Source: an optimization exercise on an open RTL-to-GDS flow (aim: small area, a short achievable clock period and few clock cycles). Production flows keep margins and buffers that such runs may drop. At most, simulation tests tie the RTL to the original design; equivalence was not proved. The series may have gaps, and a smaller design here may also do less where the tests do not look. No functional check of the RTL was part of runs 2 and 3.

<file path="flow/config.mk">
export PLATFORM = sky130hd
export DESIGN_NAME = locknet_rsa
export DESIGN_NICKNAME = locknet_rsa
export VERILOG_FILES = /design/flow/design.v
export SDC_FILE = /design/flow/constraint.sdc
export NUM_CORES = 4
export LEC_CHECK = 0
export CAP_MARGIN = 20
export CORE_MARGIN = 2
export CORE_UTILIZATION = 40
export PLACE_DENSITY = 0.6
export SLEW_MARGIN = 20
</file>
<file path="flow/constraint.sdc">
create_clock -name core_clock -period 10.0 [get_ports {PCLK}]
set_input_delay 2.0000 -clock core_clock [delete_from_list [all_inputs] [get_ports {PCLK}]]
set_output_delay 2.0000 -clock core_clock [all_outputs]
set_load 0.01 [all_outputs]
</file>
<file path="flow/design.v">
module MonMult(
    input pclk,
    input nreset,
    input GO,
    input [63:0] A,
    input [63:0] B,
    input [63:0] M,
    output reg [65:0] P,
    output reg is_ready);
    reg [65:0] P_n;
    reg is_ready_n;
    reg [6:0] counter;
    reg [6:0] counter_n;
    reg [2:0] state;
    reg [2:0] state_n;
    reg [63:0] add;
    reg [63:0] add_n;
    always @* begin
        P_n = P;
        is_ready_n = is_ready;
        counter_n = counter;
        state_n = state;
        add_n = add;
        if (~counter[6]) begin
            is_ready_n = 1'b0;
            if(state == 3'd0) begin
                add_n = (P[0] ^ (A[counter] & B[0])) ? M : 64'b0;
                state_n = 3'd1;
            end else if(state == 3'd1) begin
                state_n = 3'd2;
            end else if(state == 3'd2) begin
                add_n = A[counter] ? B : 64'b0;
                state_n = 3'd3;
            end else if(state == 3'd3) begin
                state_n = 3'd4;
            end else if(state == 3'd4) begin
                P_n = P >> 1;
                state_n = 3'd5;
            end else if(state == 3'd5) begin
                add_n = ~M + 1;
                state_n = 3'd6;
            end else if(state == 3'd6) begin
                counter_n = counter + 1'b1;
                state_n = 3'd0;
            end
            if(state == 3'd1 || state == 3'd3 || (state == 3'd6 && (& counter[5:0]) && P >= M) ) begin
                P_n = P + add;
            end
        end
        else if (counter[6]) begin
            is_ready_n = 1'b1;
            counter_n = counter;
        end
    end
    always @(posedge pclk) begin
        if(~nreset | ~GO) begin
            P <= 66'b0;
            is_ready <= 1'b0;
            counter <= 7'b0;
            state <= 1'b0;
        end else begin
            counter <= counter_n;
            is_ready <= is_ready_n;
            P <= P_n;
            state <= state_n;
            add <= add_n;
        end
    end
endmodule
module rsa(
    input pclk,  
    input nreset,  
    input bus_write_en,
    input bus_read_en,
    input RSA_ENABLE,
    input [7:0] bus_addr,  
    input wire [31:0] bus_write_data,  
    output reg [31:0] bus_read_data,  
    output reg result_valid,
    output reg [31:0] RAM_DINA,
    output reg [31:0] RAM_DINB,
    output reg [6:0] RAM_ADDRA,
    output reg [6:0] RAM_ADDRB,
    output reg RAM_RWA,
    output reg RAM_RWB,
    output reg RAM_BLKA,
    output reg RAM_BLKB,
    input [31:0] RAM_DOUTA,
    input [31:0] RAM_DOUTB
);
reg bit_switch;
reg bit_switch_n;
reg [31:0] RAM_DINA_n;
reg [31:0] RAM_DINB_n;
reg [6:0] RAM_ADDRA_n;
reg [6:0] RAM_ADDRB_n;
reg RAM_RWA_n;
reg RAM_RWB_n;
reg RAM_BLKA_n;
reg RAM_BLKB_n;
reg [2:0] read_wait_counter;
reg [2:0] read_wait_counter_n;
reg [31:0] modulus_upper;  
reg [31:0] modulus_lower;
reg [31:0] modulus_upper_n;
reg [31:0] modulus_lower_n;
reg rsa_encrypt;  
reg rsa_encrypt_n;
reg [4:0] encrypt_state;
reg [4:0] encrypt_state_n;
reg [6:0] counter;
reg [6:0] counter_n;
reg result_valid_n;
reg MonMult_GO;
reg MonMult_GO_n;
reg [63:0] A;
reg [63:0] A_n;
reg [63:0] B;
reg [63:0] B_n;
wire [65:0] P;
wire MonMult_ready;
MonMult MonMult_0(
    .pclk(pclk),
    .nreset(nreset),
    .GO(MonMult_GO),
    .A(A),
    .B(B),
    .M({modulus_upper, modulus_lower}),
    .P(P),
    .is_ready(MonMult_ready));
wire rsa_write;
wire rsa_read;
assign rsa_write = bus_write_en && RSA_ENABLE;
assign rsa_read = bus_read_en && RSA_ENABLE;
always @* begin
    bit_switch_n = bit_switch;
    modulus_upper_n = modulus_upper;
    modulus_lower_n = modulus_lower;
    rsa_encrypt_n = rsa_encrypt;
    A_n = A;
    B_n = B;
    encrypt_state_n = encrypt_state;
    counter_n = counter;
    result_valid_n = (encrypt_state == 5'd21) && rsa_encrypt;
    RAM_DINA_n = RAM_DINA; 
    RAM_DINB_n = RAM_DINB; 
    RAM_ADDRA_n = RAM_ADDRA; 
    RAM_ADDRB_n = RAM_ADDRB; 
    RAM_RWA_n = RAM_RWA; 
    RAM_RWB_n = RAM_RWB; 
    RAM_BLKA_n = RAM_BLKA; 
    RAM_BLKB_n = RAM_BLKB; 
    read_wait_counter_n = read_wait_counter;
    MonMult_GO_n = MonMult_GO;
    bus_read_data = 32'b0;
    if(bus_addr == 8'h10 && rsa_write) begin
        if(bit_switch)
            modulus_upper_n = bus_write_data;
        else
            modulus_lower_n = bus_write_data;
    end
    if(bus_addr == 8'h08 & rsa_write) begin
        bit_switch_n = bus_write_data[0];
    end else if((bus_addr == 8'h0C ||
                 bus_addr == 8'h10 ||
                 bus_addr == 8'h14 ||
                 bus_addr == 8'h18)
                && rsa_write) begin
        if(bit_switch) begin
            RAM_DINB_n = bus_write_data;
            RAM_BLKB_n = 1'b0;
            RAM_ADDRB_n = bus_addr[6:0] + 1;
            RAM_RWB_n = 1'b0;
        end else begin
            RAM_DINA_n = bus_write_data;
            RAM_BLKA_n = 1'b0;
            RAM_ADDRA_n = bus_addr[6:0];
            RAM_RWA_n = 1'b0;
        end
        rsa_encrypt_n = 1'b0;
        result_valid_n = 1'b0;
    end else if(bus_addr == 8'h1C) begin
        if (rsa_write) begin
            rsa_encrypt_n = bus_write_data[0];
            encrypt_state_n = 5'b0;
            if(rsa_encrypt == 1'b1 && bus_write_data[0] == 0) begin
                result_valid_n = 1'b0;
            end
        end
        if (rsa_read) begin
            bus_read_data = {31'b0, rsa_encrypt}; 
        end
    end else if (bus_addr == 8'h20 & rsa_read) begin
            bus_read_data = (bit_switch) ? P[63:32] : P[31:0];
    end else if (bus_addr == 8'h24 & rsa_read) begin
            bus_read_data = {31'b0, result_valid};
    end
    if(rsa_encrypt) begin
        if(encrypt_state == 5'd0) begin
            RAM_ADDRA_n = 8'h18;
            RAM_ADDRB_n = 8'h18 + 1;
            RAM_RWA_n = 1'b1;
            RAM_RWB_n = 1'b1;
            RAM_BLKA_n = 1'b0;
            RAM_BLKB_n = 1'b0;
            MonMult_GO_n = 1'b0;
            read_wait_counter_n = 3'd0;
            B_n = 64'd1;
            encrypt_state_n = 5'd1;
        end else if(encrypt_state == 5'd1) begin
            if(read_wait_counter == 3'd5) begin
                A_n = {RAM_DOUTB, RAM_DOUTA};
                MonMult_GO_n = 1'b1;
                encrypt_state_n = 5'd2;
            end else begin
                read_wait_counter_n = read_wait_counter + 1;
            end
        end else if(encrypt_state == 5'd2) begin
            if(MonMult_ready) begin
                encrypt_state_n = 5'd3;
            end
        end else if(encrypt_state == 5'd3) begin
            RAM_ADDRA_n = 8'h20;
            RAM_ADDRB_n = 8'h20 + 1;
            RAM_RWA_n = 1'b0;
            RAM_RWB_n = 1'b0;
            RAM_BLKA_n = 1'b0;
            RAM_BLKB_n = 1'b0;
            RAM_DINA_n = P[31:0];
            RAM_DINB_n = P[63:32];
            MonMult_GO_n = 1'b0;
            encrypt_state_n = 5'd4;
        end else if(encrypt_state == 5'd4) begin
            RAM_ADDRA_n = 8'h0C;
            RAM_ADDRB_n = 8'h0C + 1;
            RAM_RWA_n = 1'b1;
            RAM_RWB_n = 1'b1;
            RAM_BLKA_n = 1'b0;
            RAM_BLKB_n = 1'b0;
            read_wait_counter_n = 3'd0;
            encrypt_state_n = 5'd5;
        end else if(encrypt_state == 5'd5) begin
            if(read_wait_counter == 3'd5) begin
                B_n = {RAM_DOUTB, RAM_DOUTA};
                MonMult_GO_n = 1'b1;
                encrypt_state_n = 5'd6;
            end else begin
                read_wait_counter_n = read_wait_counter + 1;
            end
        end else if(encrypt_state == 5'd6) begin
            if(MonMult_ready) begin
                encrypt_state_n = 5'd7;
            end
        end else if(encrypt_state == 5'd7) begin
            MonMult_GO_n = 1'b0;
            RAM_ADDRA_n = 8'h20;
            RAM_ADDRB_n = 8'h20 + 1;
            RAM_RWA_n = 1'b1;
            RAM_RWB_n = 1'b1;
            RAM_BLKA_n = 1'b0;
            RAM_BLKB_n = 1'b0;
            B_n = P[63:0];
            read_wait_counter_n = 3'd0;
            counter_n = 1'b0;
            encrypt_state_n = 5'd8;
        end else if(encrypt_state == 5'd8) begin
            if(read_wait_counter == 3'd5) begin
                A_n = {RAM_DOUTB, RAM_DOUTA};
                MonMult_GO_n = 1'b1;
                encrypt_state_n = 5'd9;
            end else begin
                read_wait_counter_n = read_wait_counter + 1;
            end
        end else if(encrypt_state == 5'd9) begin
            if(MonMult_ready) begin
                encrypt_state_n = 5'd10;
            end
        end else if(encrypt_state == 5'd10) begin
            RAM_ADDRA_n = 8'h28;
            RAM_ADDRB_n = 8'h28 + 1;
            RAM_RWA_n = 1'b0;
            RAM_RWB_n = 1'b0;
            RAM_BLKA_n = 1'b0;
            RAM_BLKB_n = 1'b0;
            RAM_DINA_n = P[31:0];
            RAM_DINB_n = P[63:32];
            MonMult_GO_n = 1'b0;
            A_n = B;
            encrypt_state_n = 5'd11;
        end else if(encrypt_state == 5'd11) begin
            MonMult_GO_n = 1'b1;
            if(MonMult_ready & MonMult_GO) begin
                encrypt_state_n = 5'd12;
            end
        end else if(encrypt_state == 5'd12) begin
            B_n = P[63:0];
            MonMult_GO_n = 1'b0;
            RAM_ADDRA_n = 8'h14;
            RAM_ADDRB_n = 8'h14 + 1;
            RAM_RWA_n = 1'b1;
            RAM_RWB_n = 1'b1;
            RAM_BLKA_n = 1'b0;
            RAM_BLKB_n = 1'b0;
            read_wait_counter_n = 3'd0;
            encrypt_state_n = 5'd13;
        end else if(encrypt_state == 5'd13) begin
            if(read_wait_counter == 3'd5) begin
                encrypt_state_n = 5'd14;
            end else begin
                read_wait_counter_n = read_wait_counter + 1;
            end
        end else if(encrypt_state == 5'd14) begin
            counter_n = counter + 1'b1;
            if((counter[5] & RAM_DOUTB[counter[4:0]]) |
               (~counter[5] & RAM_DOUTA[counter[4:0]])) begin
                RAM_ADDRA_n = 8'h28;
                RAM_ADDRB_n = 8'h28 + 1;
                RAM_RWA_n = 1'b1;
                RAM_RWB_n = 1'b1;
                RAM_BLKA_n = 1'b0;
                RAM_BLKB_n = 1'b0;
                read_wait_counter_n = 3'd0;
                encrypt_state_n = 5'd15;
            end else begin
                encrypt_state_n = 5'd17;
            end
        end else if(encrypt_state == 5'd15) begin
            if(read_wait_counter == 3'd5) begin
                RAM_DINA_n = RAM_DOUTA;
                RAM_DINB_n = RAM_DOUTB;
                encrypt_state_n = 5'd16;
            end else begin
                read_wait_counter_n = read_wait_counter + 1;
            end
        end else if(encrypt_state == 5'd16) begin
            RAM_ADDRA_n = 8'h20;
            RAM_ADDRB_n = 8'h20 + 1;
            RAM_RWA_n = 1'b0;
            RAM_RWB_n = 1'b0;
            RAM_BLKA_n = 1'b0;
            RAM_BLKB_n = 1'b0;
            encrypt_state_n = 5'd17;
        end else if(encrypt_state == 5'd17) begin
            RAM_ADDRA_n = 8'h20;
            RAM_ADDRB_n = 8'h20 + 1;
            RAM_RWA_n = 1'b1;
            RAM_RWB_n = 1'b1;
            RAM_BLKA_n = 1'b0;
            RAM_BLKB_n = 1'b0;
            read_wait_counter_n = 3'd0;
            encrypt_state_n = 5'd18;
        end else if(encrypt_state == 5'd18) begin
            if(read_wait_counter == 3'd5) begin
                encrypt_state_n = 5'd19;
            end else begin
                read_wait_counter_n = read_wait_counter + 1;
            end
        end else if(encrypt_state == 5'd19) begin
            if(counter[6]) begin
                A_n = 64'd1;
                B_n = {RAM_DOUTB, RAM_DOUTA};
                encrypt_state_n = 5'd20;
                MonMult_GO_n = 1'b1;
            end else begin
                A_n = {RAM_DOUTB, RAM_DOUTA};
                encrypt_state_n = 5'd9;
                MonMult_GO_n = 1'b1;
            end
        end else if(encrypt_state == 5'd20) begin
            if(MonMult_ready) begin
                encrypt_state_n = 5'd21;
            end
        end else if(encrypt_state == 5'd21) begin
            encrypt_state_n = 5'd21;
        end
    end
end
always @(posedge pclk) begin
    if(!nreset) begin
        bit_switch <= 1'b0;
        modulus_upper <= 32'b0;
        modulus_lower <= 32'b0;
        rsa_encrypt <= 1'b0;
        result_valid <= 1'b0;
        MonMult_GO <= 1'b0;
        A <= 64'b0;
        B <= 64'b0;
        encrypt_state <= 5'b0;
        counter <= 7'b0;
        RAM_DINA <= 32'b0;
        RAM_DINB <= 32'b0;
        RAM_ADDRA <= 7'b0;
        RAM_ADDRB <= 7'b0;
        RAM_RWA <= 1'b1;
        RAM_RWB <= 1'b1;
        RAM_BLKA <= 1'b1;
        RAM_BLKB <= 1'b1;
        read_wait_counter <= 3'b0;
    end else begin 
        RAM_DINA <= RAM_DINA_n;
        RAM_DINB <= RAM_DINB_n;
        RAM_ADDRA <= RAM_ADDRA_n;
        RAM_ADDRB <= RAM_ADDRB_n;
        RAM_RWA <= RAM_RWA_n;
        RAM_RWB <= RAM_RWB_n;
        RAM_BLKA <= RAM_BLKA_n;
        RAM_BLKB <= RAM_BLKB_n;
        bit_switch <= bit_switch_n;
        read_wait_counter <= read_wait_counter_n;
        modulus_upper <= modulus_upper_n;
        modulus_lower <= modulus_lower_n;
        rsa_encrypt <= rsa_encrypt_n;
        result_valid <= result_valid_n;
        MonMult_GO <= MonMult_GO_n;
        A <= A_n;
        B <= B_n;
        encrypt_state <= encrypt_state_n;
        counter <= counter_n;
    end
end
endmodule
module rsa_ram(
    input             clk,
    input      [31:0] DINA,
    input      [31:0] DINB,
    input      [6:0]  ADDRA,
    input      [6:0]  ADDRB,
    input             RWA,
    input             RWB,
    input             BLKA,
    input             BLKB,
    output reg [31:0] DOUTA,
    output reg [31:0] DOUTB
);
reg [31:0] mem [0:11];
function [3:0] slot(input [6:0] a);
    case (a)
        7'h0C: slot = 4'd0;
        7'h0D: slot = 4'd1;
        7'h10: slot = 4'd2;
        7'h11: slot = 4'd3;
        7'h14: slot = 4'd4;
        7'h15: slot = 4'd5;
        7'h18: slot = 4'd6;
        7'h19: slot = 4'd7;
        7'h20: slot = 4'd8;
        7'h21: slot = 4'd9;
        7'h28: slot = 4'd10;
        7'h29: slot = 4'd11;
        default: slot = 4'd15;
    endcase
endfunction
wire [3:0] sa = slot(ADDRA);
wire [3:0] sb = slot(ADDRB);
integer i;
always @(posedge clk) begin
    for (i = 0; i < 12; i = i + 1) begin
        if (!BLKA && !RWA && sa == i[3:0])
            mem[i] <= DINA;
        if (!BLKB && !RWB && sb == i[3:0])
            mem[i] <= DINB;
    end
    if (!BLKA && RWA)
        DOUTA <= (sa == 4'd15) ? 32'b0 : mem[sa];
    if (!BLKB && RWB)
        DOUTB <= (sb == 4'd15) ? 32'b0 : mem[sb];
end
endmodule
module locknet_rsa(
    input         PCLK,
    input         PRESETN,
    input         PSEL,
    input         PENABLE,
    input         PWRITE,
    input  [7:0]  PADDR,
    input  [31:0] PWDATA,
    output [31:0] PRDATA,
    output        PREADY,
    output        PSLVERR,
    output        FABINT
);
wire BUS_WRITE_EN = PENABLE & PWRITE & PSEL;
wire BUS_READ_EN = ~PWRITE & PSEL;
assign PREADY = 1'b1;
assign PSLVERR = 1'b0;
wire RSA_EN = (PADDR[7:0] == 8'h08 || PADDR[7:0] == 8'h0C
              || PADDR[7:0] == 8'h10 || PADDR[7:0] == 8'h14
              || PADDR[7:0] == 8'h18 || PADDR[7:0] == 8'h1C
              || PADDR[7:0] == 8'h20 || PADDR[7:0] == 8'h24);
wire [31:0] RSA_PRDATA;
assign PRDATA = RSA_EN ? RSA_PRDATA : 32'b0;
wire [31:0] RAM_DINA, RAM_DINB, RAM_DOUTA, RAM_DOUTB;
wire [6:0] RAM_ADDRA, RAM_ADDRB;
wire RAM_RWA, RAM_RWB, RAM_BLKA, RAM_BLKB;
rsa rsa_0(
    .pclk(PCLK),
    .nreset(PRESETN),
    .bus_write_en(BUS_WRITE_EN),
    .bus_read_en(BUS_READ_EN),
    .RSA_ENABLE(RSA_EN),
    .bus_addr(PADDR),
    .bus_write_data(PWDATA),
    .bus_read_data(RSA_PRDATA),
    .result_valid(FABINT),
    .RAM_DINA(RAM_DINA),
    .RAM_DINB(RAM_DINB),
    .RAM_ADDRA(RAM_ADDRA),
    .RAM_ADDRB(RAM_ADDRB),
    .RAM_RWA(RAM_RWA),
    .RAM_RWB(RAM_RWB),
    .RAM_BLKA(RAM_BLKA),
    .RAM_BLKB(RAM_BLKB),
    .RAM_DOUTA(RAM_DOUTA),
    .RAM_DOUTB(RAM_DOUTB)
);
rsa_ram ram_0(
    .clk(PCLK),
    .DINA(RAM_DINA),
    .DINB(RAM_DINB),
    .ADDRA(RAM_ADDRA),
    .ADDRB(RAM_ADDRB),
    .RWA(RAM_RWA),
    .RWB(RAM_RWB),
    .BLKA(RAM_BLKA),
    .BLKB(RAM_BLKB),
    .DOUTA(RAM_DOUTA),
    .DOUTB(RAM_DOUTB)
);
endmodule
</file>
<file path="flow/run.sh">
#!/bin/bash
# synth_recipe.tcl (not shown) runs the flow's synth.tcl, then flattens the netlist and writes it again
# the make line also repeats each setting of config.mk as NAME=value (left out here)
make -C /OpenROAD-flow-scripts/flow DESIGN_CONFIG=/design/flow/config.mk WORK_HOME=/design/flow/orfs CLKGATE_MAP_FILE= SYNTH_SCRIPT=/design/flow/synth_recipe.tcl finish
</file>
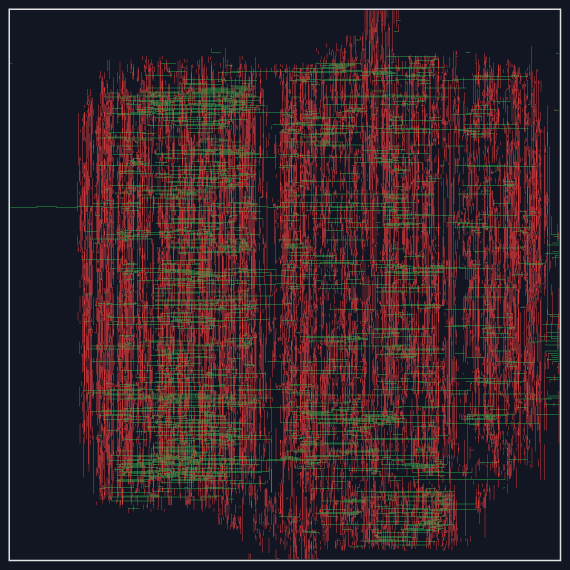
(run_1/metal_stack.png)
(1.5 px per µm) Only two layers are drawn.
Key: red = met2 [wire length 91.8 mm]; green = met3 [wire length 20.7 mm]
routed length per instance: 28.8 µm
Final Routed Wirelength: 205000 µm
GRT Total Usage: 29.2%
DR vias: 46564

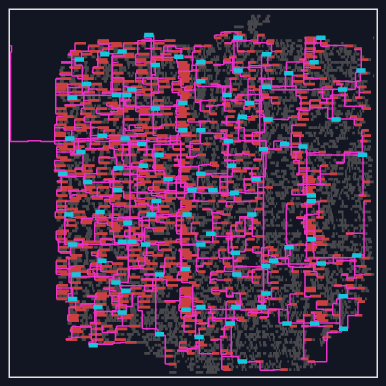
(run_1/clock_map.png)
(1 px per µm)
Key: red = flip-flops [count 882]; cyan = cells driving clock nets [count 100]; magenta = clock wires [length 12500 µm]
There are 101 routed clock nets. Position of the flops: widely spread.
Clk Latency, worst-skew pair: 730 ps

==> summary.md, run 1 <==
| Metric | Value |
|---|---|
| Tapcells | `1742` |
| Commonest non-fill, non-tap cell in the layout | `a21oi_1` |
| Met1 GRT Util | `38.4%` |
| Largest family of logic cells by synthesized area | `compound AO/OA/AOI/OAI gates` |
| #FFs+latches synth | `882` |
| Non-filler instance count after layout | `7101` |
| Synth Area in Adders | `3.40%` |
| Simple-Gate Fraction of Synth Area | `12.5%` |
| Reg-to-Reg End | `ram_0.mem[4][26]` |
| Reg with most FFs | `ram_0.mem` |
| Hold Path Class | `flop to flop` |
| Global-route wire length before repair | `297000 µm` |
| Mapped Area | `0.0525 mm²` |
| Critical path's largest stage delay | `570 ps` |
| Final core utilization | `44.6%` |
| Delay-heaviest family, CP | `buffers and inverters` |
| Clock sink count | `882` |
| CTS tree | `done` |
| Hold EP | `rsa_0.modulus_upper[24]` |
| Number of routed nets with antenna violations | `0` |
| Worst Setup Start Kind | `input port` |
| M1 wire length | `80900 µm` |
| Worst Hold Launch | `rsa_0.modulus_upper[24]` |
| Clkbuf count | `141` |
| CP endpoint | `PRDATA[22]` |
| Port bufs | `77` |
| Most frequent CP cell | `clkdlybuf4s50_1` |
| Worst path buffer plus inverter count | `4` |
| Non-clk invs | `115` |
| FFs w/ async S/R, synth | `0%` |
| Layout filler cell count | `12448` |
| Reg2Reg Depth | `11` |
| Crit path from | `PADDR[0]` |
| Initial antenna violation count | `3` |
| Hold Path Depth | `2` |
| Routability Congestion | `0.946` |
| Crit end category | `output pin` |
| FP Rows | `132` |
| Most frequent cells after synthesis | `a21oi_1, edfxtp_1, nor2_1, nand2_1, clkbuf_1` |
| Distinct cells, synth | `97` |
| Non-clk bufs | `192` |
| Register Area | `0.0228 mm²` |
| DRC | `0` |
| Die H | `366 µm` |
| Slowest-stage cell, CP | `clkdlybuf4s50_1` |
| #MultiIn Comb | `3980` |
| Met3 wire length | `20700 µm` |
| Avg Cell Area, Syn | `9.57 µm²` |
| Post-synthesis sequential area ratio | `43.4%` |
| Initial Util | `40.4%` |
| Area of the multi-input gates | `0.0276 mm²` |
| Area share of the largest cell type after synthesis | `29.3%` |
| Period utilisation layout | `63.7%` |
| FMAX | `157 MHz` |
| Synth Warn # | `4` |
| Most frequent cells in the layout | `a21oi_1, edfxtp_1, nor2_1` |
| Fraction of area in multi-input gates | `47.6%` |
| Max reg flops | `384` |
| Biggest regs | `ram_0.mem (384), rsa_0.MonMult_0.P (66)` |
| Status | `timing/DRC/antenna clean` |
| GRT Max-Usage Layer | `met2` |
| Io pins | `80` |
| Post_cts resized | `0` |
| Slew margin rel. | `21.4%` |
| H-tree levels | `3` |
| Max-area cell class | `multi-input combinational cells` |
| Clk tree area frac | `5.69%` |
| RSZ-0062 raised after global routing | `false` |
| Met2 WL post-DR | `91800 µm` |
| CP arrival | `4370 ps` |
| Synth Area in XOR/XNOR | `1.53%` |
| Cts bufs inserted | `100` |
| # diodes | `1` |
| Synth Area in Compound Gates | `21.9%` |
| Die Area | `0.134 mm²` |
| Global route overflow | `0` |
| Finished Cell Area | `0.0580 mm²` |
| Max cap viols | `0` |
Testbench counts for the RTL of run 1, summed over its fixed seeds: cycles 965,795.
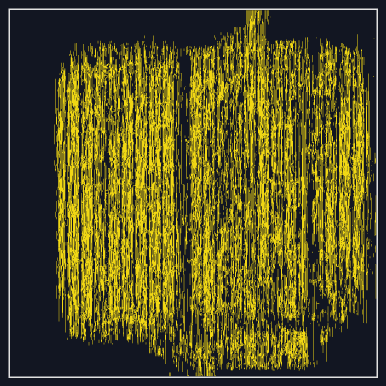
(run_1/met2.png)
(1 px per µm)
The longest straight run is 225 µm. The layer carries 91.8 mm of wire. 4353 nets have wire on it. The layer holds 45% of the routed length.
met2 global-route usage: 46.2%

==> run_1/final_clocks.png <==
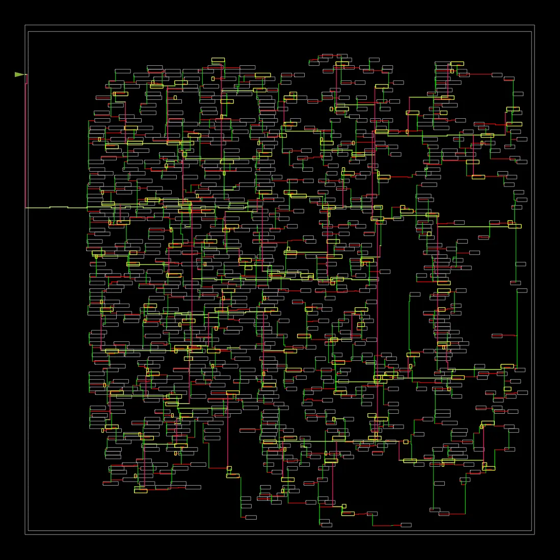

--- run 2 (changed files replaced; the others as in run 1) ---
==> flow/design.v <==
module MonMult #(parameter W = 3) (
    input  [64:0]  s_in,
    input  [64:0]  c_in,
    input  [W-1:0] a,
    input  [63:0]  B,
    input  [63:0]  M,
    output [64:0]  s_out,
    output [64:0]  c_out
);
reg [65:0] s, c, ab, ts, tc, qm, us, uc;
reg q;
integer j;
always @* begin
    s = {1'b0, s_in};
    c = {1'b0, c_in};
    for (j = 0; j < W; j = j + 1) begin
        ab = a[j] ? {2'b0, B} : 66'd0;
        ts = s ^ c ^ ab;
        tc = {((s[64:0] & c[64:0]) | (s[64:0] & ab[64:0]) | (c[64:0] & ab[64:0])), 1'b0};
        q  = ts[0];
        qm = q ? {2'b0, M} : 66'd0;
        us = ts ^ tc ^ qm;
        uc = {((ts[64:0] & tc[64:0]) | (ts[64:0] & qm[64:0]) | (tc[64:0] & qm[64:0])), 1'b0};
        s  = {1'b0, us[65:1]};
        c  = {1'b0, uc[65:1]};
    end
end
assign s_out = s[64:0];
assign c_out = c[64:0];
endmodule
module rsa #(parameter W = 3, parameter K = 66) (
    input             clk,
    input             nreset,
    input             wr_bs,
    input             wr_msg,
    input             wr_mod,
    input             wr_exp,
    input             wr_res,
    input             wr_ctl,
    input      [31:0] wdata,
    input      [7:0]  raddr,
    output     [31:0] rdata,
    output            fabint
);
localparam NC = K / W;            
localparam AW = NC * W;           
localparam ST_IDLE = 3'd0;
localparam ST_DBL  = 3'd1;        
localparam ST_MM   = 3'd2;        
localparam ST_FIN  = 3'd3;        
localparam ST_DONE = 3'd4;
localparam ST_LOAD = 3'd5;        
localparam K_SQ  = 2'd0;
localparam K_MUL = 2'd1;
localparam K_OUT = 2'd2;
reg        bs;
reg        flag;
reg        done;
reg [2:0]  st;
reg [1:0]  kind;
reg [6:0]  cnt;
reg [5:0]  idx;
reg        found;
reg [63:0] acc;
reg [63:0] xb;
reg [64:0] ss, sc;
wire [63:0] msg, M, E;
rsa_ram ram_0(
    .clk(clk), .bs(bs),
    .wr_msg(wr_msg), .wr_mod(wr_mod), .wr_exp(wr_exp),
    .wdata(wdata),
    .msg(msg), .mod(M), .ex(E));
wire [AW+W-1:0] a_all = acc;
wire [4:0]      a_ix  = cnt[4:0] + 5'd1;
reg  [W-1:0]    a_sl;
wire [63:0]   B     = (kind == K_SQ)  ? acc :
                      (kind == K_MUL) ? xb  : 64'd1;
wire [64:0] s_nx, c_nx;
MonMult #(.W(W)) mm_0(
    .s_in(ss), .c_in(sc), .a(a_sl), .B(B), .M(M),
    .s_out(s_nx), .c_out(c_nx));
wire        dbl  = (st == ST_DBL);
wire [64:0] X    = (ss + sc) | ({acc, 1'b0} & {65{dbl}});
wire [65:0] D    = {1'b0, X} - {2'b0, M};
wire [63:0] red  = D[65] ? X[63:0] : D[63:0];
always @(posedge clk)
    a_sl <= (st == ST_MM) ? a_all[a_ix*W +: W] : red[W-1:0];
wire ebit    = E[idx];
wire found_n = found | ebit;
wire op_wr = wr_msg | wr_mod | wr_exp | wr_res;
wire start = wr_ctl &  wdata[0];
wire stop  = wr_ctl & ~wdata[0];
always @(posedge clk) begin
    if (st == ST_MM) begin
        ss <= s_nx;
        sc <= c_nx;
    end else begin
        ss <= 65'd0;
        sc <= 65'd0;
    end
end
always @(posedge clk) begin
    if (!nreset) begin
        bs   <= 1'b0;
        flag <= 1'b0;
        done <= 1'b0;
        st   <= ST_IDLE;
    end else begin
        if (wr_bs)
            bs <= wdata[0];
        if (op_wr | stop) begin
            flag <= 1'b0;
            done <= 1'b0;
            st   <= ST_IDLE;
        end else if (start) begin
            flag  <= 1'b1;
            done  <= 1'b0;
            st    <= ST_LOAD;
        end else begin
            case (st)
            ST_LOAD: begin
                acc   <= msg;
                cnt   <= 7'd0;
                idx   <= 6'd63;
                found <= 1'b0;
                st    <= ST_DBL;
            end
            ST_DBL: begin
                acc <= red;
                xb  <= red;
                cnt <= cnt + 7'd1;
                if (!found) begin
                    if (ebit)
                        found <= 1'b1;
                    else if (idx != 6'd0)
                        idx <= idx - 6'd1;
                end
                if (cnt == K - 1) begin
                    cnt <= 7'd0;
                    if (!found_n) begin
                        acc  <= 64'd1;       
                        done <= 1'b1;
                        st   <= ST_DONE;
                    end else begin
                        st <= ST_MM;
                        if (idx == 6'd0) begin
                            kind <= K_OUT;
                        end else begin
                            kind <= K_SQ;
                            idx  <= idx - 6'd1;
                        end
                    end
                end
            end
            ST_MM: begin
                cnt <= cnt + 7'd1;
                if (cnt == NC - 1)
                    st <= ST_FIN;
            end
            ST_FIN: begin
                acc <= red;
                cnt <= 7'd0;
                st  <= ST_MM;
                if (kind == K_OUT) begin
                    done <= 1'b1;
                    st   <= ST_DONE;
                end else if (kind == K_SQ && ebit) begin
                    kind <= K_MUL;
                end else if (idx == 6'd0) begin
                    kind <= K_OUT;
                end else begin
                    kind <= K_SQ;
                    idx  <= idx - 6'd1;
                end
            end
            default: ;
            endcase
        end
    end
end
assign fabint = done;
assign rdata = ~raddr[5] ? {31'd0, flag} :
                raddr[2] ? {31'd0, done} :
                (bs ? acc[63:32] : acc[31:0]);
endmodule
module rsa_ram(
    input             clk,
    input             bs,
    input             wr_msg,
    input             wr_mod,
    input             wr_exp,
    input      [31:0] wdata,
    output reg [63:0] msg,
    output reg [63:0] mod,
    output reg [63:0] ex
);
always @(posedge clk) begin
    if (wr_msg & ~bs) msg[31:0]  <= wdata;
    if (wr_msg &  bs) msg[63:32] <= wdata;
    if (wr_mod & ~bs) mod[31:0]  <= wdata;
    if (wr_mod &  bs) mod[63:32] <= wdata;
    if (wr_exp & ~bs) ex[31:0]   <= wdata;
    if (wr_exp &  bs) ex[63:32]  <= wdata;
end
endmodule
module locknet_rsa(
    input         PCLK,
    input         PRESETN,
    input         PSEL,
    input         PENABLE,
    input         PWRITE,
    input  [7:0]  PADDR,
    input  [31:0] PWDATA,
    output [31:0] PRDATA,
    output        PREADY,
    output        PSLVERR,
    output        FABINT
);
assign PREADY  = 1'b1;
assign PSLVERR = 1'b0;
wire wr   = PSEL & PENABLE & PWRITE;
wire wsel = wr & (PADDR[7:5] == 3'b000) & (PADDR[1:0] == 2'b00);
rsa rsa_0(
    .clk(PCLK),
    .nreset(PRESETN),
    .wr_bs (wsel & (PADDR[4:2] == 3'b010)),    
    .wr_msg(wsel & (PADDR[4:2] == 3'b011)),    
    .wr_mod(wsel & (PADDR[4:2] == 3'b100)),    
    .wr_exp(wsel & (PADDR[4:2] == 3'b101)),    
    .wr_res(wsel & (PADDR[4:2] == 3'b110)),    
    .wr_ctl(wsel & (PADDR[4:2] == 3'b111)),    
    .wdata(PWDATA),
    .raddr(PADDR),
    .rdata(PRDATA),
    .fabint(FABINT)
);
endmodule
==> flow/config.mk <==
export PLATFORM = sky130hd
export DESIGN_NAME = locknet_rsa
export DESIGN_NICKNAME = locknet_rsa
export VERILOG_FILES = /design/flow/design.v
export SDC_FILE = /design/flow/constraint.sdc
export NUM_CORES = 4
export LEC_CHECK = 0
export ABC_CLOCK_PERIOD_IN_PS = 5000
export CAP_MARGIN = 20
export CORE_MARGIN = 2
export CORE_UTILIZATION = 40
export PLACE_DENSITY = 0.6
export SETUP_SLACK_MARGIN = 4.5
export SLEW_MARGIN = 20
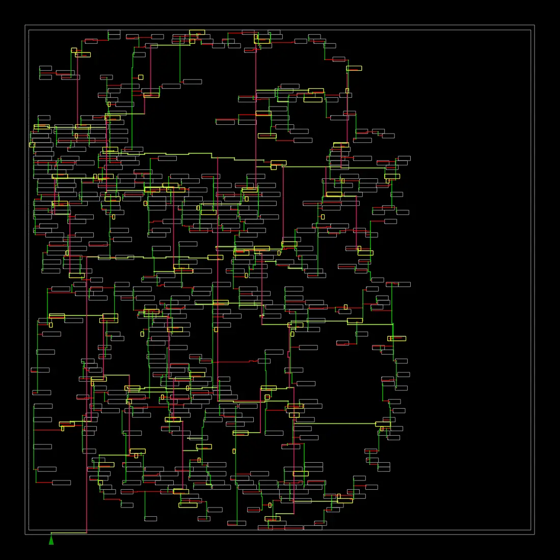
(run_2/final_clocks.png)
Clk Latency, worst-skew pair: 650 ps
clkbuf count: 63
clock sink count: 475
cts bufs inserted: 54

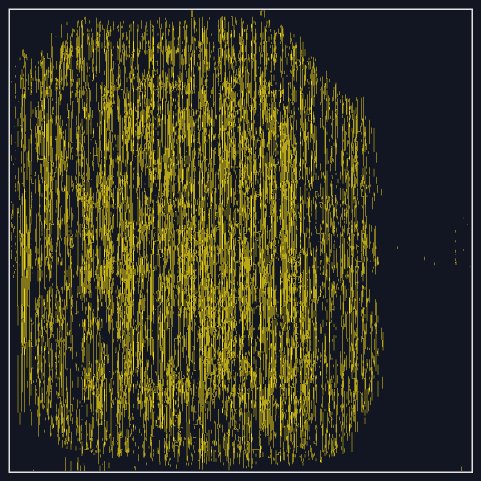
(run_2/met2.png)
(1.5 px per µm)
The wires run mostly vertical. The layer holds 43% of the routed length. The layer carries 55.2 mm of wire. 3712 nets have wire on it. The longest straight run is 163 µm.
DR vias: 28326
Final Routed Wirelength: 129000 µm

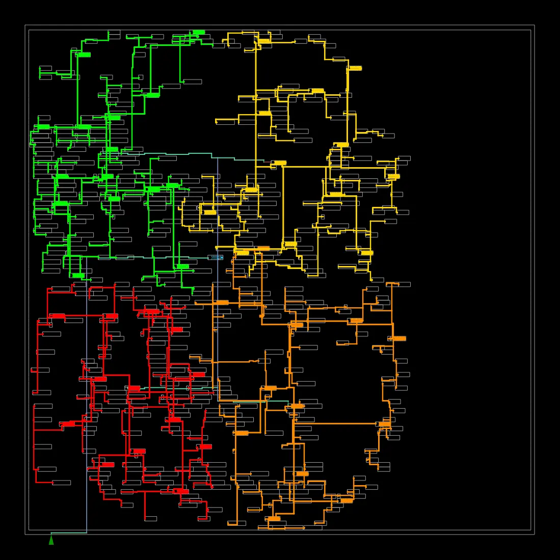
(run_2/cts_layout.png)
Clk Tree Root Cell: clkbuf_16
H-tree levels: 2
FFs & Latches: 475

==> run 2 against run 1 <==
Net effect:
- routed wire length shrank 37%
- critical endpoint is now rsa_0.acc[62]
- clock skew down 8.0 ps
- largest cell class unchanged
==> summary.md, run 2 <==
| Metric | Value |
|---|---|
| Critical path depth | `27 (was 8)` |
| Slew @ Worst Pin | `1180 ps (about the same)` |
| CTS tree | `done (unchanged)` |
| FFs w/ async S/R, synth | `0% (unchanged)` |
| Met1 GRT Util | `37.8% (was 38.4%)` |
| Biggest regs | `rsa_0.sc (65), rsa_0.ss (65) (was ram_0.mem (384), rsa_0.MonMult_0.P (66))` |
| FMAX | `169 MHz (was 157 MHz)` |
| Hold Path Class | `flop to flop (unchanged)` |
| DRC | `0 (unchanged)` |
| RSZ-0062 raised after global routing | `true (was false)` |
| Critical path's largest stage delay | `380 ps (was 570 ps)` |
| Port bufs | `77 (unchanged)` |
| FP Rows | `111 (was 132)` |
| Simple-Gate Fraction of Synth Area | `14.4% (was 12.5%)` |
| Routability Congestion | `1.00 (was 0.946)` |
| R2r setup slk | `4070 ps (was 4860 ps)` |
| Tapcells | `1186 (was 1742)` |
| Reg2Reg Depth | `27 (was 11)` |
| Clock skew | `29.6 ps (was 37.6 ps)` |
| Placement Setup Slack | `2490 ps (was 3640 ps)` |
| Most frequent CP cell | `buf_12 (was clkdlybuf4s50_1)` |
| Max-area cell class | `multi-input combinational cells (unchanged)` |
| Area of placed instances | `0.0389 mm² (was 0.0547 mm²)` |
| NumNets Final | `4282 (was 5458)` |
| Reg2reg start | `rsa_0.sc[0] (was rsa_0.RAM_ADDRB[5])` |
| GRT Total Usage | `26.7% (was 29.2%)` |
| Non-filler instance count after layout | `4950 (was 7101)` |
| Postcts setup bufs | `73 (was 0)` |
| Area of the multi-input gates | `0.0241 mm² (was 0.0276 mm²)` |
| Uppermost layer routed | `met5 (was met4)` |
| Initial DRC count | `3204 (was 7670)` |
| Met2 WL post-DR | `55200 µm (was 91800 µm)` |
| Pins Over Slew Limit | `0 (unchanged)` |
| Global route overflow | `0 (unchanged)` |
| Drt via density | `5.72 (was 6.56)` |
| Worst-path maximum fanout | `7 (was 31)` |
| Data required, critical path | `10390 ps (was 8000 ps)` |
| Largest net degree at the start of global routing | `96 (was 127)` |
| Commonest non-fill, non-tap cell in the layout | `nand2_1 (was a21oi_1)` |
| Die Area | `0.0947 mm² (was 0.134 mm²)` |
| GRT Max-Usage Layer | `met2 (unchanged)` |
| Non-clk bufs | `250 (was 192)` |
| Share of post-route cells with drive strength above 1 | `18.6% (was 14.6%)` |
| Worst Setup Start Kind | `flop (was input port)` |
| DP HPWL | `87500 µm (was 131000 µm)` |
| Sequential share of cell area | `29.0% (was 39.3%)` |
| Slowest-stage cell, CP | `ha_4 (was clkdlybuf4s50_1)` |
| Register Area | `0.0129 mm² (was 0.0228 mm²)` |
| Clk tree area frac | `3.94% (was 5.69%)` |
| Number of synthesized flops with an enable pin | `336 (was 512)` |
| Worst path buffer plus inverter count | `7 (was 4)` |
| Most frequent cells in the layout | `nand2_1, inv_1, fa_1 (was a21oi_1, edfxtp_1, nor2_1)` |
| Die H | `308 µm (was 366 µm)` |
| Fraction of area in multi-input gates | `54.1% (was 47.6%)` |
| Routed length per instance | `26.0 µm (was 28.8 µm)` |
| Largest family of logic cells by synthesized area | `adder cells (was compound AO/OA/AOI/OAI gates)` |
| Met2 global-route usage | `40.0% (was 46.2%)` |
| Hold Vio Cnt, Final | `0 (unchanged)` |
| Final hold slack | `471 ps (was 474 ps)` |
| Status | `timing/DRC/antenna clean (unchanged)` |
| Initial antenna violation count | `13 (was 3)` |
| Layout filler cell count | `8267 (was 12448)` |
| Period utilisation layout | `59.3% (was 63.7%)` |
| Number of routed nets with antenna violations | `0 (unchanged)` |
| Core Footprint | `0.0915 mm² (was 0.130 mm²)` |
| Number of global-route vias before repair | `28118 (was 44121)` |
| Crit end category | `flop (was output pin)` |
| Global-route wire length before repair | `187000 µm (was 297000 µm)` |
| GR Layer Usage met3 | `4.52% (was 5.21%)` |
| Syn Nets | `4133 (was 5680)` |
| CTS Hold Buffers Added | `0 (unchanged)` |
| Finished Cell Area | `0.0445 mm² (was 0.0580 mm²)` |
| Synth area leaders | `edfxtp_1, fa_1, dfxtp_1, nand2_1, ha_1 (was edfxtp_1, dfxtp_1, mux2_2, a21oi_1, ha_1)` |
| Worst Hold Launch | `rsa_0.flag (was rsa_0.modulus_upper[24])` |
| Ys flop type | `edfxtp_1 (unchanged)` |
| Die Wd | `308 µm (was 366 µm)` |
| Mapped Area | `0.0369 mm² (was 0.0525 mm²)` |
| Syn-to-layout area delta | `20.7% (was 10.3%)` |
| #FFs+latches synth | `475 (was 882)` |
| Area share of the largest cell type after synthesis | `27.4% (was 29.3%)` |
| Fin crit period | `5930 ps (was 6370 ps)` |
| Distinct cells, synth | `80 (was 97)` |
| Post-route setup TNS | `0 ps (unchanged)` |
| Synth Area in Compound Gates | `10.8% (was 21.9%)` |
| Cells after synthesis | `3565 (was 5493)` |
| Synth Area in Adders | `25.6% (was 3.40%)` |
| Count of final setup violators | `0 (unchanged)` |
| Met3 wire length | `12000 µm (was 20700 µm)` |
| Delay-heaviest family, CP | `compound AO/OA/AOI/OAI gates (was buffers and inverters)` |
| Slew margin rel. | `21.5% (was 21.4%)` |
| Synth Warn # | `3 (was 4)` |
| Non-clk invs | `390 (was 115)` |
| DRT Pass-1 Iters | `5 (was 11)` |
| Max Buffers Root-to-Sink | `3 (unchanged)` |
| M1 wire length | `54100 µm (was 80900 µm)` |
| Post-synthesis sequential area ratio | `34.9% (was 43.4%)` |
| Most frequent cells after synthesis | `nand2_1, inv_1, fa_1, edfxtp_1, nor2_1 (was a21oi_1, edfxtp_1, nor2_1, nand2_1, clkbuf_1)` |
| Initial Util | `40.3% (was 40.4%)` |
| Crit path from | `rsa_0.sc[0] (was PADDR[0])` |
| NonClk Buf Share | `6.27% (was 2.85%)` |
| Hold Path Depth | `2 (unchanged)` |
| Placed insts | `4696 (was 6910)` |
| Hold EP | `rsa_0.flag (was rsa_0.modulus_upper[24])` |
| Clk pin slew, worst setup/hold paths | `60 ps (about the same)` |
| Io pins | `80 (unchanged)` |
| Setup ws final | `4070 ps (was 3630 ps)` |
| Avg Cell Area, Syn | `10.3 µm² (was 9.57 µm²)` |
| CP endpoint | `rsa_0.acc[62] (was PRDATA[22])` |
| Count leader, synth | `nand2_1 (was a21oi_1)` |
| Setup CP Type | `flop to flop (was input port to output pin)` |
| #MultiIn Comb | `2543 (was 3980)` |
| Synth area leader | `edfxtp_1 (unchanged)` |
| Synth Area in XOR/XNOR | `2.94% (was 1.53%)` |
| Reg-to-Reg End | `rsa_0.acc[62] (was ram_0.mem[4][26])` |
| Final core utilization | `48.6% (was 44.6%)` |
| Max cap viols | `0 (unchanged)` |
| # diodes | `5 (was 1)` |
| Post_cts resized | `331 (was 0)` |
| CP arrival | `6320 ps (was 4370 ps)` |
| Mux contribution to synthesized area | `5.66% (was 12.6%)` |
==> run_2/clock_map.png <==
(1.5 px per µm)
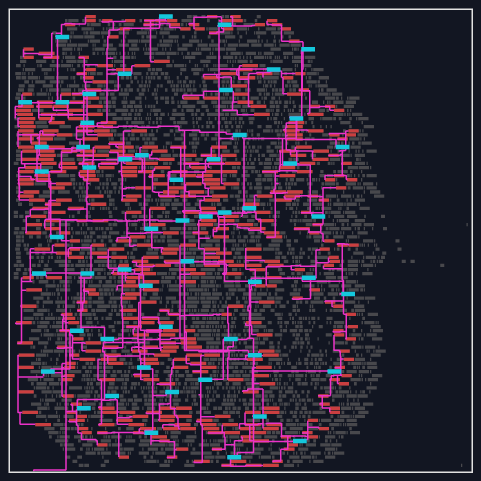

==> run 3, diff against run 2 <==
--- a/flow/config.mk
+++ b/flow/config.mk
@@ -6,9 +6,7 @@
 export NUM_CORES = 4
 export LEC_CHECK = 0
-export ABC_CLOCK_PERIOD_IN_PS = 5000
 export CAP_MARGIN = 20
 export CORE_MARGIN = 2
 export CORE_UTILIZATION = 40
 export PLACE_DENSITY = 0.6
-export SETUP_SLACK_MARGIN = 4.5
 export SLEW_MARGIN = 20
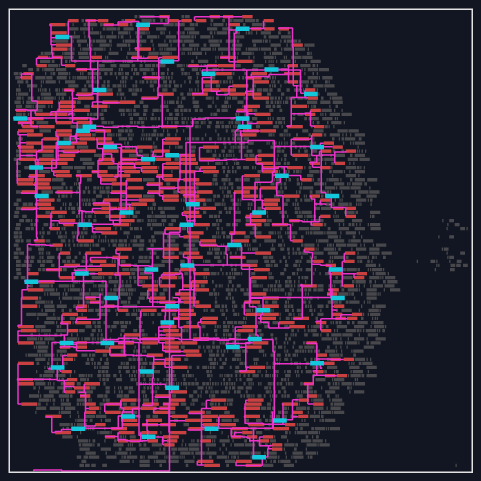
(run_3/clock_map.png)
(1.5 px per µm)
Clk Latency, worst-skew pair: 630 ps
clock skew: 21.6 ps

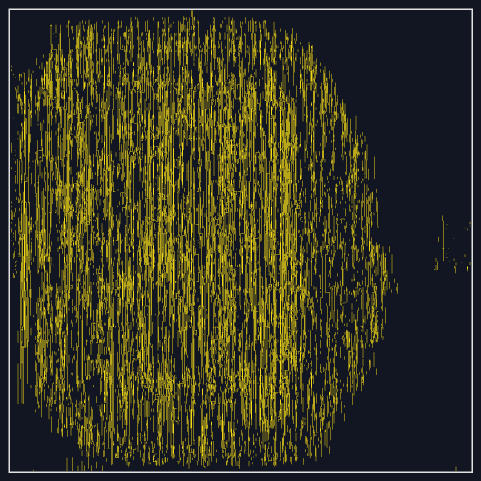
(run_3/met2.png)
(1.5 px per µm)
The wires run mostly vertical. The layer holds 42% of the routed length. 3458 nets have wire on it. The longest straight run is 107 µm. The layer carries 49.4 mm of wire.
met2 global-route usage: 36.9%
DR vias: 26798
Final Routed Wirelength: 116000 µm

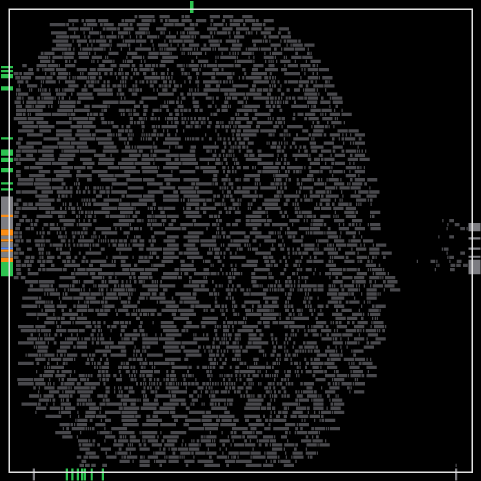
(run_3/pins.png)
(1.5 px per µm) Pins as bars across the die edge, other pins in gray.
Key: blue = PRESETN [pins 1, direction input, edge left]; green = PWDATA [pins 32, direction input, edge 23 left, 7 bottom, 2 top]; orange = PADDR [pins 8, direction input, edge left]
All pins by edge: 55 left, 14 right, 9 bottom, 2 top.
port bufs: 77
Die H: 308 µm
Die Wd: 308 µm

==> run 3 against run 2 <==
Net effect:
- still clean on timing, DRC and antenna
- area after synthesis unchanged
- maximum frequency decreased by 25%
- first-iteration DRC count decreased by 12%
- via count decreased by 5.4%
- largest cell class unchanged
==> summary.md, run 3 <==
| Metric | Value |
|---|---|
| Status | `timing/DRC/antenna clean (unchanged)` |
| Crit path from | `rsa_0.ss[0] (was rsa_0.sc[0])` |
| Ys flop type | `edfxtp_1 (unchanged)` |
| Mux contribution to synthesized area | `5.66% (unchanged)` |
| Clock sink count | `475 (unchanged)` |
| Met1 GRT Util | `36.1% (was 37.8%)` |
| Clk Tree Root Cell | `clkbuf_16 (unchanged)` |
| NonClk Buf Share | `2.59% (was 6.27%)` |
| Slew @ Worst Pin | `1100 ps (was 1180 ps)` |
| Syn-to-layout area delta | `10.2% (was 20.7%)` |
| H-tree levels | `2 (unchanged)` |
| Core Footprint | `0.0915 mm² (unchanged)` |
| FFs & Latches | `475 (unchanged)` |
| Most frequent cells in the layout | `nand2_1, inv_1, fa_1 (unchanged)` |
| FFs w/ async S/R, synth | `0% (unchanged)` |
| Placed insts | `4702 (was 4696)` |
| Synth area leaders | `edfxtp_1, fa_1, dfxtp_1, nand2_1, ha_1 (unchanged)` |
| Synth Warn # | `3 (unchanged)` |
| Initial DRC count | `2828 (was 3204)` |
| Routability Congestion | `1.00 (about the same)` |
| Placement Setup Slack | `2280 ps (was 2490 ps)` |
| Critical path depth | `24 (was 27)` |
| Crit end category | `flop (unchanged)` |
| Clk tree area frac | `4.35% (was 3.94%)` |
| Non-clk invs | `389 (was 390)` |
| Hold Vio Cnt, Final | `0 (unchanged)` |
| Worst path buffer plus inverter count | `2 (was 7)` |
| Syn Nets | `4133 (unchanged)` |
| Post_cts resized | `0 (was 331)` |
| Hold Path Depth | `2 (unchanged)` |
| Most frequent CP cell | `o21ai_1 (was buf_12)` |
| Synth Area in XOR/XNOR | `2.94% (unchanged)` |
| Mapped Area | `0.0369 mm² (unchanged)` |
| Sequential share of cell area | `31.7% (was 29.0%)` |
| Slowest-stage cell, CP | `a221oi_2 (was ha_4)` |
| Count of final setup violators | `0 (unchanged)` |
| Number of routed nets with antenna violations | `0 (unchanged)` |
| Synth Area in Compound Gates | `10.8% (unchanged)` |
| Clk pin slew, worst setup/hold paths | `70 ps (was 60 ps)` |
| # diodes | `3 (was 5)` |
| R2r setup slk | `2100 ps (was 4070 ps)` |
| CP arrival | `8280 ps (was 6320 ps)` |
| Cts bufs inserted | `52 (was 54)` |
| Fraction of area in multi-input gates | `54.1% (about the same)` |
| Largest family of logic cells by synthesized area | `adder cells (unchanged)` |
| Initial antenna violation count | `6 (was 13)` |
| Tapcells | `1186 (unchanged)` |
| Finished Cell Area | `0.0406 mm² (was 0.0445 mm²)` |
| Synth Area in Adders | `25.6% (unchanged)` |
| DRT Pass-1 Iters | `6 (was 5)` |
| Post-route setup TNS | `0 ps (unchanged)` |
| GR Layer Usage met3 | `4.96% (was 4.52%)` |
| Met2 WL post-DR | `49400 µm (was 55200 µm)` |
| Routed length per instance | `24.2 µm (was 26.0 µm)` |
| DP HPWL | `88000 µm (was 87500 µm)` |
| Commonest non-fill, non-tap cell in the layout | `nand2_1 (unchanged)` |
| Reg2reg start | `rsa_0.ss[0] (was rsa_0.sc[0])` |
| FP Rows | `111 (unchanged)` |
| Initial Util | `40.3% (unchanged)` |
| Postcts setup bufs | `0 (was 73)` |
| Io pins | `80 (unchanged)` |
| Final hold slack | `464 ps (was 471 ps)` |
| Pins Over Slew Limit | `0 (unchanged)` |
| Crit-path cells | `ha_1 -> fa_1 -> a211oi_1 -> o21ai_1 -> a221oi_2 -> o21ai_0 -> a21boi_0 -> nor3_1 -> or3_1 -> a22o_1 -> ha_1 -> nand2_1 -> nor4_1 -> a221oi_1 -> o21ai_0 -> o21ai_1 -> a211oi_1 -> o21ai_1 -> o21ai_2 -> a21oi_4 -> buf_4 -> inv_2 -> mux2_2 -> a22o_1` |
| Max cap viols | `0 (unchanged)` |
| CTS tree | `done (unchanged)` |
| RSZ-0062 raised after global routing | `false (was true)` |
| #MultiIn Comb | `2543 (unchanged)` |
| Post-synthesis sequential area ratio | `34.9% (unchanged)` |
| Number of synthesized flops with an enable pin | `336 (unchanged)` |
| Setup CP Type | `flop to flop (unchanged)` |
| Non-filler instance count after layout | `4803 (was 4950)` |
| Reg-to-Reg End | `rsa_0.acc[59] (was rsa_0.acc[62])` |
| GRT Total Usage | `24.9% (was 26.7%)` |
| Uppermost layer routed | `met5 (unchanged)` |
| Distinct cells, synth | `80 (unchanged)` |
| Non-clk bufs | `110 (was 250)` |
| Max Buffers Root-to-Sink | `3 (unchanged)` |
| Drt via density | `5.58 (was 5.72)` |
| Most frequent cells after synthesis | `nand2_1, inv_1, fa_1, edfxtp_1, nor2_1 (unchanged)` |
| Area share of the largest cell type after synthesis | `27.4% (unchanged)` |
| Reg2Reg Depth | `24 (was 27)` |
| Hold EP | `rsa_0.flag (unchanged)` |
| Delay-heaviest family, CP | `compound AO/OA/AOI/OAI gates (unchanged)` |
| Layout filler cell count | `8634 (was 8267)` |
| Register Area | `0.0129 mm² (about the same)` |
| Number of global-route vias before repair | `27044 (was 28118)` |
| Simple-Gate Fraction of Synth Area | `14.4% (unchanged)` |
| Slew margin rel. | `26.5% (was 21.5%)` |
| Synth area leader | `edfxtp_1 (unchanged)` |
| Worst Hold Launch | `rsa_0.flag (unchanged)` |
| Hold Path Class | `flop to flop (unchanged)` |
| Cells after synthesis | `3565 (unchanged)` |
| Worst Setup Start Kind | `flop (unchanged)` |
| Biggest regs | `rsa_0.sc (65), rsa_0.ss (65) (unchanged)` |
| #FFs+latches synth | `475 (unchanged)` |
| Worst-path maximum fanout | `29 (was 7)` |
| Avg Cell Area, Syn | `10.3 µm² (unchanged)` |
| M1 wire length | `51700 µm (was 54100 µm)` |
| Area of placed instances | `0.0388 mm² (was 0.0389 mm²)` |
| Count leader, synth | `nand2_1 (unchanged)` |
| Data required, critical path | `10380 ps (was 10390 ps)` |
| Period utilisation layout | `79.0% (was 59.3%)` |
| Global route overflow | `0 (unchanged)` |
| Max-area cell class | `multi-input combinational cells (unchanged)` |
| Critical path's largest stage delay | `630 ps (was 380 ps)` |
| Area of the multi-input gates | `0.0220 mm² (was 0.0241 mm²)` |
| Met3 wire length | `10500 µm (was 12000 µm)` |
| NumNets Final | `4139 (was 4282)` |
| GRT Max-Usage Layer | `met2 (unchanged)` |
| Setup ws final | `2100 ps (was 4070 ps)` |
| CTS Hold Buffers Added | `0 (unchanged)` |
==> run_3/final_clocks.png <==
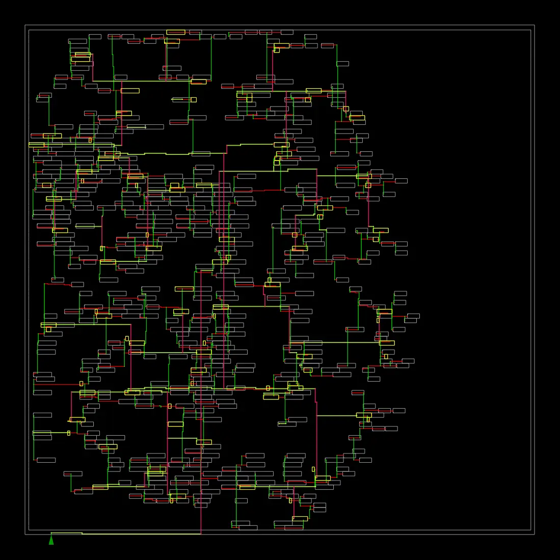

## Run 4: files that changed since run 3, shown whole
==> flow/design.v <==
module MonMult #(parameter W = 3) (
    input  [65:0]  s_in,
    input  [65:0]  c_in,
    input  [W-1:0] a,
    input  [64:0]  B,
    input  [63:0]  M,
    output [65:0]  s_out,
    output [65:0]  c_out
);
reg [66:0] s, c, ab, ts, tc, qm, us, uc;
reg q;
integer j;
always @* begin
    s = {1'b0, s_in};
    c = {1'b0, c_in};
    for (j = 0; j < W; j = j + 1) begin
        ab = a[j] ? {2'b0, B} : 67'd0;
        ts = s ^ c ^ ab;
        tc = {((s[65:0] & c[65:0]) | (s[65:0] & ab[65:0]) | (c[65:0] & ab[65:0])), 1'b0};
        q  = ts[0];
        qm = q ? {3'b0, M} : 67'd0;
        us = ts ^ tc ^ qm;
        uc = {((ts[65:0] & tc[65:0]) | (ts[65:0] & qm[65:0]) | (tc[65:0] & qm[65:0])), 1'b0};
        s  = {1'b0, us[66:1]};
        c  = {1'b0, uc[66:1]};
    end
end
assign s_out = s[65:0];
assign c_out = c[65:0];
endmodule
module rsa #(parameter W = 3) (
    input             clk,
    input             nreset,
    input             wr_bs,
    input             wr_msg,
    input             wr_mod,
    input             wr_exp,
    input             wr_res,
    input             wr_ctl,
    input      [31:0] wdata,
    input      [7:0]  raddr,
    output     [31:0] rdata,
    output            fabint
);
localparam NC = (66 + W - 1) / W;    
localparam K  = NC * W;              
localparam ST_IDLE = 7'b0000001;
localparam ST_LOAD = 7'b0000010;    
localparam ST_DBL  = 7'b0000100;    
localparam ST_MM   = 7'b0001000;    
localparam ST_FIN  = 7'b0010000;    
localparam ST_RED  = 7'b0100000;    
localparam ST_DONE = 7'b1000000;
localparam K_SQ  = 2'd0;
localparam K_MUL = 2'd1;
localparam K_OUT = 2'd2;
reg        bs;
reg        flag;
reg        done;
reg [6:0]  st;
reg [1:0]  kind;
reg [6:0]  cnt;
reg [5:0]  idx;
reg        found;
reg [64:0] acc;
reg [63:0] xb;
reg [65:0] ss, sc;
reg [W-1:0] a_sl;
wire [63:0] msg, M, E;
rsa_ram ram_0(
    .clk(clk), .bs(bs),
    .wr_msg(wr_msg), .wr_mod(wr_mod), .wr_exp(wr_exp),
    .wdata(wdata),
    .msg(msg), .mod(M), .ex(E));
wire [65:0] s_nx, c_nx;
MonMult #(.W(W)) mm_0(
    .s_in(ss), .c_in(sc), .a(a_sl), .B(acc), .M(M),
    .s_out(s_nx), .c_out(c_nx));
wire        dbl  = st[2];
wire        rst_ = st[5];
wire        sub  = dbl | rst_;
wire [64:0] X    = dbl ? {acc[63:0], 1'b0} : acc;
wire [65:0] P    = {1'b0, ss[64:0] | (X & {65{sub}})};
wire [65:0] Q    = sub ? {2'b11, ~M} : {1'b0, sc[64:0]};
wire [65:0] R    = P + Q + {65'd0, sub};
wire [64:0] sum  = R[64:0];
wire [63:0] red  = R[65] ? X[63:0] : R[63:0];
wire ebit    = E[idx];
wire found_n = found | ebit;
wire dbl_end = st[2] && (cnt == K - 1);
wire mm_end  = st[3] && (cnt == NC - 1);
wire       last = (idx == 6'd0);
wire [1:0] kind_n = (st[4] && kind == K_SQ && ebit) ? K_MUL :
                    last ? K_OUT : K_SQ;
wire [K+W-1:0] a_acc = acc;
wire [K+W-1:0] a_xb  = xb;
wire [4:0]     a_ix  = cnt[4:0] + 5'd1;
wire [W-1:0]   a_one = 1;
always @(posedge clk) begin
    if (st[3])
        a_sl <= (kind == K_SQ)  ? a_acc[a_ix*W +: W] :
                (kind == K_MUL) ? a_xb[a_ix*W +: W]  : {W{1'b0}};
    else if (st[4])
        a_sl <= (kind_n == K_SQ)  ? sum[W-1:0] :
                (kind_n == K_MUL) ? xb[W-1:0]  : a_one;
    else
        a_sl <= (kind_n == K_SQ)  ? red[W-1:0] : a_one;
end
always @(posedge clk) begin
    if (st[3]) begin
        ss <= s_nx;
        sc <= c_nx;
    end else begin
        ss <= 66'd0;
        sc <= 66'd0;
    end
end
always @(posedge clk) begin
    case (1'b1)
    st[1]: begin
        acc   <= {1'b0, msg};
        cnt   <= 7'd0;
        idx   <= 6'd63;
        found <= 1'b0;
    end
    st[2]: begin
        acc <= {1'b0, red};
        xb  <= red;
        cnt <= cnt + 7'd1;
        if (!found) begin
            if (ebit)
                found <= 1'b1;
            else if (!last)
                idx <= idx - 6'd1;
        end
        if (dbl_end) begin
            cnt  <= 7'd0;
            kind <= kind_n;
            if (!found_n)
                acc <= 65'd1;            
            else if (kind_n == K_SQ)
                idx <= idx - 6'd1;
        end
    end
    st[3]: begin
        cnt <= cnt + 7'd1;
    end
    st[4]: begin
        acc  <= sum;
        cnt  <= 7'd0;
        kind <= kind_n;
        if (kind_n == K_SQ)
            idx <= idx - 6'd1;
    end
    st[5]: begin
        acc <= {1'b0, red};
    end
    default: ;
    endcase
end
wire op_wr = wr_msg | wr_mod | wr_exp | wr_res;
wire start = wr_ctl &  wdata[0];
wire stop  = wr_ctl & ~wdata[0];
always @(posedge clk) begin
    if (!nreset) begin
        bs   <= 1'b0;
        flag <= 1'b0;
        done <= 1'b0;
        st   <= ST_IDLE;
    end else begin
        if (wr_bs)
            bs <= wdata[0];
        if (op_wr | stop) begin
            flag <= 1'b0;
            done <= 1'b0;
            st   <= ST_IDLE;
        end else if (start) begin
            flag <= 1'b1;
            done <= 1'b0;
            st   <= ST_LOAD;
        end else begin
            case (1'b1)
            st[1]:   st <= ST_DBL;
            st[2]:   if (dbl_end) begin
                         if (!found_n) begin
                             done <= 1'b1;
                             st   <= ST_DONE;
                         end else
                             st <= ST_MM;
                     end
            st[3]:   if (mm_end) st <= ST_FIN;
            st[4]:   st <= (kind == K_OUT) ? ST_RED : ST_MM;
            st[5]:   begin
                         done <= 1'b1;
                         st   <= ST_DONE;
                     end
            default: ;
            endcase
        end
    end
end
assign fabint = done;
assign rdata = ~raddr[5] ? {31'd0, flag} :
                raddr[2] ? {31'd0, done} :
                (bs ? acc[63:32] : acc[31:0]);
endmodule
module rsa_ram(
    input             clk,
    input             bs,
    input             wr_msg,
    input             wr_mod,
    input             wr_exp,
    input      [31:0] wdata,
    output reg [63:0] msg,
    output reg [63:0] mod,
    output reg [63:0] ex
);
always @(posedge clk) begin
    if (wr_msg & ~bs) msg[31:0]  <= wdata;
    if (wr_msg &  bs) msg[63:32] <= wdata;
    if (wr_mod & ~bs) mod[31:0]  <= wdata;
    if (wr_mod &  bs) mod[63:32] <= wdata;
    if (wr_exp & ~bs) ex[31:0]   <= wdata;
    if (wr_exp &  bs) ex[63:32]  <= wdata;
end
endmodule
module locknet_rsa(
    input         PCLK,
    input         PRESETN,
    input         PSEL,
    input         PENABLE,
    input         PWRITE,
    input  [7:0]  PADDR,
    input  [31:0] PWDATA,
    output [31:0] PRDATA,
    output        PREADY,
    output        PSLVERR,
    output        FABINT
);
assign PREADY  = 1'b1;
assign PSLVERR = 1'b0;
wire wr   = PSEL & PENABLE & PWRITE;
wire wsel = wr & (PADDR[7:5] == 3'b000) & (PADDR[1:0] == 2'b00);
rsa rsa_0(
    .clk(PCLK),
    .nreset(PRESETN),
    .wr_bs (wsel & (PADDR[4:2] == 3'b010)),    
    .wr_msg(wsel & (PADDR[4:2] == 3'b011)),    
    .wr_mod(wsel & (PADDR[4:2] == 3'b100)),    
    .wr_exp(wsel & (PADDR[4:2] == 3'b101)),    
    .wr_res(wsel & (PADDR[4:2] == 3'b110)),    
    .wr_ctl(wsel & (PADDR[4:2] == 3'b111)),    
    .wdata(PWDATA),
    .raddr(PADDR),
    .rdata(PRDATA),
    .fabint(FABINT)
);
endmodule
==> flow/config.mk <==
export PLATFORM = sky130hd
export DESIGN_NAME = locknet_rsa
export DESIGN_NICKNAME = locknet_rsa
export VERILOG_FILES = /design/flow/design.v
export SDC_FILE = /design/flow/constraint.sdc
export NUM_CORES = 4
export LEC_CHECK = 0
export ABC_CLOCK_PERIOD_IN_PS = 5000
export CAP_MARGIN = 20
export CORE_MARGIN = 2
export CORE_UTILIZATION = 40
export PLACE_DENSITY = 0.6
export SETUP_SLACK_MARGIN = 4.5
export SLEW_MARGIN = 20
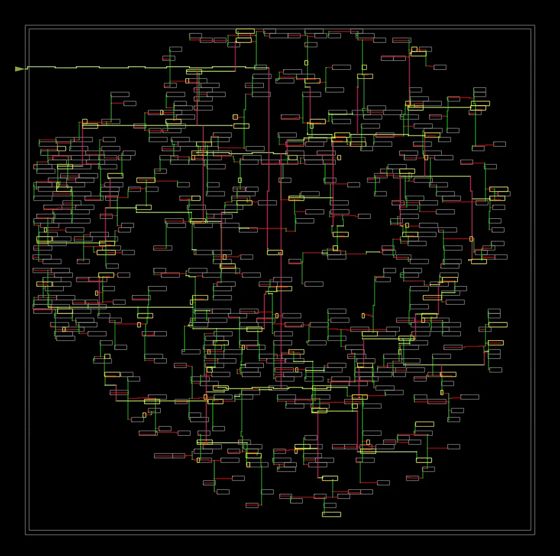
(run_4/final_clocks.png)
FFs & Latches: 480
cts bufs inserted: 60
clkbuf count: 72
clock sink count: 480

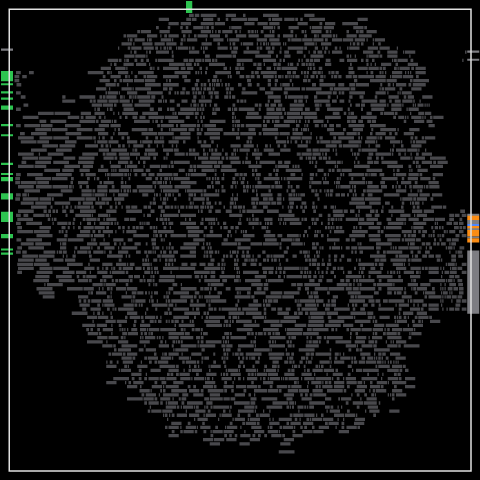
(run_4/pins.png)
(1.5 px per µm) Pins as bars across the die edge, other pins in gray.
Key: orange = PADDR [pins 8, direction input, edge right]; blue = PRESETN [pins 1, direction input, edge right]; green = PWDATA [pins 32, direction input, edge 28 left, 4 top]
All pins by edge: 47 right, 29 left, 4 top.
Die Wd: 307 µm
Die H: 307 µm

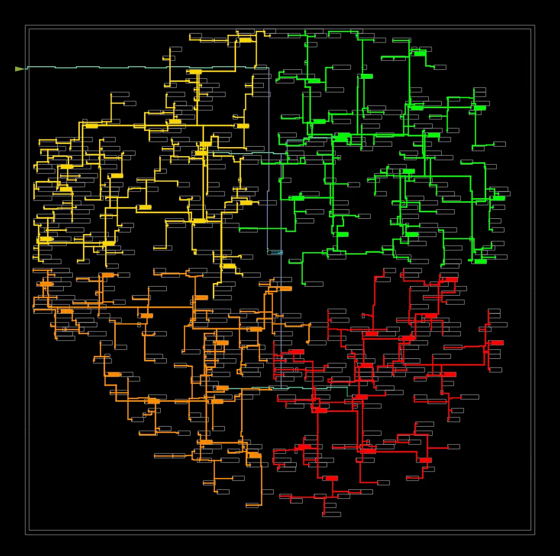
(run_4/cts_layout.png)

==> run 4 against run 3 <==
Net effect:
- die area down 0.50%
- synthesized cell count down 2.2%
- first-iteration DRC count up 14%
- routed wire length up 8.0%
- clock skew up 17 ps
- via count up 3.4%
- still clean
- critical path type unchanged
- final cell count down 2.8%
- critical path depth down 9
- largest cell class unchanged
- sequential share of layout area down 0.19 points
==> summary.md, run 4 <==
| Metric | Value |
|---|---|
| Placement Setup Slack | `3710 ps (was 2280 ps)` |
| Die Area | `0.0942 mm² (was 0.0947 mm²)` |
| Max cap viols | `0 (unchanged)` |
| Worst path buffer plus inverter count | `2 (unchanged)` |
| Critical path's largest stage delay | `540 ps (was 630 ps)` |
| Area of the multi-input gates | `0.0219 mm² (was 0.0220 mm²)` |
| Post-route setup TNS | `0 ps (unchanged)` |
| Slowest-stage cell, CP | `dfxtp_4 (was a221oi_2)` |
| DRT Pass-1 Iters | `6 (unchanged)` |
| Global route overflow | `0 (unchanged)` |
| Setup CP Type | `flop to flop (unchanged)` |
| # diodes | `1 (was 3)` |
| Initial Util | `40.2% (was 40.3%)` |
| Worst-path maximum fanout | `85 (was 29)` |
| Setup ws final | `4410 ps (was 2100 ps)` |
| Syn-to-layout area delta | `11.2% (was 10.2%)` |
| Reg2reg start | `rsa_0.st[2] (was rsa_0.ss[0])` |
| Non-filler instance count after layout | `4667 (was 4803)` |
| Clk Tree Root Cell | `clkbuf_16 (unchanged)` |
| H-tree levels | `2 (unchanged)` |
| Crit path from | `rsa_0.st[2] (was rsa_0.ss[0])` |
| Count leader, synth | `fa_1 (was nand2_1)` |
| Initial DRC count | `3220 (was 2828)` |
| RSZ-0062 raised after global routing | `true (was false)` |
| Max Buffers Root-to-Sink | `3 (unchanged)` |
| Area of placed instances | `0.0384 mm² (was 0.0388 mm²)` |
| NonClk Buf Share | `3.28% (was 2.59%)` |
| Fraction of area in multi-input gates | `53.7% (was 54.1%)` |
| Critical path depth | `15 (was 24)` |
| Global-route wire length before repair | `186000 µm (was 175000 µm)` |
| Port bufs | `77 (unchanged)` |
| Non-clk invs | `306 (was 389)` |
| Max-area cell class | `multi-input combinational cells (unchanged)` |
| Final core utilization | `44.7% (was 44.4%)` |
| Final Routed Wirelength | `126000 µm (was 116000 µm)` |
| Post_cts resized | `17 (was 0)` |
| Met1 GRT Util | `38.8% (was 36.1%)` |
| Share of post-route cells with drive strength above 1 | `7.47% (was 7.11%)` |
| Synth Warn # | `3 (unchanged)` |
| Drt via density | `5.94 (was 5.58)` |
| Tapcells | `1186 (unchanged)` |
| Number of routed nets with antenna violations | `0 (unchanged)` |
| NumNets Final | `3937 (was 4139)` |
| CP arrival | `6110 ps (was 8280 ps)` |
| Syn Nets | `3996 (was 4133)` |
| GR Layer Usage met3 | `5.58% (was 4.96%)` |
| Most frequent cells in the layout | `fa_1, edfxtp_1, inv_1 (was nand2_1, inv_1, fa_1)` |
| Crit-path cells | `or2_4 -> buf_16 -> a21oi_1 -> ha_1 -> nand2_1 -> o211a_1 -> o31ai_2 -> o311a_1 -> a31o_2 -> nand3_2 -> and4_4 -> or3_4 -> buf_16 -> mux2_4 -> o41a_1 (was ha_1 -> fa_1 -> a211oi_1 -> o21ai_1 -> a221oi_2 -> o21ai_0 -> a21boi_0 -> nor3_1 -> or3_1 -> a22o_1 -> ha_1 -> nand2_1 -> nor4_1 -> a221oi_1 -> o21ai_0 -> o21ai_1 -> a211oi_1 -> o21ai_1 -> o21ai_2 -> a21oi_4 -> buf_4 -> inv_2 -> mux2_2 -> a22o_1)` |
| Status | `timing/DRC/antenna clean (unchanged)` |
| Clk Latency, worst-skew pair | `660 ps (was 630 ps)` |
| Met2 WL post-DR | `54400 µm (was 49400 µm)` |
| Layout filler cell count | `8593 (was 8634)` |
| #FFs+latches synth | `480 (was 475)` |
| Slew @ Worst Pin | `1080 ps (was 1100 ps)` |
| Pins Over Slew Limit | `0 (unchanged)` |
| Synth Area in XOR/XNOR | `1.53% (was 2.94%)` |
| Data required, critical path | `10520 ps (was 10380 ps)` |
| Mux contribution to synthesized area | `6.35% (was 5.66%)` |
| Most frequent CP cell | `buf_16 (was o21ai_1)` |
| Largest net degree at the start of global routing | `86 (was 100)` |
| Core Footprint | `0.0912 mm² (was 0.0915 mm²)` |
| DRC | `0 (unchanged)` |
| Clk pin slew, worst setup/hold paths | `60 ps (was 70 ps)` |
| Cells after synthesis | `3487 (was 3565)` |
| FP Rows | `111 (unchanged)` |
| Mapped Area | `0.0367 mm² (was 0.0369 mm²)` |
| CTS tree | `done (unchanged)` |
| Number of synthesized flops with an enable pin | `322 (was 336)` |
| #MultiIn Comb | `2454 (was 2543)` |
| Postcts setup bufs | `6 (was 0)` |
| Reg-to-Reg End | `rsa_0.a_sl[0] (was rsa_0.acc[59])` |
| M1 wire length | `53800 µm (was 51700 µm)` |
| CP endpoint | `rsa_0.a_sl[0] (was rsa_0.acc[59])` |
| Number of global-route vias before repair | `27383 (was 27044)` |
| Register Area | `0.0128 mm² (was 0.0129 mm²)` |
| Reg2Reg Depth | `15 (was 24)` |
| Placed insts | `4534 (was 4702)` |
| CTS Hold Buffers Added | `0 (unchanged)` |
| Synth area leaders | `edfxtp_1, fa_1, dfxtp_1, and2_1, mux4_2 (was edfxtp_1, fa_1, dfxtp_1, nand2_1, ha_1)` |
| Delay-heaviest family, CP | `compound AO/OA/AOI/OAI gates (unchanged)` |
| Io pins | `80 (unchanged)` |
| Distinct cells, synth | `87 (was 80)` |
| Uppermost layer routed | `met5 (unchanged)` |
| Biggest regs | `rsa_0.sc (66), rsa_0.ss (66), rsa_0.acc (65) (was rsa_0.sc (65), rsa_0.ss (65))` |
| Crit end category | `flop (unchanged)` |
| Count of final setup violators | `0 (unchanged)` |
| Hold EP | `rsa_0.cnt[5] (was rsa_0.flag)` |
| Non-clk bufs | `126 (was 110)` |
| Finished Cell Area | `0.0408 mm² (was 0.0406 mm²)` |
| FMAX | `179 MHz (was 127 MHz)` |
| Synth Area in Compound Gates | `11.6% (was 10.8%)` |
| Clk tree area frac | `5.09% (was 4.35%)` |
| Initial antenna violation count | `9 (was 6)` |
| R2r setup slk | `4410 ps (was 2100 ps)` |
| Commonest non-fill, non-tap cell in the layout | `fa_1 (was nand2_1)` |
| Routability Congestion | `1.00 (about the same)` |
| Final hold slack | `522 ps (was 464 ps)` |
| Slew margin rel. | `27.3% (was 26.5%)` |
| Avg Cell Area, Syn | `10.5 µm² (was 10.3 µm²)` |
| Worst Hold Launch | `rsa_0.cnt[5] (was rsa_0.flag)` |
| Most frequent cells after synthesis | `fa_1, edfxtp_1, inv_1, nor2_1, and2_1 (was nand2_1, inv_1, fa_1, edfxtp_1, nor2_1)` |
| Synth Area in Adders | `23.7% (was 25.6%)` |
| DR vias | `27715 (was 26798)` |
| Post-synthesis sequential area ratio | `35.0% (was 34.9%)` |
| Routed length per instance | `26.9 µm (was 24.2 µm)` |
| Largest family of logic cells by synthesized area | `adder cells (unchanged)` |
| Met2 global-route usage | `39.7% (was 36.9%)` |
| FFs w/ async S/R, synth | `0% (unchanged)` |
| Worst Setup Start Kind | `flop (unchanged)` |
| Met3 wire length | `13100 µm (was 10500 µm)` |
| Clock skew | `38.4 ps (was 21.6 ps)` |
| Area share of the largest cell type after synthesis | `26.4% (was 27.4%)` |
| GRT Max-Usage Layer | `met2 (unchanged)` |
| Fin crit period | `5590 ps (was 7900 ps)` |
| Sequential share of cell area | `31.5% (was 31.7%)` |
| Hold Vio Cnt, Final | `0 (unchanged)` |
| Ys flop type | `edfxtp_1 (unchanged)` |
| Simple-Gate Fraction of Synth Area | `15.8% (was 14.4%)` |
| Hold Path Depth | `1 (was 2)` |
| DP HPWL | `86200 µm (was 88000 µm)` |
| GRT Total Usage | `26.6% (was 24.9%)` |
| Hold Path Class | `flop to flop (unchanged)` |
| Period utilisation layout | `55.9% (was 79.0%)` |
| Synth area leader | `edfxtp_1 (unchanged)` |
Testbench counts for the RTL of run 4, summed over its fixed seeds: cycles 35,344.
==> run_4/metal_stack.png <==
(2 px per µm) Only two layers are drawn.
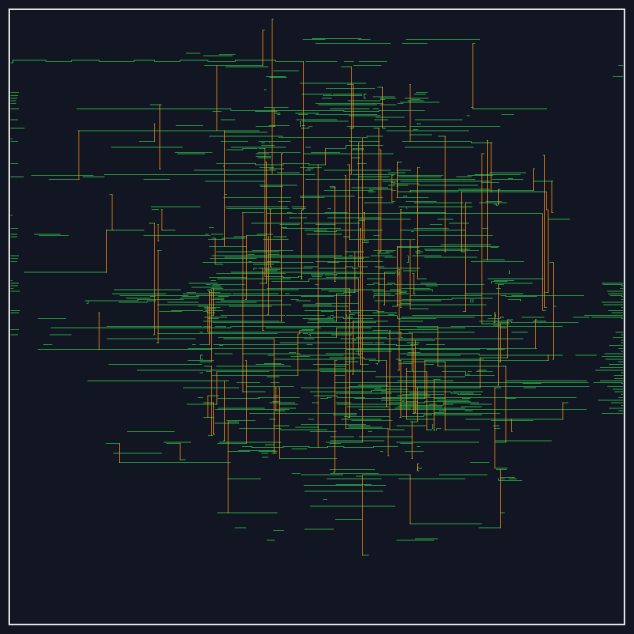

==> run 5, diff against run 4 <==
==> flow/config.mk (replaced) <==
export PLATFORM = sky130hd
export DESIGN_NAME = locknet_rsa
export DESIGN_NICKNAME = locknet_rsa
export VERILOG_FILES = /design/flow/design.v
export SDC_FILE = /design/flow/constraint.sdc
export NUM_CORES = 4
export LEC_CHECK = 0
export ABC_CLOCK_PERIOD_IN_PS = 4000
export CAP_MARGIN = 20
export CORE_MARGIN = 2
export CORE_UTILIZATION = 50
export PLACE_DENSITY = 0.65
export SETUP_SLACK_MARGIN = 5
export SLEW_MARGIN = 20
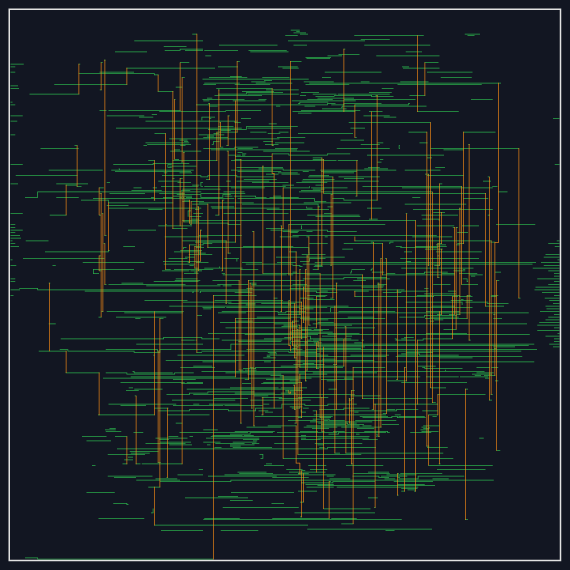
(run_5/metal_stack.png)
(2 px per µm) Only two layers are drawn.
GRT Total Usage: 35.4%
routed length per instance: 29.6 µm
DR vias: 28510

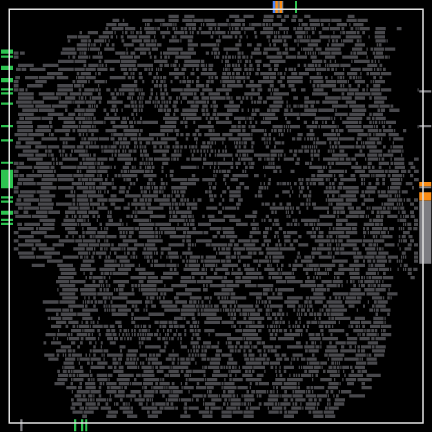
(run_5/pins.png)
(1.5 px per µm) Pins as bars across the die edge, other pins in gray.
Key: green = PWDATA [pins 32, direction input, edge 28 left, 3 bottom, 1 top]; orange = PADDR [pins 8, direction input, edge 6 right, 2 top]; blue = PRESETN [pins 1, direction input, edge top]
Die Wd: 275 µm
Die H: 275 µm

==> run 5 against run 4 <==
Net effect:
- synthesized cell count unchanged
- first-iteration DRC count is 20% higher
- clock-buffer cell count decreased by 5
- final cell count is 4.0% lower
- utilization rose by 12 points
==> summary.md, run 5 <==
| Metric | Value |
|---|---|
| Cells after synthesis | `3487 (unchanged)` |
| RSZ-0062 raised after global routing | `true (unchanged)` |
| Finished Cell Area | `0.0417 mm² (was 0.0408 mm²)` |
| Status | `timing/DRC/antenna clean (unchanged)` |
| Clk tree area frac | `4.93% (was 5.09%)` |
| Most frequent cells in the layout | `fa_1, edfxtp_1, inv_1 (unchanged)` |
| FP Rows | `99 (was 111)` |
| Io pins | `80 (unchanged)` |
| Met1 GRT Util | `48.7% (was 38.8%)` |
| Met2 WL post-DR | `57100 µm (was 54400 µm)` |
| GR Layer Usage met3 | `10.1% (was 5.58%)` |
| Worst-path maximum fanout | `6 (was 85)` |
| Synth Area in Adders | `23.7% (unchanged)` |
| Synth area leader | `edfxtp_1 (unchanged)` |
| Synth Area in XOR/XNOR | `1.53% (unchanged)` |
| Core Footprint | `0.0728 mm² (was 0.0912 mm²)` |
| Clock skew | `17.9 ps (was 38.4 ps)` |
| Largest net degree at the start of global routing | `97 (was 86)` |
| FMAX | `194 MHz (was 179 MHz)` |
| Fraction of area in multi-input gates | `54.1% (was 53.7%)` |
| Routability Congestion | `1.03 (was 1.00)` |
| R2r setup slk | `4850 ps (was 4410 ps)` |
| Global route overflow | `0 (unchanged)` |
| Uppermost layer routed | `met5 (unchanged)` |
| Drt via density | `6.37 (was 5.94)` |
| Initial antenna violation count | `9 (unchanged)` |
| Clk pin slew, worst setup/hold paths | `60 ps (about the same)` |
| Worst Setup Start Kind | `flop (unchanged)` |
| Mux contribution to synthesized area | `6.35% (unchanged)` |
| Post_cts resized | `149 (was 17)` |
| DP HPWL | `88600 µm (was 86200 µm)` |
| Die Area | `0.0756 mm² (was 0.0942 mm²)` |
| Tapcells | `959 (was 1186)` |
| Delay-heaviest family, CP | `adder cells (was compound AO/OA/AOI/OAI gates)` |
| #MultiIn Comb | `2455 (was 2454)` |
| Critical path depth | `13 (was 15)` |
| Number of synthesized flops with an enable pin | `322 (unchanged)` |
| Port bufs | `77 (unchanged)` |
| Most frequent cells after synthesis | `fa_1, edfxtp_1, inv_1, nor2_1, and2_1 (unchanged)` |
| Hold Vio Cnt, Final | `0 (unchanged)` |
| NumNets Final | `3975 (was 3937)` |
| Clkbuf count | `67 (was 72)` |
| Area share of the largest cell type after synthesis | `26.4% (unchanged)` |
| CTS tree | `done (unchanged)` |
| Crit path from | `rsa_0.acc[0] (was rsa_0.st[2])` |
| Sequential share of cell area | `30.8% (was 31.5%)` |
| Clk Latency, worst-skew pair | `640 ps (was 660 ps)` |
| Pins Over Slew Limit | `0 (unchanged)` |
| Fin crit period | `5150 ps (was 5590 ps)` |
| Hold EP | `rsa_0.acc[61] (was rsa_0.cnt[5])` |
| Critical path's largest stage delay | `810 ps (was 540 ps)` |
| Avg Cell Area, Syn | `10.5 µm² (unchanged)` |
| Postcts setup bufs | `27 (was 6)` |
| #FFs+latches synth | `480 (unchanged)` |
| Hold Path Depth | `2 (was 1)` |
| Non-clk bufs | `165 (was 126)` |
| Post-route setup TNS | `0 ps (unchanged)` |
| NonClk Buf Share | `4.44% (was 3.28%)` |
| Setup CP Type | `flop to flop (unchanged)` |
| Number of routed nets with antenna violations | `0 (unchanged)` |
| CP arrival | `5730 ps (was 6110 ps)` |
| Initial Util | `50.4% (was 40.2%)` |
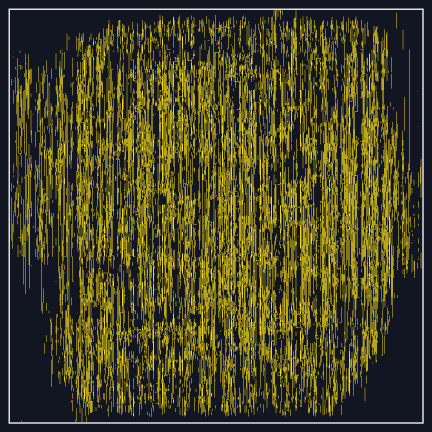
(run_5/met2.png)
(1.5 px per µm)
met2 global-route usage: 52.4%
Final Routed Wirelength: 133000 µm

==> run_5/cts_layout.png <==
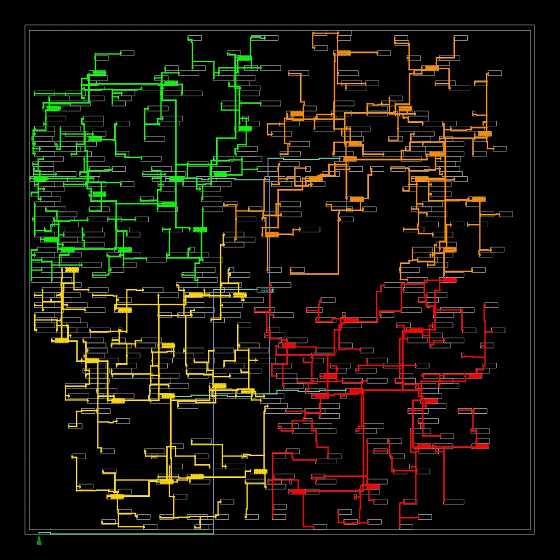

==> run 6, diff against run 5 <==
--- a/flow/design.v
+++ b/flow/design.v
@@ -1,3 +1,3 @@
-module MonMult #(parameter W = 3) (
+module MonMult #(parameter W = 4) (
     input  [65:0]  s_in,
     input  [65:0]  c_in,
@@ -9,14 +9,18 @@
 );
 reg [66:0] s, c, ab, ts, tc, qm, us, uc;
-reg q;
+reg q, qp;
 integer j;
 always @* begin
-    s = {1'b0, s_in};
-    c = {1'b0, c_in};
+    s  = {1'b0, s_in};
+    c  = {1'b0, c_in};
+    qp = 1'b0;
     for (j = 0; j < W; j = j + 1) begin
+        if (j == 0)
+            q = s[0] ^ c[0] ^ (a[0] & B[0]);
+        else
+            q = ts[1] ^ tc[1] ^ (a[j] & B[0]) ^ (qp & ~M[1]);
         ab = a[j] ? {2'b0, B} : 67'd0;
         ts = s ^ c ^ ab;
         tc = {((s[65:0] & c[65:0]) | (s[65:0] & ab[65:0]) | (c[65:0] & ab[65:0])), 1'b0};
-        q  = ts[0];
         qm = q ? {3'b0, M} : 67'd0;
         us = ts ^ tc ^ qm;
@@ -24,4 +28,5 @@
         s  = {1'b0, us[66:1]};
         c  = {1'b0, uc[66:1]};
+        qp = q;
     end
 end
@@ -29,5 +34,5 @@
 assign c_out = c[65:0];
 endmodule
-module rsa #(parameter W = 3) (
+module rsa #(parameter W = 4) (
     input             clk,
     input             nreset,
--- a/flow/config.mk
+++ b/flow/config.mk
@@ -9,6 +9,6 @@
 export CAP_MARGIN = 20
 export CORE_MARGIN = 2
-export CORE_UTILIZATION = 50
-export PLACE_DENSITY = 0.65
+export CORE_UTILIZATION = 40
+export PLACE_DENSITY = 0.6
 export SETUP_SLACK_MARGIN = 5
 export SLEW_MARGIN = 20
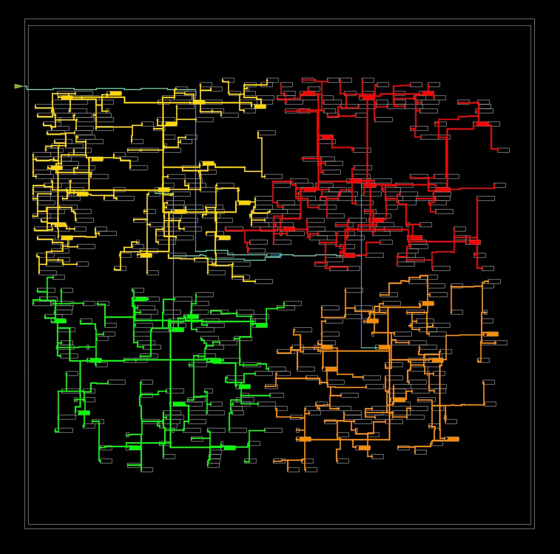
(run_6/cts_layout.png)
cts bufs inserted: 54
FFs & Latches: 481

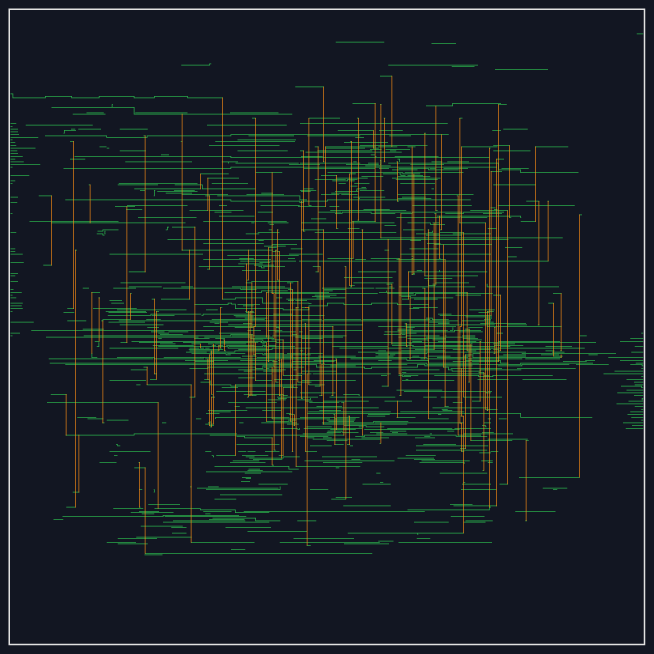
(run_6/metal_stack.png)
(2 px per µm) Only two layers are drawn.
Key: green = met3 [wire length 15900 µm]; orange = met4 [wire length 6950 µm]
DR vias: 29702
routed length per instance: 28.7 µm
Final Routed Wirelength: 143000 µm
GRT Total Usage: 28.6%

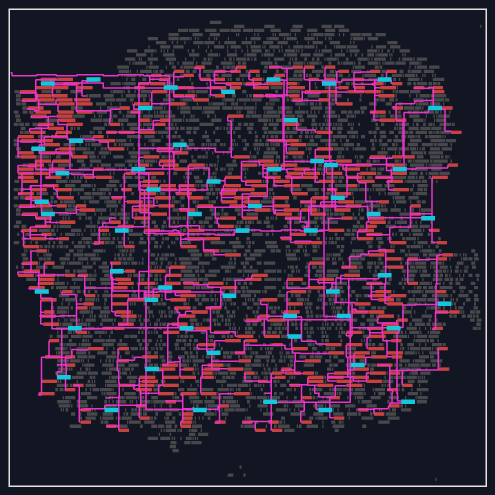
(run_6/clock_map.png)
(1.5 px per µm)

==> run 6 against run 5 <==
Net effect:
- register-to-register slack lost 320 ps
- clock skew grew 9.4 ps
- critical path type unchanged
==> summary.md, run 6 <==
| Metric | Value |
|---|---|
| Status | `timing/DRC/antenna clean (unchanged)` |
| CTS tree | `done (unchanged)` |
| Critical path depth | `16 (was 13)` |
| Synth Area in XOR/XNOR | `1.63% (was 1.53%)` |
| Routability Congestion | `1.02 (was 1.03)` |
| FP Rows | `114 (was 99)` |
| Commonest non-fill, non-tap cell in the layout | `nand2_1 (was fa_1)` |
| Drt via density | `5.94 (was 6.37)` |
| Met2 global-route usage | `43.4% (was 52.4%)` |
| Clk Latency, worst-skew pair | `660 ps (was 640 ps)` |
| Uppermost layer routed | `met5 (unchanged)` |
| Reg2Reg Depth | `16 (was 13)` |
| Initial antenna violation count | `10 (was 9)` |
| Area share of the largest cell type after synthesis | `26.4% (about the same)` |
| Layout filler cell count | `8822 (was 6089)` |
| Met1 GRT Util | `39.3% (was 48.7%)` |
| Cells after synthesis | `3659 (was 3487)` |
| Tapcells | `1276 (was 959)` |
| Fin crit period | `5470 ps (was 5150 ps)` |
| Finished Cell Area | `0.0453 mm² (was 0.0417 mm²)` |
| Placed insts | `4823 (was 4311)` |
| Crit-path cells | `buf_8 -> nand2_4 -> fa_2 -> buf_12 -> buf_12 -> buf_6 -> nand2b_4 -> fa_1 -> fa_1 -> fa_2 -> fa_1 -> fa_2 -> fa_1 -> inv_1 -> fa_2 -> and2_1 (was nand2_2 -> fa_2 -> nand2b_4 -> fa_1 -> fa_4 -> nand2b_4 -> fa_1 -> fa_4 -> buf_12 -> buf_16 -> nor2b_4 -> fa_2 -> and2_4)` |
| Met3 wire length | `15900 µm (was 16100 µm)` |
| Initial DRC count | `3861 (was 3878)` |
| Number of synthesized flops with an enable pin | `322 (unchanged)` |
| Pins Over Slew Limit | `0 (unchanged)` |
| Hold Path Class | `flop to flop (unchanged)` |
| Initial Util | `40.4% (was 50.4%)` |
| Crit end category | `flop (unchanged)` |
| Delay-heaviest family, CP | `adder cells (unchanged)` |
| Synth Warn # | `3 (unchanged)` |
| DP HPWL | `95000 µm (was 88600 µm)` |
| Share of post-route cells with drive strength above 1 | `16.9% (was 11.8%)` |
| Distinct cells, synth | `83 (was 87)` |
| Met2 WL post-DR | `63000 µm (was 57100 µm)` |
| Synth Area in Adders | `29.0% (was 23.7%)` |
| FMAX | `183 MHz (was 194 MHz)` |
| Sequential share of cell area | `28.4% (was 30.8%)` |
| Global route overflow | `0 (unchanged)` |
| H-tree levels | `2 (unchanged)` |
| Max cap viols | `0 (unchanged)` |
| Count leader, synth | `fa_1 (unchanged)` |
| Most frequent cells in the layout | `nand2_1, fa_1, edfxtp_1 (was fa_1, edfxtp_1, inv_1)` |
| Biggest regs | `rsa_0.sc (66), rsa_0.ss (66), rsa_0.acc (65) (unchanged)` |
| Number of routed nets with antenna violations | `0 (unchanged)` |
| Syn Nets | `4303 (was 3996)` |
| Synth area leaders | `fa_1, edfxtp_1, dfxtp_1, nand2_1, and2_1 (was edfxtp_1, fa_1, dfxtp_1, and2_1, mux4_2)` |
| Hold Vio Cnt, Final | `0 (unchanged)` |
| CP arrival | `6010 ps (was 5730 ps)` |
| Slowest-stage cell, CP | `fa_1 (was fa_4)` |
| Die Area | `0.100 mm² (was 0.0756 mm²)` |
| Avg Cell Area, Syn | `10.7 µm² (was 10.5 µm²)` |
| Port bufs | `77 (unchanged)` |
| CP endpoint | `rsa_0.ss[21] (unchanged)` |
| Data required, critical path | `10550 ps (was 10580 ps)` |
| Placement Setup Slack | `3010 ps (was 3220 ps)` |
| Setup CP Type | `flop to flop (unchanged)` |
| Max Buffers Root-to-Sink | `3 (unchanged)` |
| Register Area | `0.0129 mm² (about the same)` |
| M1 wire length | `57500 µm (was 52400 µm)` |
| Die Wd | `317 µm (was 275 µm)` |
| Post-synthesis sequential area ratio | `32.8% (was 35.0%)` |
| #MultiIn Comb | `2627 (was 2455)` |
| Largest net degree at the start of global routing | `86 (was 97)` |
| Non-clk bufs | `191 (was 165)` |
| Global-route wire length before repair | `207000 µm (was 194000 µm)` |
| Post_cts resized | `373 (was 149)` |
| Count of final setup violators | `0 (unchanged)` |
| Die H | `317 µm (was 275 µm)` |
| CTS Hold Buffers Added | `0 (unchanged)` |
| DRC | `0 (unchanged)` |
| NonClk Buf Share | `5.31% (was 4.44%)` |
| Worst-path maximum fanout | `7 (was 6)` |
| Mux contribution to synthesized area | `6.91% (was 6.35%)` |
| Hold EP | `rsa_0.cnt[6] (was rsa_0.acc[61])` |
| Clk Tree Root Cell | `clkbuf_16 (unchanged)` |
| Slew @ Worst Pin | `1080 ps (was 1100 ps)` |
| Synth area leader | `fa_1 (was edfxtp_1)` |
| FFs w/ async S/R, synth | `0% (unchanged)` |
| Hold Path Depth | `2 (unchanged)` |
| Crit path from | `rsa_0.acc[0] (unchanged)` |
| Core Footprint | `0.0969 mm² (was 0.0728 mm²)` |
| Non-filler instance count after layout | `5000 (was 4479)` |
| Setup ws final | `4530 ps (was 4850 ps)` |
| Clock skew | `27.3 ps (was 17.9 ps)` |
| Post-route setup TNS | `0 ps (unchanged)` |
| Fraction of area in multi-input gates | `56.3% (was 54.1%)` |
| Critical path's largest stage delay | `550 ps (was 810 ps)` |
| Area of the multi-input gates | `0.0255 mm² (was 0.0225 mm²)` |
| GR Layer Usage met3 | `7.42% (was 10.1%)` |
| Non-clk invs | `321 (was 306)` |
| Postcts setup bufs | `32 (was 27)` |
| R2r setup slk | `4530 ps (was 4850 ps)` |
| Clkbuf count | `73 (was 67)` |
| NumNets Final | `4320 (was 3975)` |
| Slew margin rel. | `27.8% (was 26.6%)` |
| Reg2reg start | `rsa_0.acc[0] (unchanged)` |
| Ys flop type | `edfxtp_1 (unchanged)` |
| Most frequent cells after synthesis | `fa_1, nand2_1, edfxtp_1, inv_1, and2_1 (was fa_1, edfxtp_1, inv_1, nor2_1, and2_1)` |
| DRT Pass-1 Iters | `8 (was 6)` |
| GRT Max-Usage Layer | `met2 (unchanged)` |
| Reg-to-Reg End | `rsa_0.ss[21] (unchanged)` |
| Period utilisation layout | `54.7% (was 51.5%)` |
| Max-area cell class | `multi-input combinational cells (unchanged)` |
| Number of global-route vias before repair | `29579 (was 28941)` |
| Mapped Area | `0.0392 mm² (was 0.0367 mm²)` |
| Worst Hold Launch | `rsa_0.cnt[6] (was rsa_0.ram_0.msg[61])` |
| Syn-to-layout area delta | `15.6% (was 13.5%)` |
| Clk pin slew, worst setup/hold paths | `60 ps (about the same)` |
| Area of placed instances | `0.0412 mm² (was 0.0383 mm²)` |
| Worst path buffer plus inverter count | `5 (was 2)` |
| Final hold slack | `509 ps (was 535 ps)` |
| #FFs+latches synth | `481 (was 480)` |
| Worst Setup Start Kind | `flop (unchanged)` |
| Clk tree area frac | `3.72% (was 4.93%)` |
| Synth Area in Compound Gates | `9.37% (was 11.6%)` |
| Simple-Gate Fraction of Synth Area | `14.6% (was 15.8%)` |
| Final core utilization | `46.7% (was 57.2%)` |
| Clock sink count | `481 (was 480)` |
| Io pins | `80 (unchanged)` |
Testbench counts for the RTL of run 6, summed over its fixed seeds: cycles 28,016.
==> run_6/final_clocks.png <==
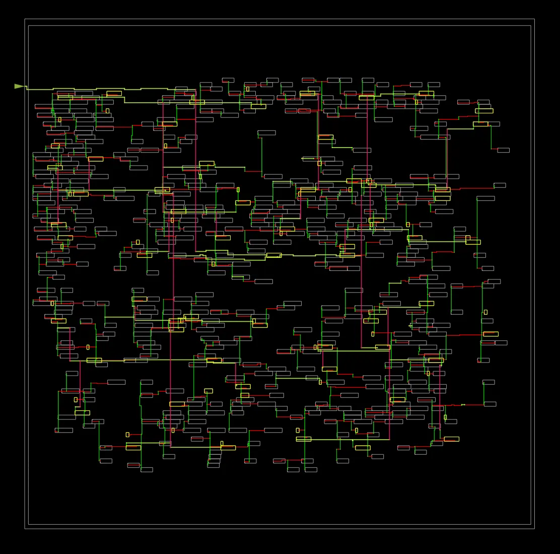

==> run 7, diff against run 6 <==
--- a/flow/design.v
+++ b/flow/design.v
@@ -3,4 +3,5 @@
     input  [65:0]  c_in,
     input  [W-1:0] a,
+    input          q0,               
     input  [64:0]  B,
     input  [63:0]  M,
@@ -17,5 +18,5 @@
     for (j = 0; j < W; j = j + 1) begin
         if (j == 0)
-            q = s[0] ^ c[0] ^ (a[0] & B[0]);
+            q = q0;
         else
             q = ts[1] ^ tc[1] ^ (a[j] & B[0]) ^ (qp & ~M[1]);
@@ -79,6 +80,7 @@
     .msg(msg), .mod(M), .ex(E));
 wire [65:0] s_nx, c_nx;
+reg q0;
 MonMult #(.W(W)) mm_0(
-    .s_in(ss), .c_in(sc), .a(a_sl), .B(acc), .M(M),
+    .s_in(ss), .c_in(sc), .a(a_sl), .q0(q0), .B(acc), .M(M),
     .s_out(s_nx), .c_out(c_nx));
 wire        dbl  = st[2];
@@ -102,13 +104,19 @@
 wire [4:0]     a_ix  = cnt[4:0] + 5'd1;
 wire [W-1:0]   a_one = 1;
-always @(posedge clk) begin
+reg [W-1:0] a_sl_n;
+always @* begin
     if (st[3])
-        a_sl <= (kind == K_SQ)  ? a_acc[a_ix*W +: W] :
-                (kind == K_MUL) ? a_xb[a_ix*W +: W]  : {W{1'b0}};
+        a_sl_n = (kind == K_SQ)  ? a_acc[a_ix*W +: W] :
+                 (kind == K_MUL) ? a_xb[a_ix*W +: W]  : {W{1'b0}};
     else if (st[4])
-        a_sl <= (kind_n == K_SQ)  ? sum[W-1:0] :
-                (kind_n == K_MUL) ? xb[W-1:0]  : a_one;
+        a_sl_n = (kind_n == K_SQ)  ? sum[W-1:0] :
+                 (kind_n == K_MUL) ? xb[W-1:0]  : a_one;
     else
-        a_sl <= (kind_n == K_SQ)  ? red[W-1:0] : a_one;
+        a_sl_n = (kind_n == K_SQ)  ? red[W-1:0] : a_one;
+end
+wire b0_n = st[3] ? acc[0] : st[4] ? sum[0] : red[0];
+always @(posedge clk) begin
+    a_sl <= a_sl_n;
+    q0   <= (st[3] ? (s_nx[0] ^ c_nx[0]) : 1'b0) ^ (a_sl_n[0] & b0_n);
 end
 always @(posedge clk) begin
--- a/flow/config.mk
+++ b/flow/config.mk
@@ -9,6 +9,6 @@
 export CAP_MARGIN = 20
 export CORE_MARGIN = 2
-export CORE_UTILIZATION = 40
-export PLACE_DENSITY = 0.6
+export CORE_UTILIZATION = 50
+export PLACE_DENSITY = 0.65
 export SETUP_SLACK_MARGIN = 5
 export SLEW_MARGIN = 20
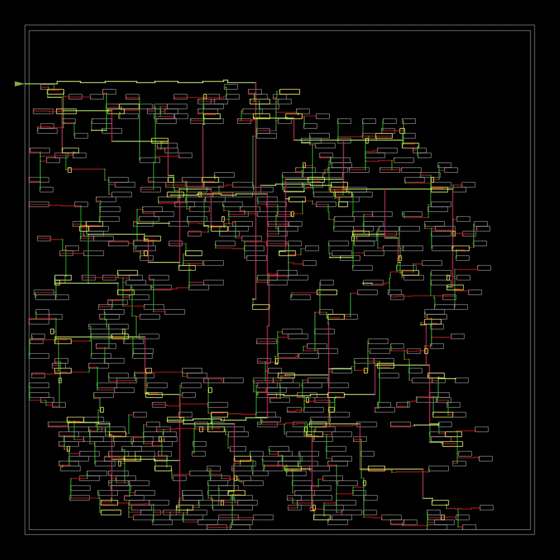
(run_7/final_clocks.png)
clock skew: 30.6 ps
clkbuf count: 74
FFs & Latches: 482
clock sink count: 482

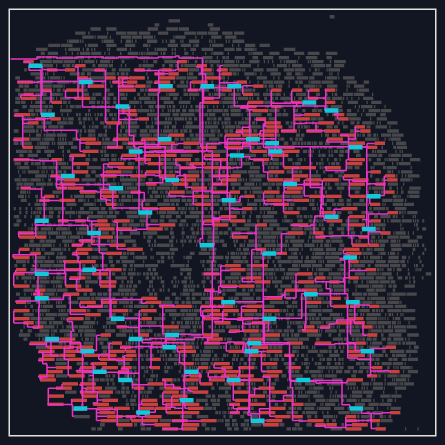
(run_7/clock_map.png)
(1.5 px per µm)
Key: cyan = cells driving clock nets [count 56]; red = flip-flops [count 482]; magenta = clock wires [length 7090 µm]
There are 57 routed clock nets.
Clk Latency, worst-skew pair: 650 ps

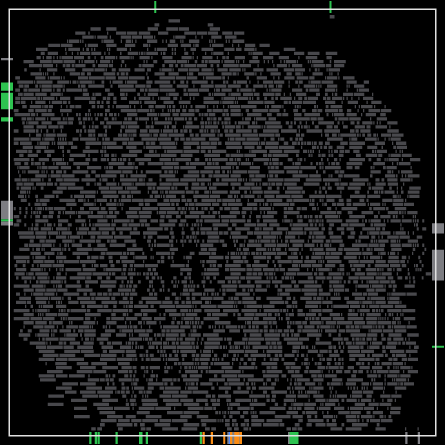
(run_7/pins.png)
(1.5 px per µm) Pins as bars across the die edge, other pins in gray.
Die Wd: 283 µm
Die H: 283 µm

==> run 7 against run 6 <==
Net effect:
- still clean on timing, DRC and antenna
- worst hold slack gained 0.82 ps
- utilization increased by 14 points
- synthesized cell count is 2.0% lower
- maximum frequency increased by 1.4%
- setup slack gained 75 ps
==> summary.md, run 7 <==
| Metric | Value |
|---|---|
| Core Footprint | `0.0773 mm² (was 0.0969 mm²)` |
| Clk Tree Root Cell | `clkbuf_16 (unchanged)` |
| Cts bufs inserted | `56 (was 54)` |
| Worst path buffer plus inverter count | `5 (unchanged)` |
| GR Layer Usage met3 | `11.4% (was 7.42%)` |
| CTS Hold Buffers Added | `0 (unchanged)` |
| Met2 WL post-DR | `61700 µm (was 63000 µm)` |
| Setup CP Type | `flop to flop (unchanged)` |
| Tapcells | `1040 (was 1276)` |
| Fraction of area in multi-input gates | `54.9% (was 56.3%)` |
| Hold EP | `rsa_0.found (was rsa_0.cnt[6])` |
| Hold Vio Cnt, Final | `0 (unchanged)` |
| Fin crit period | `5390 ps (was 5470 ps)` |
| Crit path from | `rsa_0.acc[3] (was rsa_0.acc[0])` |
| Slew @ Worst Pin | `1220 ps (was 1080 ps)` |
| Count leader, synth | `nand2_1 (was fa_1)` |
| Largest family of logic cells by synthesized area | `adder cells (unchanged)` |
| Hold Path Class | `flop to flop (unchanged)` |
| Avg Cell Area, Syn | `10.9 µm² (was 10.7 µm²)` |
| Most frequent CP cell | `fa_1` |
| Worst-path maximum fanout | `9 (was 7)` |
| Io pins | `80 (unchanged)` |
| Drt via density | `6.31 (was 5.94)` |
| Share of post-route cells with drive strength above 1 | `25.2% (was 16.9%)` |
| FP Rows | `102 (was 114)` |
| M1 wire length | `53100 µm (was 57500 µm)` |
| Count of final setup violators | `0 (unchanged)` |
| Ys flop type | `edfxtp_1 (unchanged)` |
| Largest net degree at the start of global routing | `75 (was 86)` |
| Post-route setup TNS | `0 ps (unchanged)` |
| Commonest non-fill, non-tap cell in the layout | `nand2_1 (unchanged)` |
| Placed insts | `4497 (was 4823)` |
| Worst Setup Start Kind | `flop (unchanged)` |
| Crit-path cells | `and2_4 -> fa_1 -> fa_1 -> fa_1 -> fa_1 -> fa_1 -> buf_4 -> buf_6 -> ha_4 -> xor2_4 -> xnor2_4 -> buf_12 -> buf_12 -> buf_16 -> and2_4 -> fa_2 -> and2_4 (was buf_8 -> nand2_4 -> fa_2 -> buf_12 -> buf_12 -> buf_6 -> nand2b_4 -> fa_1 -> fa_1 -> fa_2 -> fa_1 -> fa_2 -> fa_1 -> inv_1 -> fa_2 -> and2_1)` |
| NonClk Buf Share | `8.35% (was 5.31%)` |
| Most frequent cells in the layout | `nand2_1, fa_1, edfxtp_1 (unchanged)` |
| Syn-to-layout area delta | `21.0% (was 15.6%)` |
| Post_cts resized | `567 (was 373)` |
| Initial antenna violation count | `12 (was 10)` |
| FFs w/ async S/R, synth | `0% (unchanged)` |
| Syn Nets | `4229 (was 4303)` |
| Synth Area in Compound Gates | `9.89% (was 9.37%)` |
| Met3 wire length | `19200 µm (was 15900 µm)` |
| Initial Util | `50.4% (was 40.4%)` |
| Non-filler instance count after layout | `4801 (was 5000)` |
| Die Area | `0.0803 mm² (was 0.100 mm²)` |
| #MultiIn Comb | `2545 (was 2627)` |
| Routability Congestion | `0.978 (was 1.02)` |
| Global-route wire length before repair | `207000 µm (about the same)` |
| Distinct cells, synth | `88 (was 83)` |
| Data required, critical path | `10530 ps (was 10550 ps)` |
| Mux contribution to synthesized area | `6.81% (was 6.91%)` |
| Global route overflow | `0 (unchanged)` |
| Cells after synthesis | `3585 (was 3659)` |
| Final hold slack | `510 ps (was 509 ps)` |
| Number of global-route vias before repair | `30062 (was 29579)` |
| R2r setup slk | `4610 ps (was 4530 ps)` |
| CP endpoint | `rsa_0.ss[55] (was rsa_0.ss[21])` |
| Register Area | `0.0129 mm² (about the same)` |
| Met1 GRT Util | `46.7% (was 39.3%)` |
| Worst Hold Launch | `rsa_0.found (was rsa_0.cnt[6])` |
| Area of placed instances | `0.0405 mm² (was 0.0412 mm²)` |
| Slew margin rel. | `18.4% (was 27.8%)` |
| Uppermost layer routed | `met5 (unchanged)` |
| Synth Warn # | `3 (unchanged)` |
| GRT Max-Usage Layer | `met2 (unchanged)` |
| Area share of the largest cell type after synthesis | `26.5% (was 26.4%)` |
| Area of the multi-input gates | `0.0259 mm² (was 0.0255 mm²)` |
| DR vias | `30279 (was 29702)` |
| Synth Area in Adders | `29.2% (was 29.0%)` |
| Postcts setup bufs | `82 (was 32)` |
| DP HPWL | `86700 µm (was 95000 µm)` |
| Clk tree area frac | `4.07% (was 3.72%)` |
| Pins Over Slew Limit | `0 (unchanged)` |
| Period utilisation layout | `53.9% (was 54.7%)` |
| Non-clk invs | `316 (was 321)` |
| Max cap viols | `0 (unchanged)` |
| Reg2Reg Depth | `17 (was 16)` |
| Initial DRC count | `3974 (was 3861)` |
| Synth area leaders | `fa_1, edfxtp_1, dfxtp_1, nand2_1, and2_1 (unchanged)` |
| Status | `timing/DRC/antenna clean (unchanged)` |
| Hold Path Depth | `1 (was 2)` |
| Port bufs | `77 (unchanged)` |
| CP arrival | `5920 ps (was 6010 ps)` |
| GRT Total Usage | `35.2% (was 28.6%)` |
| Placement Setup Slack | `3110 ps (was 3010 ps)` |
| NumNets Final | `4351 (was 4320)` |
| Max Buffers Root-to-Sink | `3 (unchanged)` |
| Synth area leader | `fa_1 (unchanged)` |
| Critical path's largest stage delay | `530 ps (was 550 ps)` |
| Setup ws final | `4610 ps (was 4530 ps)` |
| Max-area cell class | `multi-input combinational cells (unchanged)` |
| Simple-Gate Fraction of Synth Area | `13.6% (was 14.6%)` |
| Biggest regs | `rsa_0.sc (66), rsa_0.ss (66), rsa_0.acc (65) (unchanged)` |
| Clk pin slew, worst setup/hold paths | `60 ps (about the same)` |
| Finished Cell Area | `0.0472 mm² (was 0.0453 mm²)` |
| Delay-heaviest family, CP | `adder cells (unchanged)` |
| Synth Area in XOR/XNOR | `1.80% (was 1.63%)` |
| Sequential share of cell area | `27.3% (was 28.4%)` |
| Post-synthesis sequential area ratio | `33.0% (was 32.8%)` |
| Most frequent cells after synthesis | `nand2_1, fa_1, edfxtp_1, inv_1, and2_1 (was fa_1, nand2_1, edfxtp_1, inv_1, and2_1)` |
| Final Routed Wirelength | `144000 µm (was 143000 µm)` |
| Slowest-stage cell, CP | `fa_1 (unchanged)` |
| Reg2reg start | `rsa_0.acc[3] (was rsa_0.acc[0])` |
| Non-clk bufs | `306 (was 191)` |
| Number of synthesized flops with an enable pin | `322 (unchanged)` |
| FMAX | `185 MHz (was 183 MHz)` |
| CTS tree | `done (unchanged)` |
| DRT Pass-1 Iters | `5 (was 8)` |
| #FFs+latches synth | `482 (was 481)` |
| # diodes | `6 (was 5)` |
| Reg-to-Reg End | `rsa_0.ss[55] (was rsa_0.ss[21])` |
| Layout filler cell count | `6275 (was 8822)` |
Testbench counts for the RTL of run 7, summed over its fixed seeds: cycles 28,016.
==> run_7/cts_layout.png <==
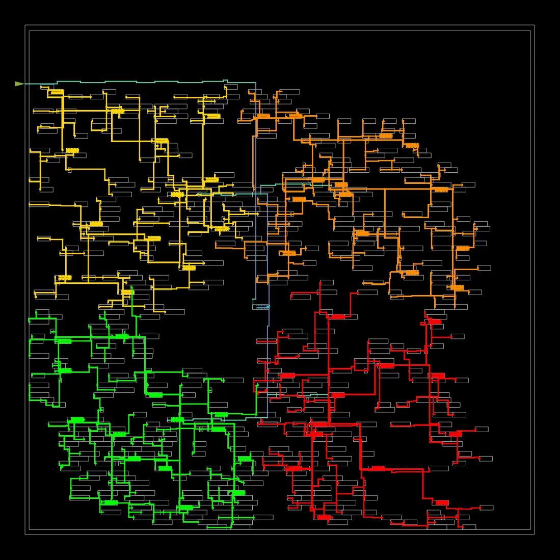

==> run 8, diff against run 7 <==
--- a/flow/config.mk
+++ b/flow/config.mk
@@ -9,6 +9,6 @@
 export CAP_MARGIN = 20
 export CORE_MARGIN = 2
-export CORE_UTILIZATION = 50
-export PLACE_DENSITY = 0.65
+export CORE_UTILIZATION = 65
+export PLACE_DENSITY = 0.75
 export SETUP_SLACK_MARGIN = 5
 export SLEW_MARGIN = 20
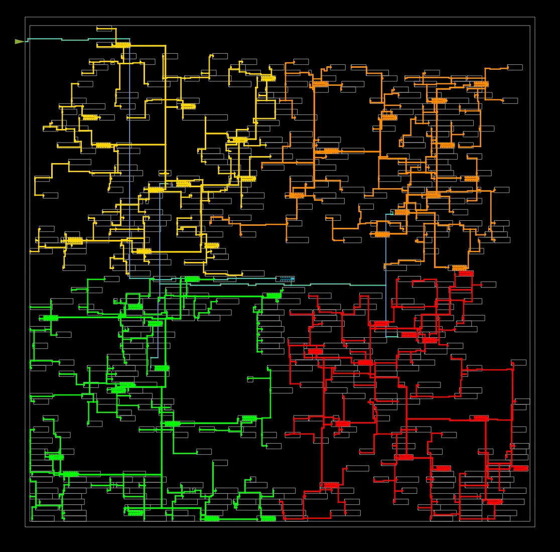
(run_8/cts_layout.png)
cts bufs inserted: 53

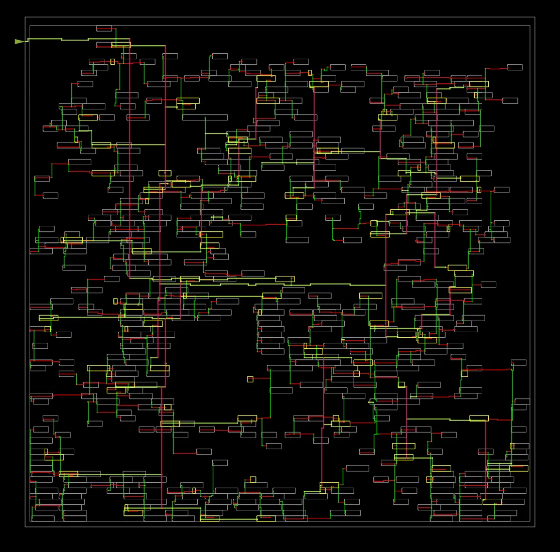
(run_8/final_clocks.png)
Clk Latency, worst-skew pair: 640 ps
clock skew: 28.3 ps
clkbuf count: 60

==> run 8 against run 7 <==
Net effect:
- still clean on timing, DRC and antenna
- global-route usage grew 8.8 points
- die area decreased by 23%
- first-iteration DRC count rose by 5.6%
- clock skew is 2.3 ps lower
==> summary.md, run 8 <==
| Metric | Value |
|---|---|
| Status | `timing/DRC/antenna clean (unchanged)` |
| Layout filler cell count | `3897 (was 6275)` |
| #FFs+latches synth | `482 (unchanged)` |
| Biggest regs | `rsa_0.sc (66), rsa_0.ss (66), rsa_0.acc (65) (unchanged)` |
| Worst path buffer plus inverter count | `3 (was 5)` |
| Met2 WL post-DR | `57600 µm (was 61700 µm)` |
| Avg Cell Area, Syn | `10.9 µm² (unchanged)` |
| RSZ-0062 raised after global routing | `true (unchanged)` |
| Tapcells | `773 (was 1040)` |
| Period utilisation layout | `53.9% (about the same)` |
| Port bufs | `77 (unchanged)` |
| H-tree levels | `2 (unchanged)` |
| Most frequent cells in the layout | `nand2_1, fa_1, edfxtp_1 (unchanged)` |
| Non-filler instance count after layout | `4464 (was 4801)` |
| NonClk Buf Share | `6.51% (was 8.35%)` |
| Post_cts resized | `361 (was 567)` |
| Met3 wire length | `20400 µm (was 19200 µm)` |
| Die Area | `0.0620 mm² (was 0.0803 mm²)` |
| FP Rows | `89 (was 102)` |
| Non-clk bufs | `236 (was 306)` |
| Final hold slack | `519 ps (was 510 ps)` |
| Max-area cell class | `multi-input combinational cells (unchanged)` |
| Initial DRC count | `4195 (was 3974)` |
| Number of global-route vias before repair | `30885 (was 30062)` |
| Drt via density | `6.80 (was 6.31)` |
| FFs & Latches | `482 (unchanged)` |
| Distinct cells, synth | `88 (unchanged)` |
| Mux contribution to synthesized area | `6.81% (unchanged)` |
| Core Footprint | `0.0591 mm² (was 0.0773 mm²)` |
| Placement Setup Slack | `3420 ps (was 3110 ps)` |
| Commonest non-fill, non-tap cell in the layout | `nand2_1 (unchanged)` |
| # diodes | `9 (was 6)` |
| Syn Nets | `4229 (unchanged)` |
| Mapped Area | `0.0390 mm² (unchanged)` |
| CP endpoint | `rsa_0.q0 (was rsa_0.ss[55])` |
| Critical path depth | `16 (was 17)` |
| CP arrival | `5910 ps (was 5920 ps)` |
| Synth area leaders | `fa_1, edfxtp_1, dfxtp_1, nand2_1, and2_1 (unchanged)` |
| Fin crit period | `5390 ps (about the same)` |
| Worst Hold Launch | `rsa_0.ram_0.msg[33] (was rsa_0.found)` |
| GR Layer Usage met3 | `14.0% (was 11.4%)` |
| Slew @ Worst Pin | `1120 ps (was 1220 ps)` |
| Synth Area in Adders | `29.2% (unchanged)` |
| Hold Vio Cnt, Final | `0 (unchanged)` |
| Synth Area in XOR/XNOR | `1.80% (unchanged)` |
| Synth area leader | `fa_1 (unchanged)` |
| Setup ws final | `4610 ps (about the same)` |
| Sequential share of cell area | `28.8% (was 27.3%)` |
| Synth Area in Compound Gates | `9.89% (unchanged)` |
| Synth Warn # | `3 (unchanged)` |
| CTS Hold Buffers Added | `0 (unchanged)` |
| CTS tree | `done (unchanged)` |
| Reg-to-Reg End | `rsa_0.q0 (was rsa_0.ss[55])` |
| GRT Max-Usage Layer | `met2 (unchanged)` |
| Initial antenna violation count | `5 (was 12)` |
| Die H | `249 µm (was 283 µm)` |
| Most frequent cells after synthesis | `nand2_1, fa_1, edfxtp_1, inv_1, and2_1 (unchanged)` |
| Post-synthesis sequential area ratio | `33.0% (unchanged)` |
| Initial Util | `66.0% (was 50.4%)` |
| Count of final setup violators | `0 (unchanged)` |
| Hold Path Depth | `1 (unchanged)` |
| Hold Path Class | `flop to flop (unchanged)` |
| Pins Over Slew Limit | `0 (unchanged)` |
| Cells after synthesis | `3585 (unchanged)` |
| NumNets Final | `4281 (was 4351)` |
| FFs w/ async S/R, synth | `0% (unchanged)` |
| Simple-Gate Fraction of Synth Area | `13.6% (unchanged)` |
| FMAX | `185 MHz (about the same)` |
| Slowest-stage cell, CP | `fa_2 (was fa_1)` |
| Routability Congestion | `1.00 (was 0.978)` |
| Post-route setup TNS | `0 ps (unchanged)` |
| Slew margin rel. | `24.3% (was 18.4%)` |
| Worst Setup Start Kind | `flop (unchanged)` |
| Clock sink count | `482 (unchanged)` |
| Worst-path maximum fanout | `2 (was 9)` |
| Fraction of area in multi-input gates | `55.7% (was 54.9%)` |
| Reg2reg start | `rsa_0.acc[2] (was rsa_0.acc[3])` |
| DP HPWL | `84100 µm (was 86700 µm)` |
| DRT Pass-1 Iters | `8 (was 5)` |
| Placed insts | `4226 (was 4497)` |
| Number of synthesized flops with an enable pin | `322 (unchanged)` |
| Met2 global-route usage | `63.8% (was 51.2%)` |
| Share of post-route cells with drive strength above 1 | `17.9% (was 25.2%)` |
| Largest family of logic cells by synthesized area | `adder cells (unchanged)` |
| Non-clk invs | `316 (unchanged)` |
| Io pins | `80 (unchanged)` |
| Ys flop type | `edfxtp_1 (unchanged)` |
| Setup CP Type | `flop to flop (unchanged)` |
| Global route overflow | `0 (unchanged)` |
| Met1 GRT Util | `59.4% (was 46.7%)` |
| Die Wd | `249 µm (was 283 µm)` |
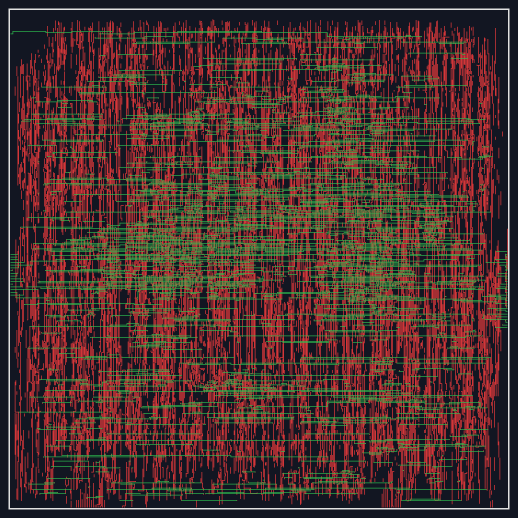
(run_8/metal_stack.png)
(2 px per µm) Only two layers are drawn.
Key: green = met3 [wire length 20.4 mm]; red = met2 [wire length 57.6 mm]
routed length per instance: 30.3 µm
Final Routed Wirelength: 135000 µm
DR vias: 30339

==> run_8/pins.png <==
(2 px per µm) Pins as bars across the die edge, other pins in gray.
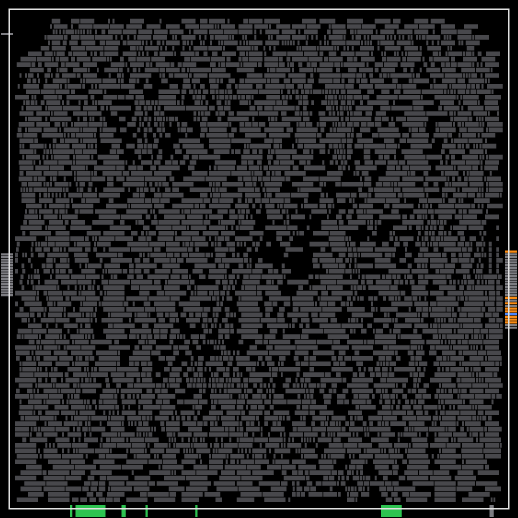

==> run 9, diff against run 8 <==
--- a/flow/config.mk
+++ b/flow/config.mk
@@ -10,4 +10,6 @@
 export CORE_MARGIN = 2
 export CORE_UTILIZATION = 65
+export CTS_BUF_LIST = sky130_fd_sc_hd__clkbuf_8
+export CTS_CLUSTER_SIZE = 20
 export PLACE_DENSITY = 0.75
 export SETUP_SLACK_MARGIN = 5
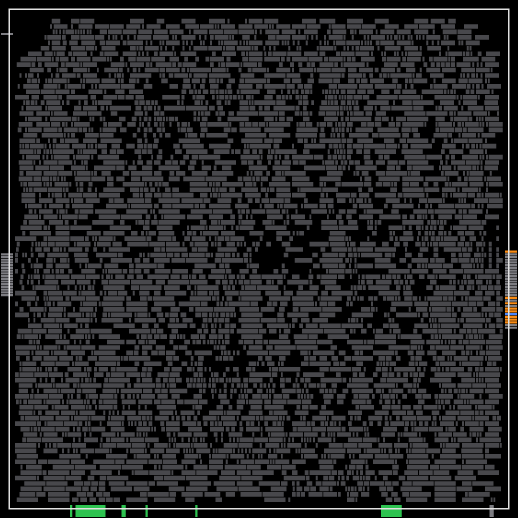
(run_9/pins.png)
(2 px per µm) Pins as bars across the die edge, other pins in gray.
Key: green = PWDATA [pins 32, direction input, edge bottom]; blue = PRESETN [pins 1, direction input, edge right]; orange = PADDR [pins 8, direction input, edge right]
All pins by edge: 34 bottom, 29 right, 17 left.
Die H: 249 µm
Die Wd: 249 µm

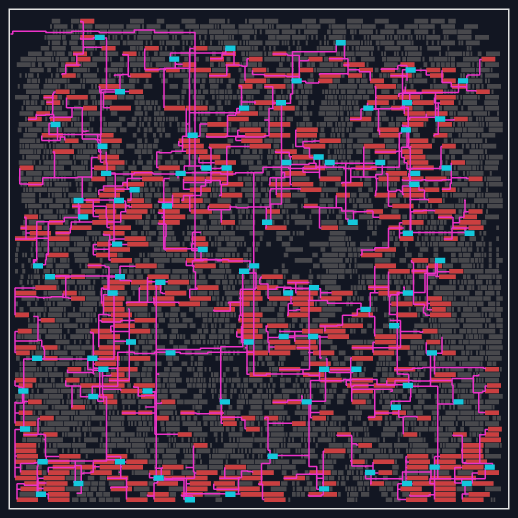
(run_9/clock_map.png)
(2 px per µm)
Clk Latency, worst-skew pair: 730 ps

==> run 9 against run 8 <==
Net effect:
- still clean
- synthesized cell count did not move
- critical path depth rose by 2
- final area fell by 1.5%
- register-to-register slack improved by 40 ps
- critical path type unchanged
- highest routed layer is now met5
==> summary.md, run 9 <==
| Metric | Value |
|---|---|
| Met1 GRT Util | `58.0% (was 59.4%)` |
| Die Area | `0.0620 mm² (unchanged)` |
| DR vias | `29935 (was 30339)` |
| Area share of the largest cell type after synthesis | `26.5% (unchanged)` |
| #FFs+latches synth | `482 (unchanged)` |
| Most frequent cells in the layout | `nand2_1, fa_1, inv_1 (was nand2_1, fa_1, edfxtp_1)` |
| Synth Warn # | `3 (unchanged)` |
| Crit end category | `flop (unchanged)` |
| Routability Congestion | `1.00 (unchanged)` |
| Tapcells | `773 (unchanged)` |
| Most frequent CP cell | `fa_2` |
| Register Area | `0.0129 mm² (unchanged)` |
| Syn-to-layout area delta | `12.9% (was 14.7%)` |
| Reg-to-Reg End | `rsa_0.ss[61] (was rsa_0.q0)` |
| Synth area leader | `fa_1 (unchanged)` |
| Initial Util | `66.0% (unchanged)` |
| Critical path's largest stage delay | `540 ps (was 620 ps)` |
| Hold EP | `rsa_0.acc[33] (unchanged)` |
| Max Buffers Root-to-Sink | `3 (unchanged)` |
| Number of synthesized flops with an enable pin | `322 (unchanged)` |
| Status | `timing/DRC/antenna clean (unchanged)` |
| Number of global-route vias before repair | `30764 (was 30885)` |
| CP endpoint | `rsa_0.ss[61] (was rsa_0.q0)` |
| Period utilisation layout | `53.5% (was 53.9%)` |
| Distinct cells, synth | `88 (unchanged)` |
| Met2 WL post-DR | `55500 µm (was 57600 µm)` |
| DP HPWL | `84100 µm (unchanged)` |
| CTS Hold Buffers Added | `0 (unchanged)` |
| Synth area leaders | `fa_1, edfxtp_1, dfxtp_1, nand2_1, and2_1 (unchanged)` |
| Avg Cell Area, Syn | `10.9 µm² (unchanged)` |
| Routed length per instance | `29.3 µm (was 30.3 µm)` |
| Synth Area in XOR/XNOR | `1.80% (unchanged)` |
| CTS tree | `done (unchanged)` |
| Most frequent cells after synthesis | `nand2_1, fa_1, edfxtp_1, inv_1, and2_1 (unchanged)` |
| CP arrival | `5950 ps (was 5910 ps)` |
| FMAX | `187 MHz (was 185 MHz)` |
| Syn Nets | `4229 (unchanged)` |
| Global-route wire length before repair | `196000 µm (was 200000 µm)` |
| Io pins | `80 (unchanged)` |
| Core Footprint | `0.0591 mm² (unchanged)` |
| Non-clk invs | `316 (unchanged)` |
| Pins Over Slew Limit | `0 (unchanged)` |
| Slowest-stage cell, CP | `fa_2 (unchanged)` |
| Share of post-route cells with drive strength above 1 | `15.3% (was 17.9%)` |
| Slew @ Worst Pin | `1140 ps (was 1120 ps)` |
| Drt via density | `6.64 (was 6.80)` |
| Fin crit period | `5350 ps (was 5390 ps)` |
| Count of final setup violators | `0 (unchanged)` |
| Ys flop type | `edfxtp_1 (unchanged)` |
| DRC | `0 (unchanged)` |
| Met3 wire length | `19300 µm (was 20400 µm)` |
| Area of the multi-input gates | `0.0247 mm² (was 0.0249 mm²)` |
| Post_cts resized | `241 (was 361)` |
| FP Rows | `89 (unchanged)` |
| Clk tree area frac | `3.91% (was 4.09%)` |
| Max-area cell class | `multi-input combinational cells (unchanged)` |
| Setup ws final | `4650 ps (was 4610 ps)` |
| # diodes | `5 (was 9)` |
| RSZ-0062 raised after global routing | `true (unchanged)` |
| Final hold slack | `518 ps (was 519 ps)` |
| Met2 global-route usage | `61.8% (was 63.8%)` |
| Worst path buffer plus inverter count | `6 (was 3)` |
| Reg2reg start | `rsa_0.acc[1] (was rsa_0.acc[2])` |
| Synth Area in Adders | `29.2% (unchanged)` |
| Clk Tree Root Cell | `clkbuf_8 (was clkbuf_16)` |
| Biggest regs | `rsa_0.sc (66), rsa_0.ss (66), rsa_0.acc (65) (unchanged)` |
| Clock sink count | `482 (unchanged)` |
| Fraction of area in multi-input gates | `56.1% (was 55.7%)` |
| Clkbuf count | `94 (was 60)` |
| FFs & Latches | `482 (unchanged)` |
| Number of routed nets with antenna violations | `0 (unchanged)` |
| Global route overflow | `0 (unchanged)` |
| Count leader, synth | `nand2_1 (unchanged)` |
| Non-clk bufs | `220 (was 236)` |
| Uppermost layer routed | `met5 (was met4)` |
| Critical path depth | `18 (was 16)` |
| Final Routed Wirelength | `132000 µm (was 135000 µm)` |
| R2r setup slk | `4650 ps (was 4610 ps)` |
| Delay-heaviest family, CP | `adder cells (unchanged)` |
| DRT Pass-1 Iters | `6 (was 8)` |
| Hold Path Depth | `1 (unchanged)` |
| Placement Setup Slack | `3420 ps (unchanged)` |
| Mapped Area | `0.0390 mm² (unchanged)` |
| Worst Hold Launch | `rsa_0.ram_0.msg[33] (unchanged)` |
| Final core utilization | `74.5% (was 75.7%)` |
| FFs w/ async S/R, synth | `0% (unchanged)` |
| M1 wire length | `47800 µm (was 48300 µm)` |
| NonClk Buf Share | `5.75% (was 6.51%)` |
| Port bufs | `77 (unchanged)` |
| Worst-path maximum fanout | `8 (was 2)` |
| Initial DRC count | `3754 (was 4195)` |
| Data required, critical path | `10600 ps (was 10520 ps)` |
| H-tree levels | `3 (was 2)` |
| Max cap viols | `0 (unchanged)` |
| Mux contribution to synthesized area | `6.81% (unchanged)` |
| Post-synthesis sequential area ratio | `33.0% (unchanged)` |
| GRT Total Usage | `42.9% (was 44.1%)` |
| Clk pin slew, worst setup/hold paths | `70 ps (about the same)` |
| Finished Cell Area | `0.0441 mm² (was 0.0447 mm²)` |
| Commonest non-fill, non-tap cell in the layout | `nand2_1 (unchanged)` |
| Synth Area in Compound Gates | `9.89% (unchanged)` |
| Largest family of logic cells by synthesized area | `adder cells (unchanged)` |
| Slew margin rel. | `23.2% (was 24.3%)` |
| Placed insts | `4226 (unchanged)` |
| Setup CP Type | `flop to flop (unchanged)` |
| Initial antenna violation count | `12 (was 5)` |
| Cells after synthesis | `3585 (unchanged)` |
| GR Layer Usage met3 | `13.8% (was 14.0%)` |
| Non-filler instance count after layout | `4505 (was 4464)` |
| Sequential share of cell area | `29.3% (was 28.8%)` |
| Worst Setup Start Kind | `flop (unchanged)` |
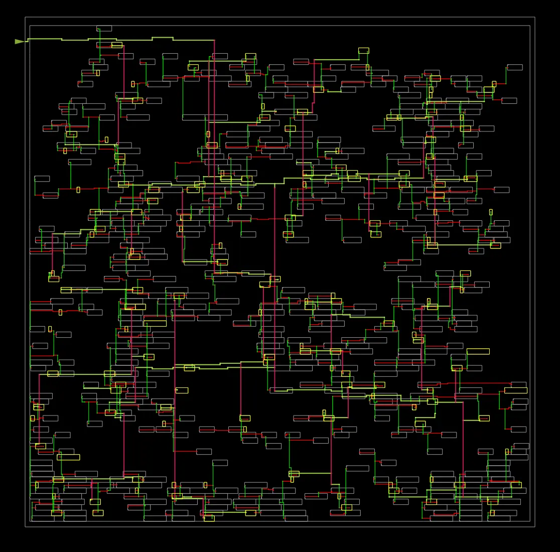
(run_9/final_clocks.png)
cts bufs inserted: 86
clock skew: 41.7 ps

==> separate check: timing with driven ports <==
No port has a modelled driver above. Below, the same layouts with a new extraction and two added sets of constraints.
Step 1 (the two cells are an assumption about what drives the block):
set clk [get_ports {PCLK}]
set_driving_cell -lib_cell sky130_fd_sc_hd__clkbuf_16 $clk
set_driving_cell -lib_cell sky130_fd_sc_hd__buf_2 [delete_from_list [all_inputs] $clk]
Step 2, shift: input delay + t, output delay - t, t = (earliest + latest rising clock arrival at the registers) / 2. This alone moves slack from input paths to output paths.
Slacks: no drivers / after step 1 / after step 2; pairs: no drivers / after step 1.
| run | shift t [ns] | setup WS [ns] | worst register clock-pin slew, ns |
|---|---|---|---|
| run 1 | 0.782 | 3.631 / 3.611 / 3.611 | 0.07 / 0.07 |
| run 2 | 0.706 | 4.070 / 4.070 / 4.070 | 0.07 / 0.07 |
| run 3 | 0.679 | 2.102 / 2.102 / 2.102 | 0.07 / 0.07 |
| run 4 | 0.708 | 4.411 / 4.411 / 4.411 | 0.07 / 0.07 |
| run 5 | 0.697 | 4.849 / 4.849 / 4.849 | 0.07 / 0.07 |
| run 6 | 0.711 | 4.533 / 4.533 / 4.533 | 0.07 / 0.07 |
| run 7 | 0.704 | 4.609 / 4.609 / 4.609 | 0.07 / 0.07 |
| run 8 | 0.693 | 4.607 / 4.607 / 4.607 | 0.07 / 0.07 |
| run 9 | 0.771 | 4.646 / 4.646 / 4.646 | 0.07 / 0.07 |
After both steps setup and hold are still met in every run listed. For run 1, which loses most, drivers alone change the setup slack by -0.020 ns; drivers and shift together by -0.020 ns.
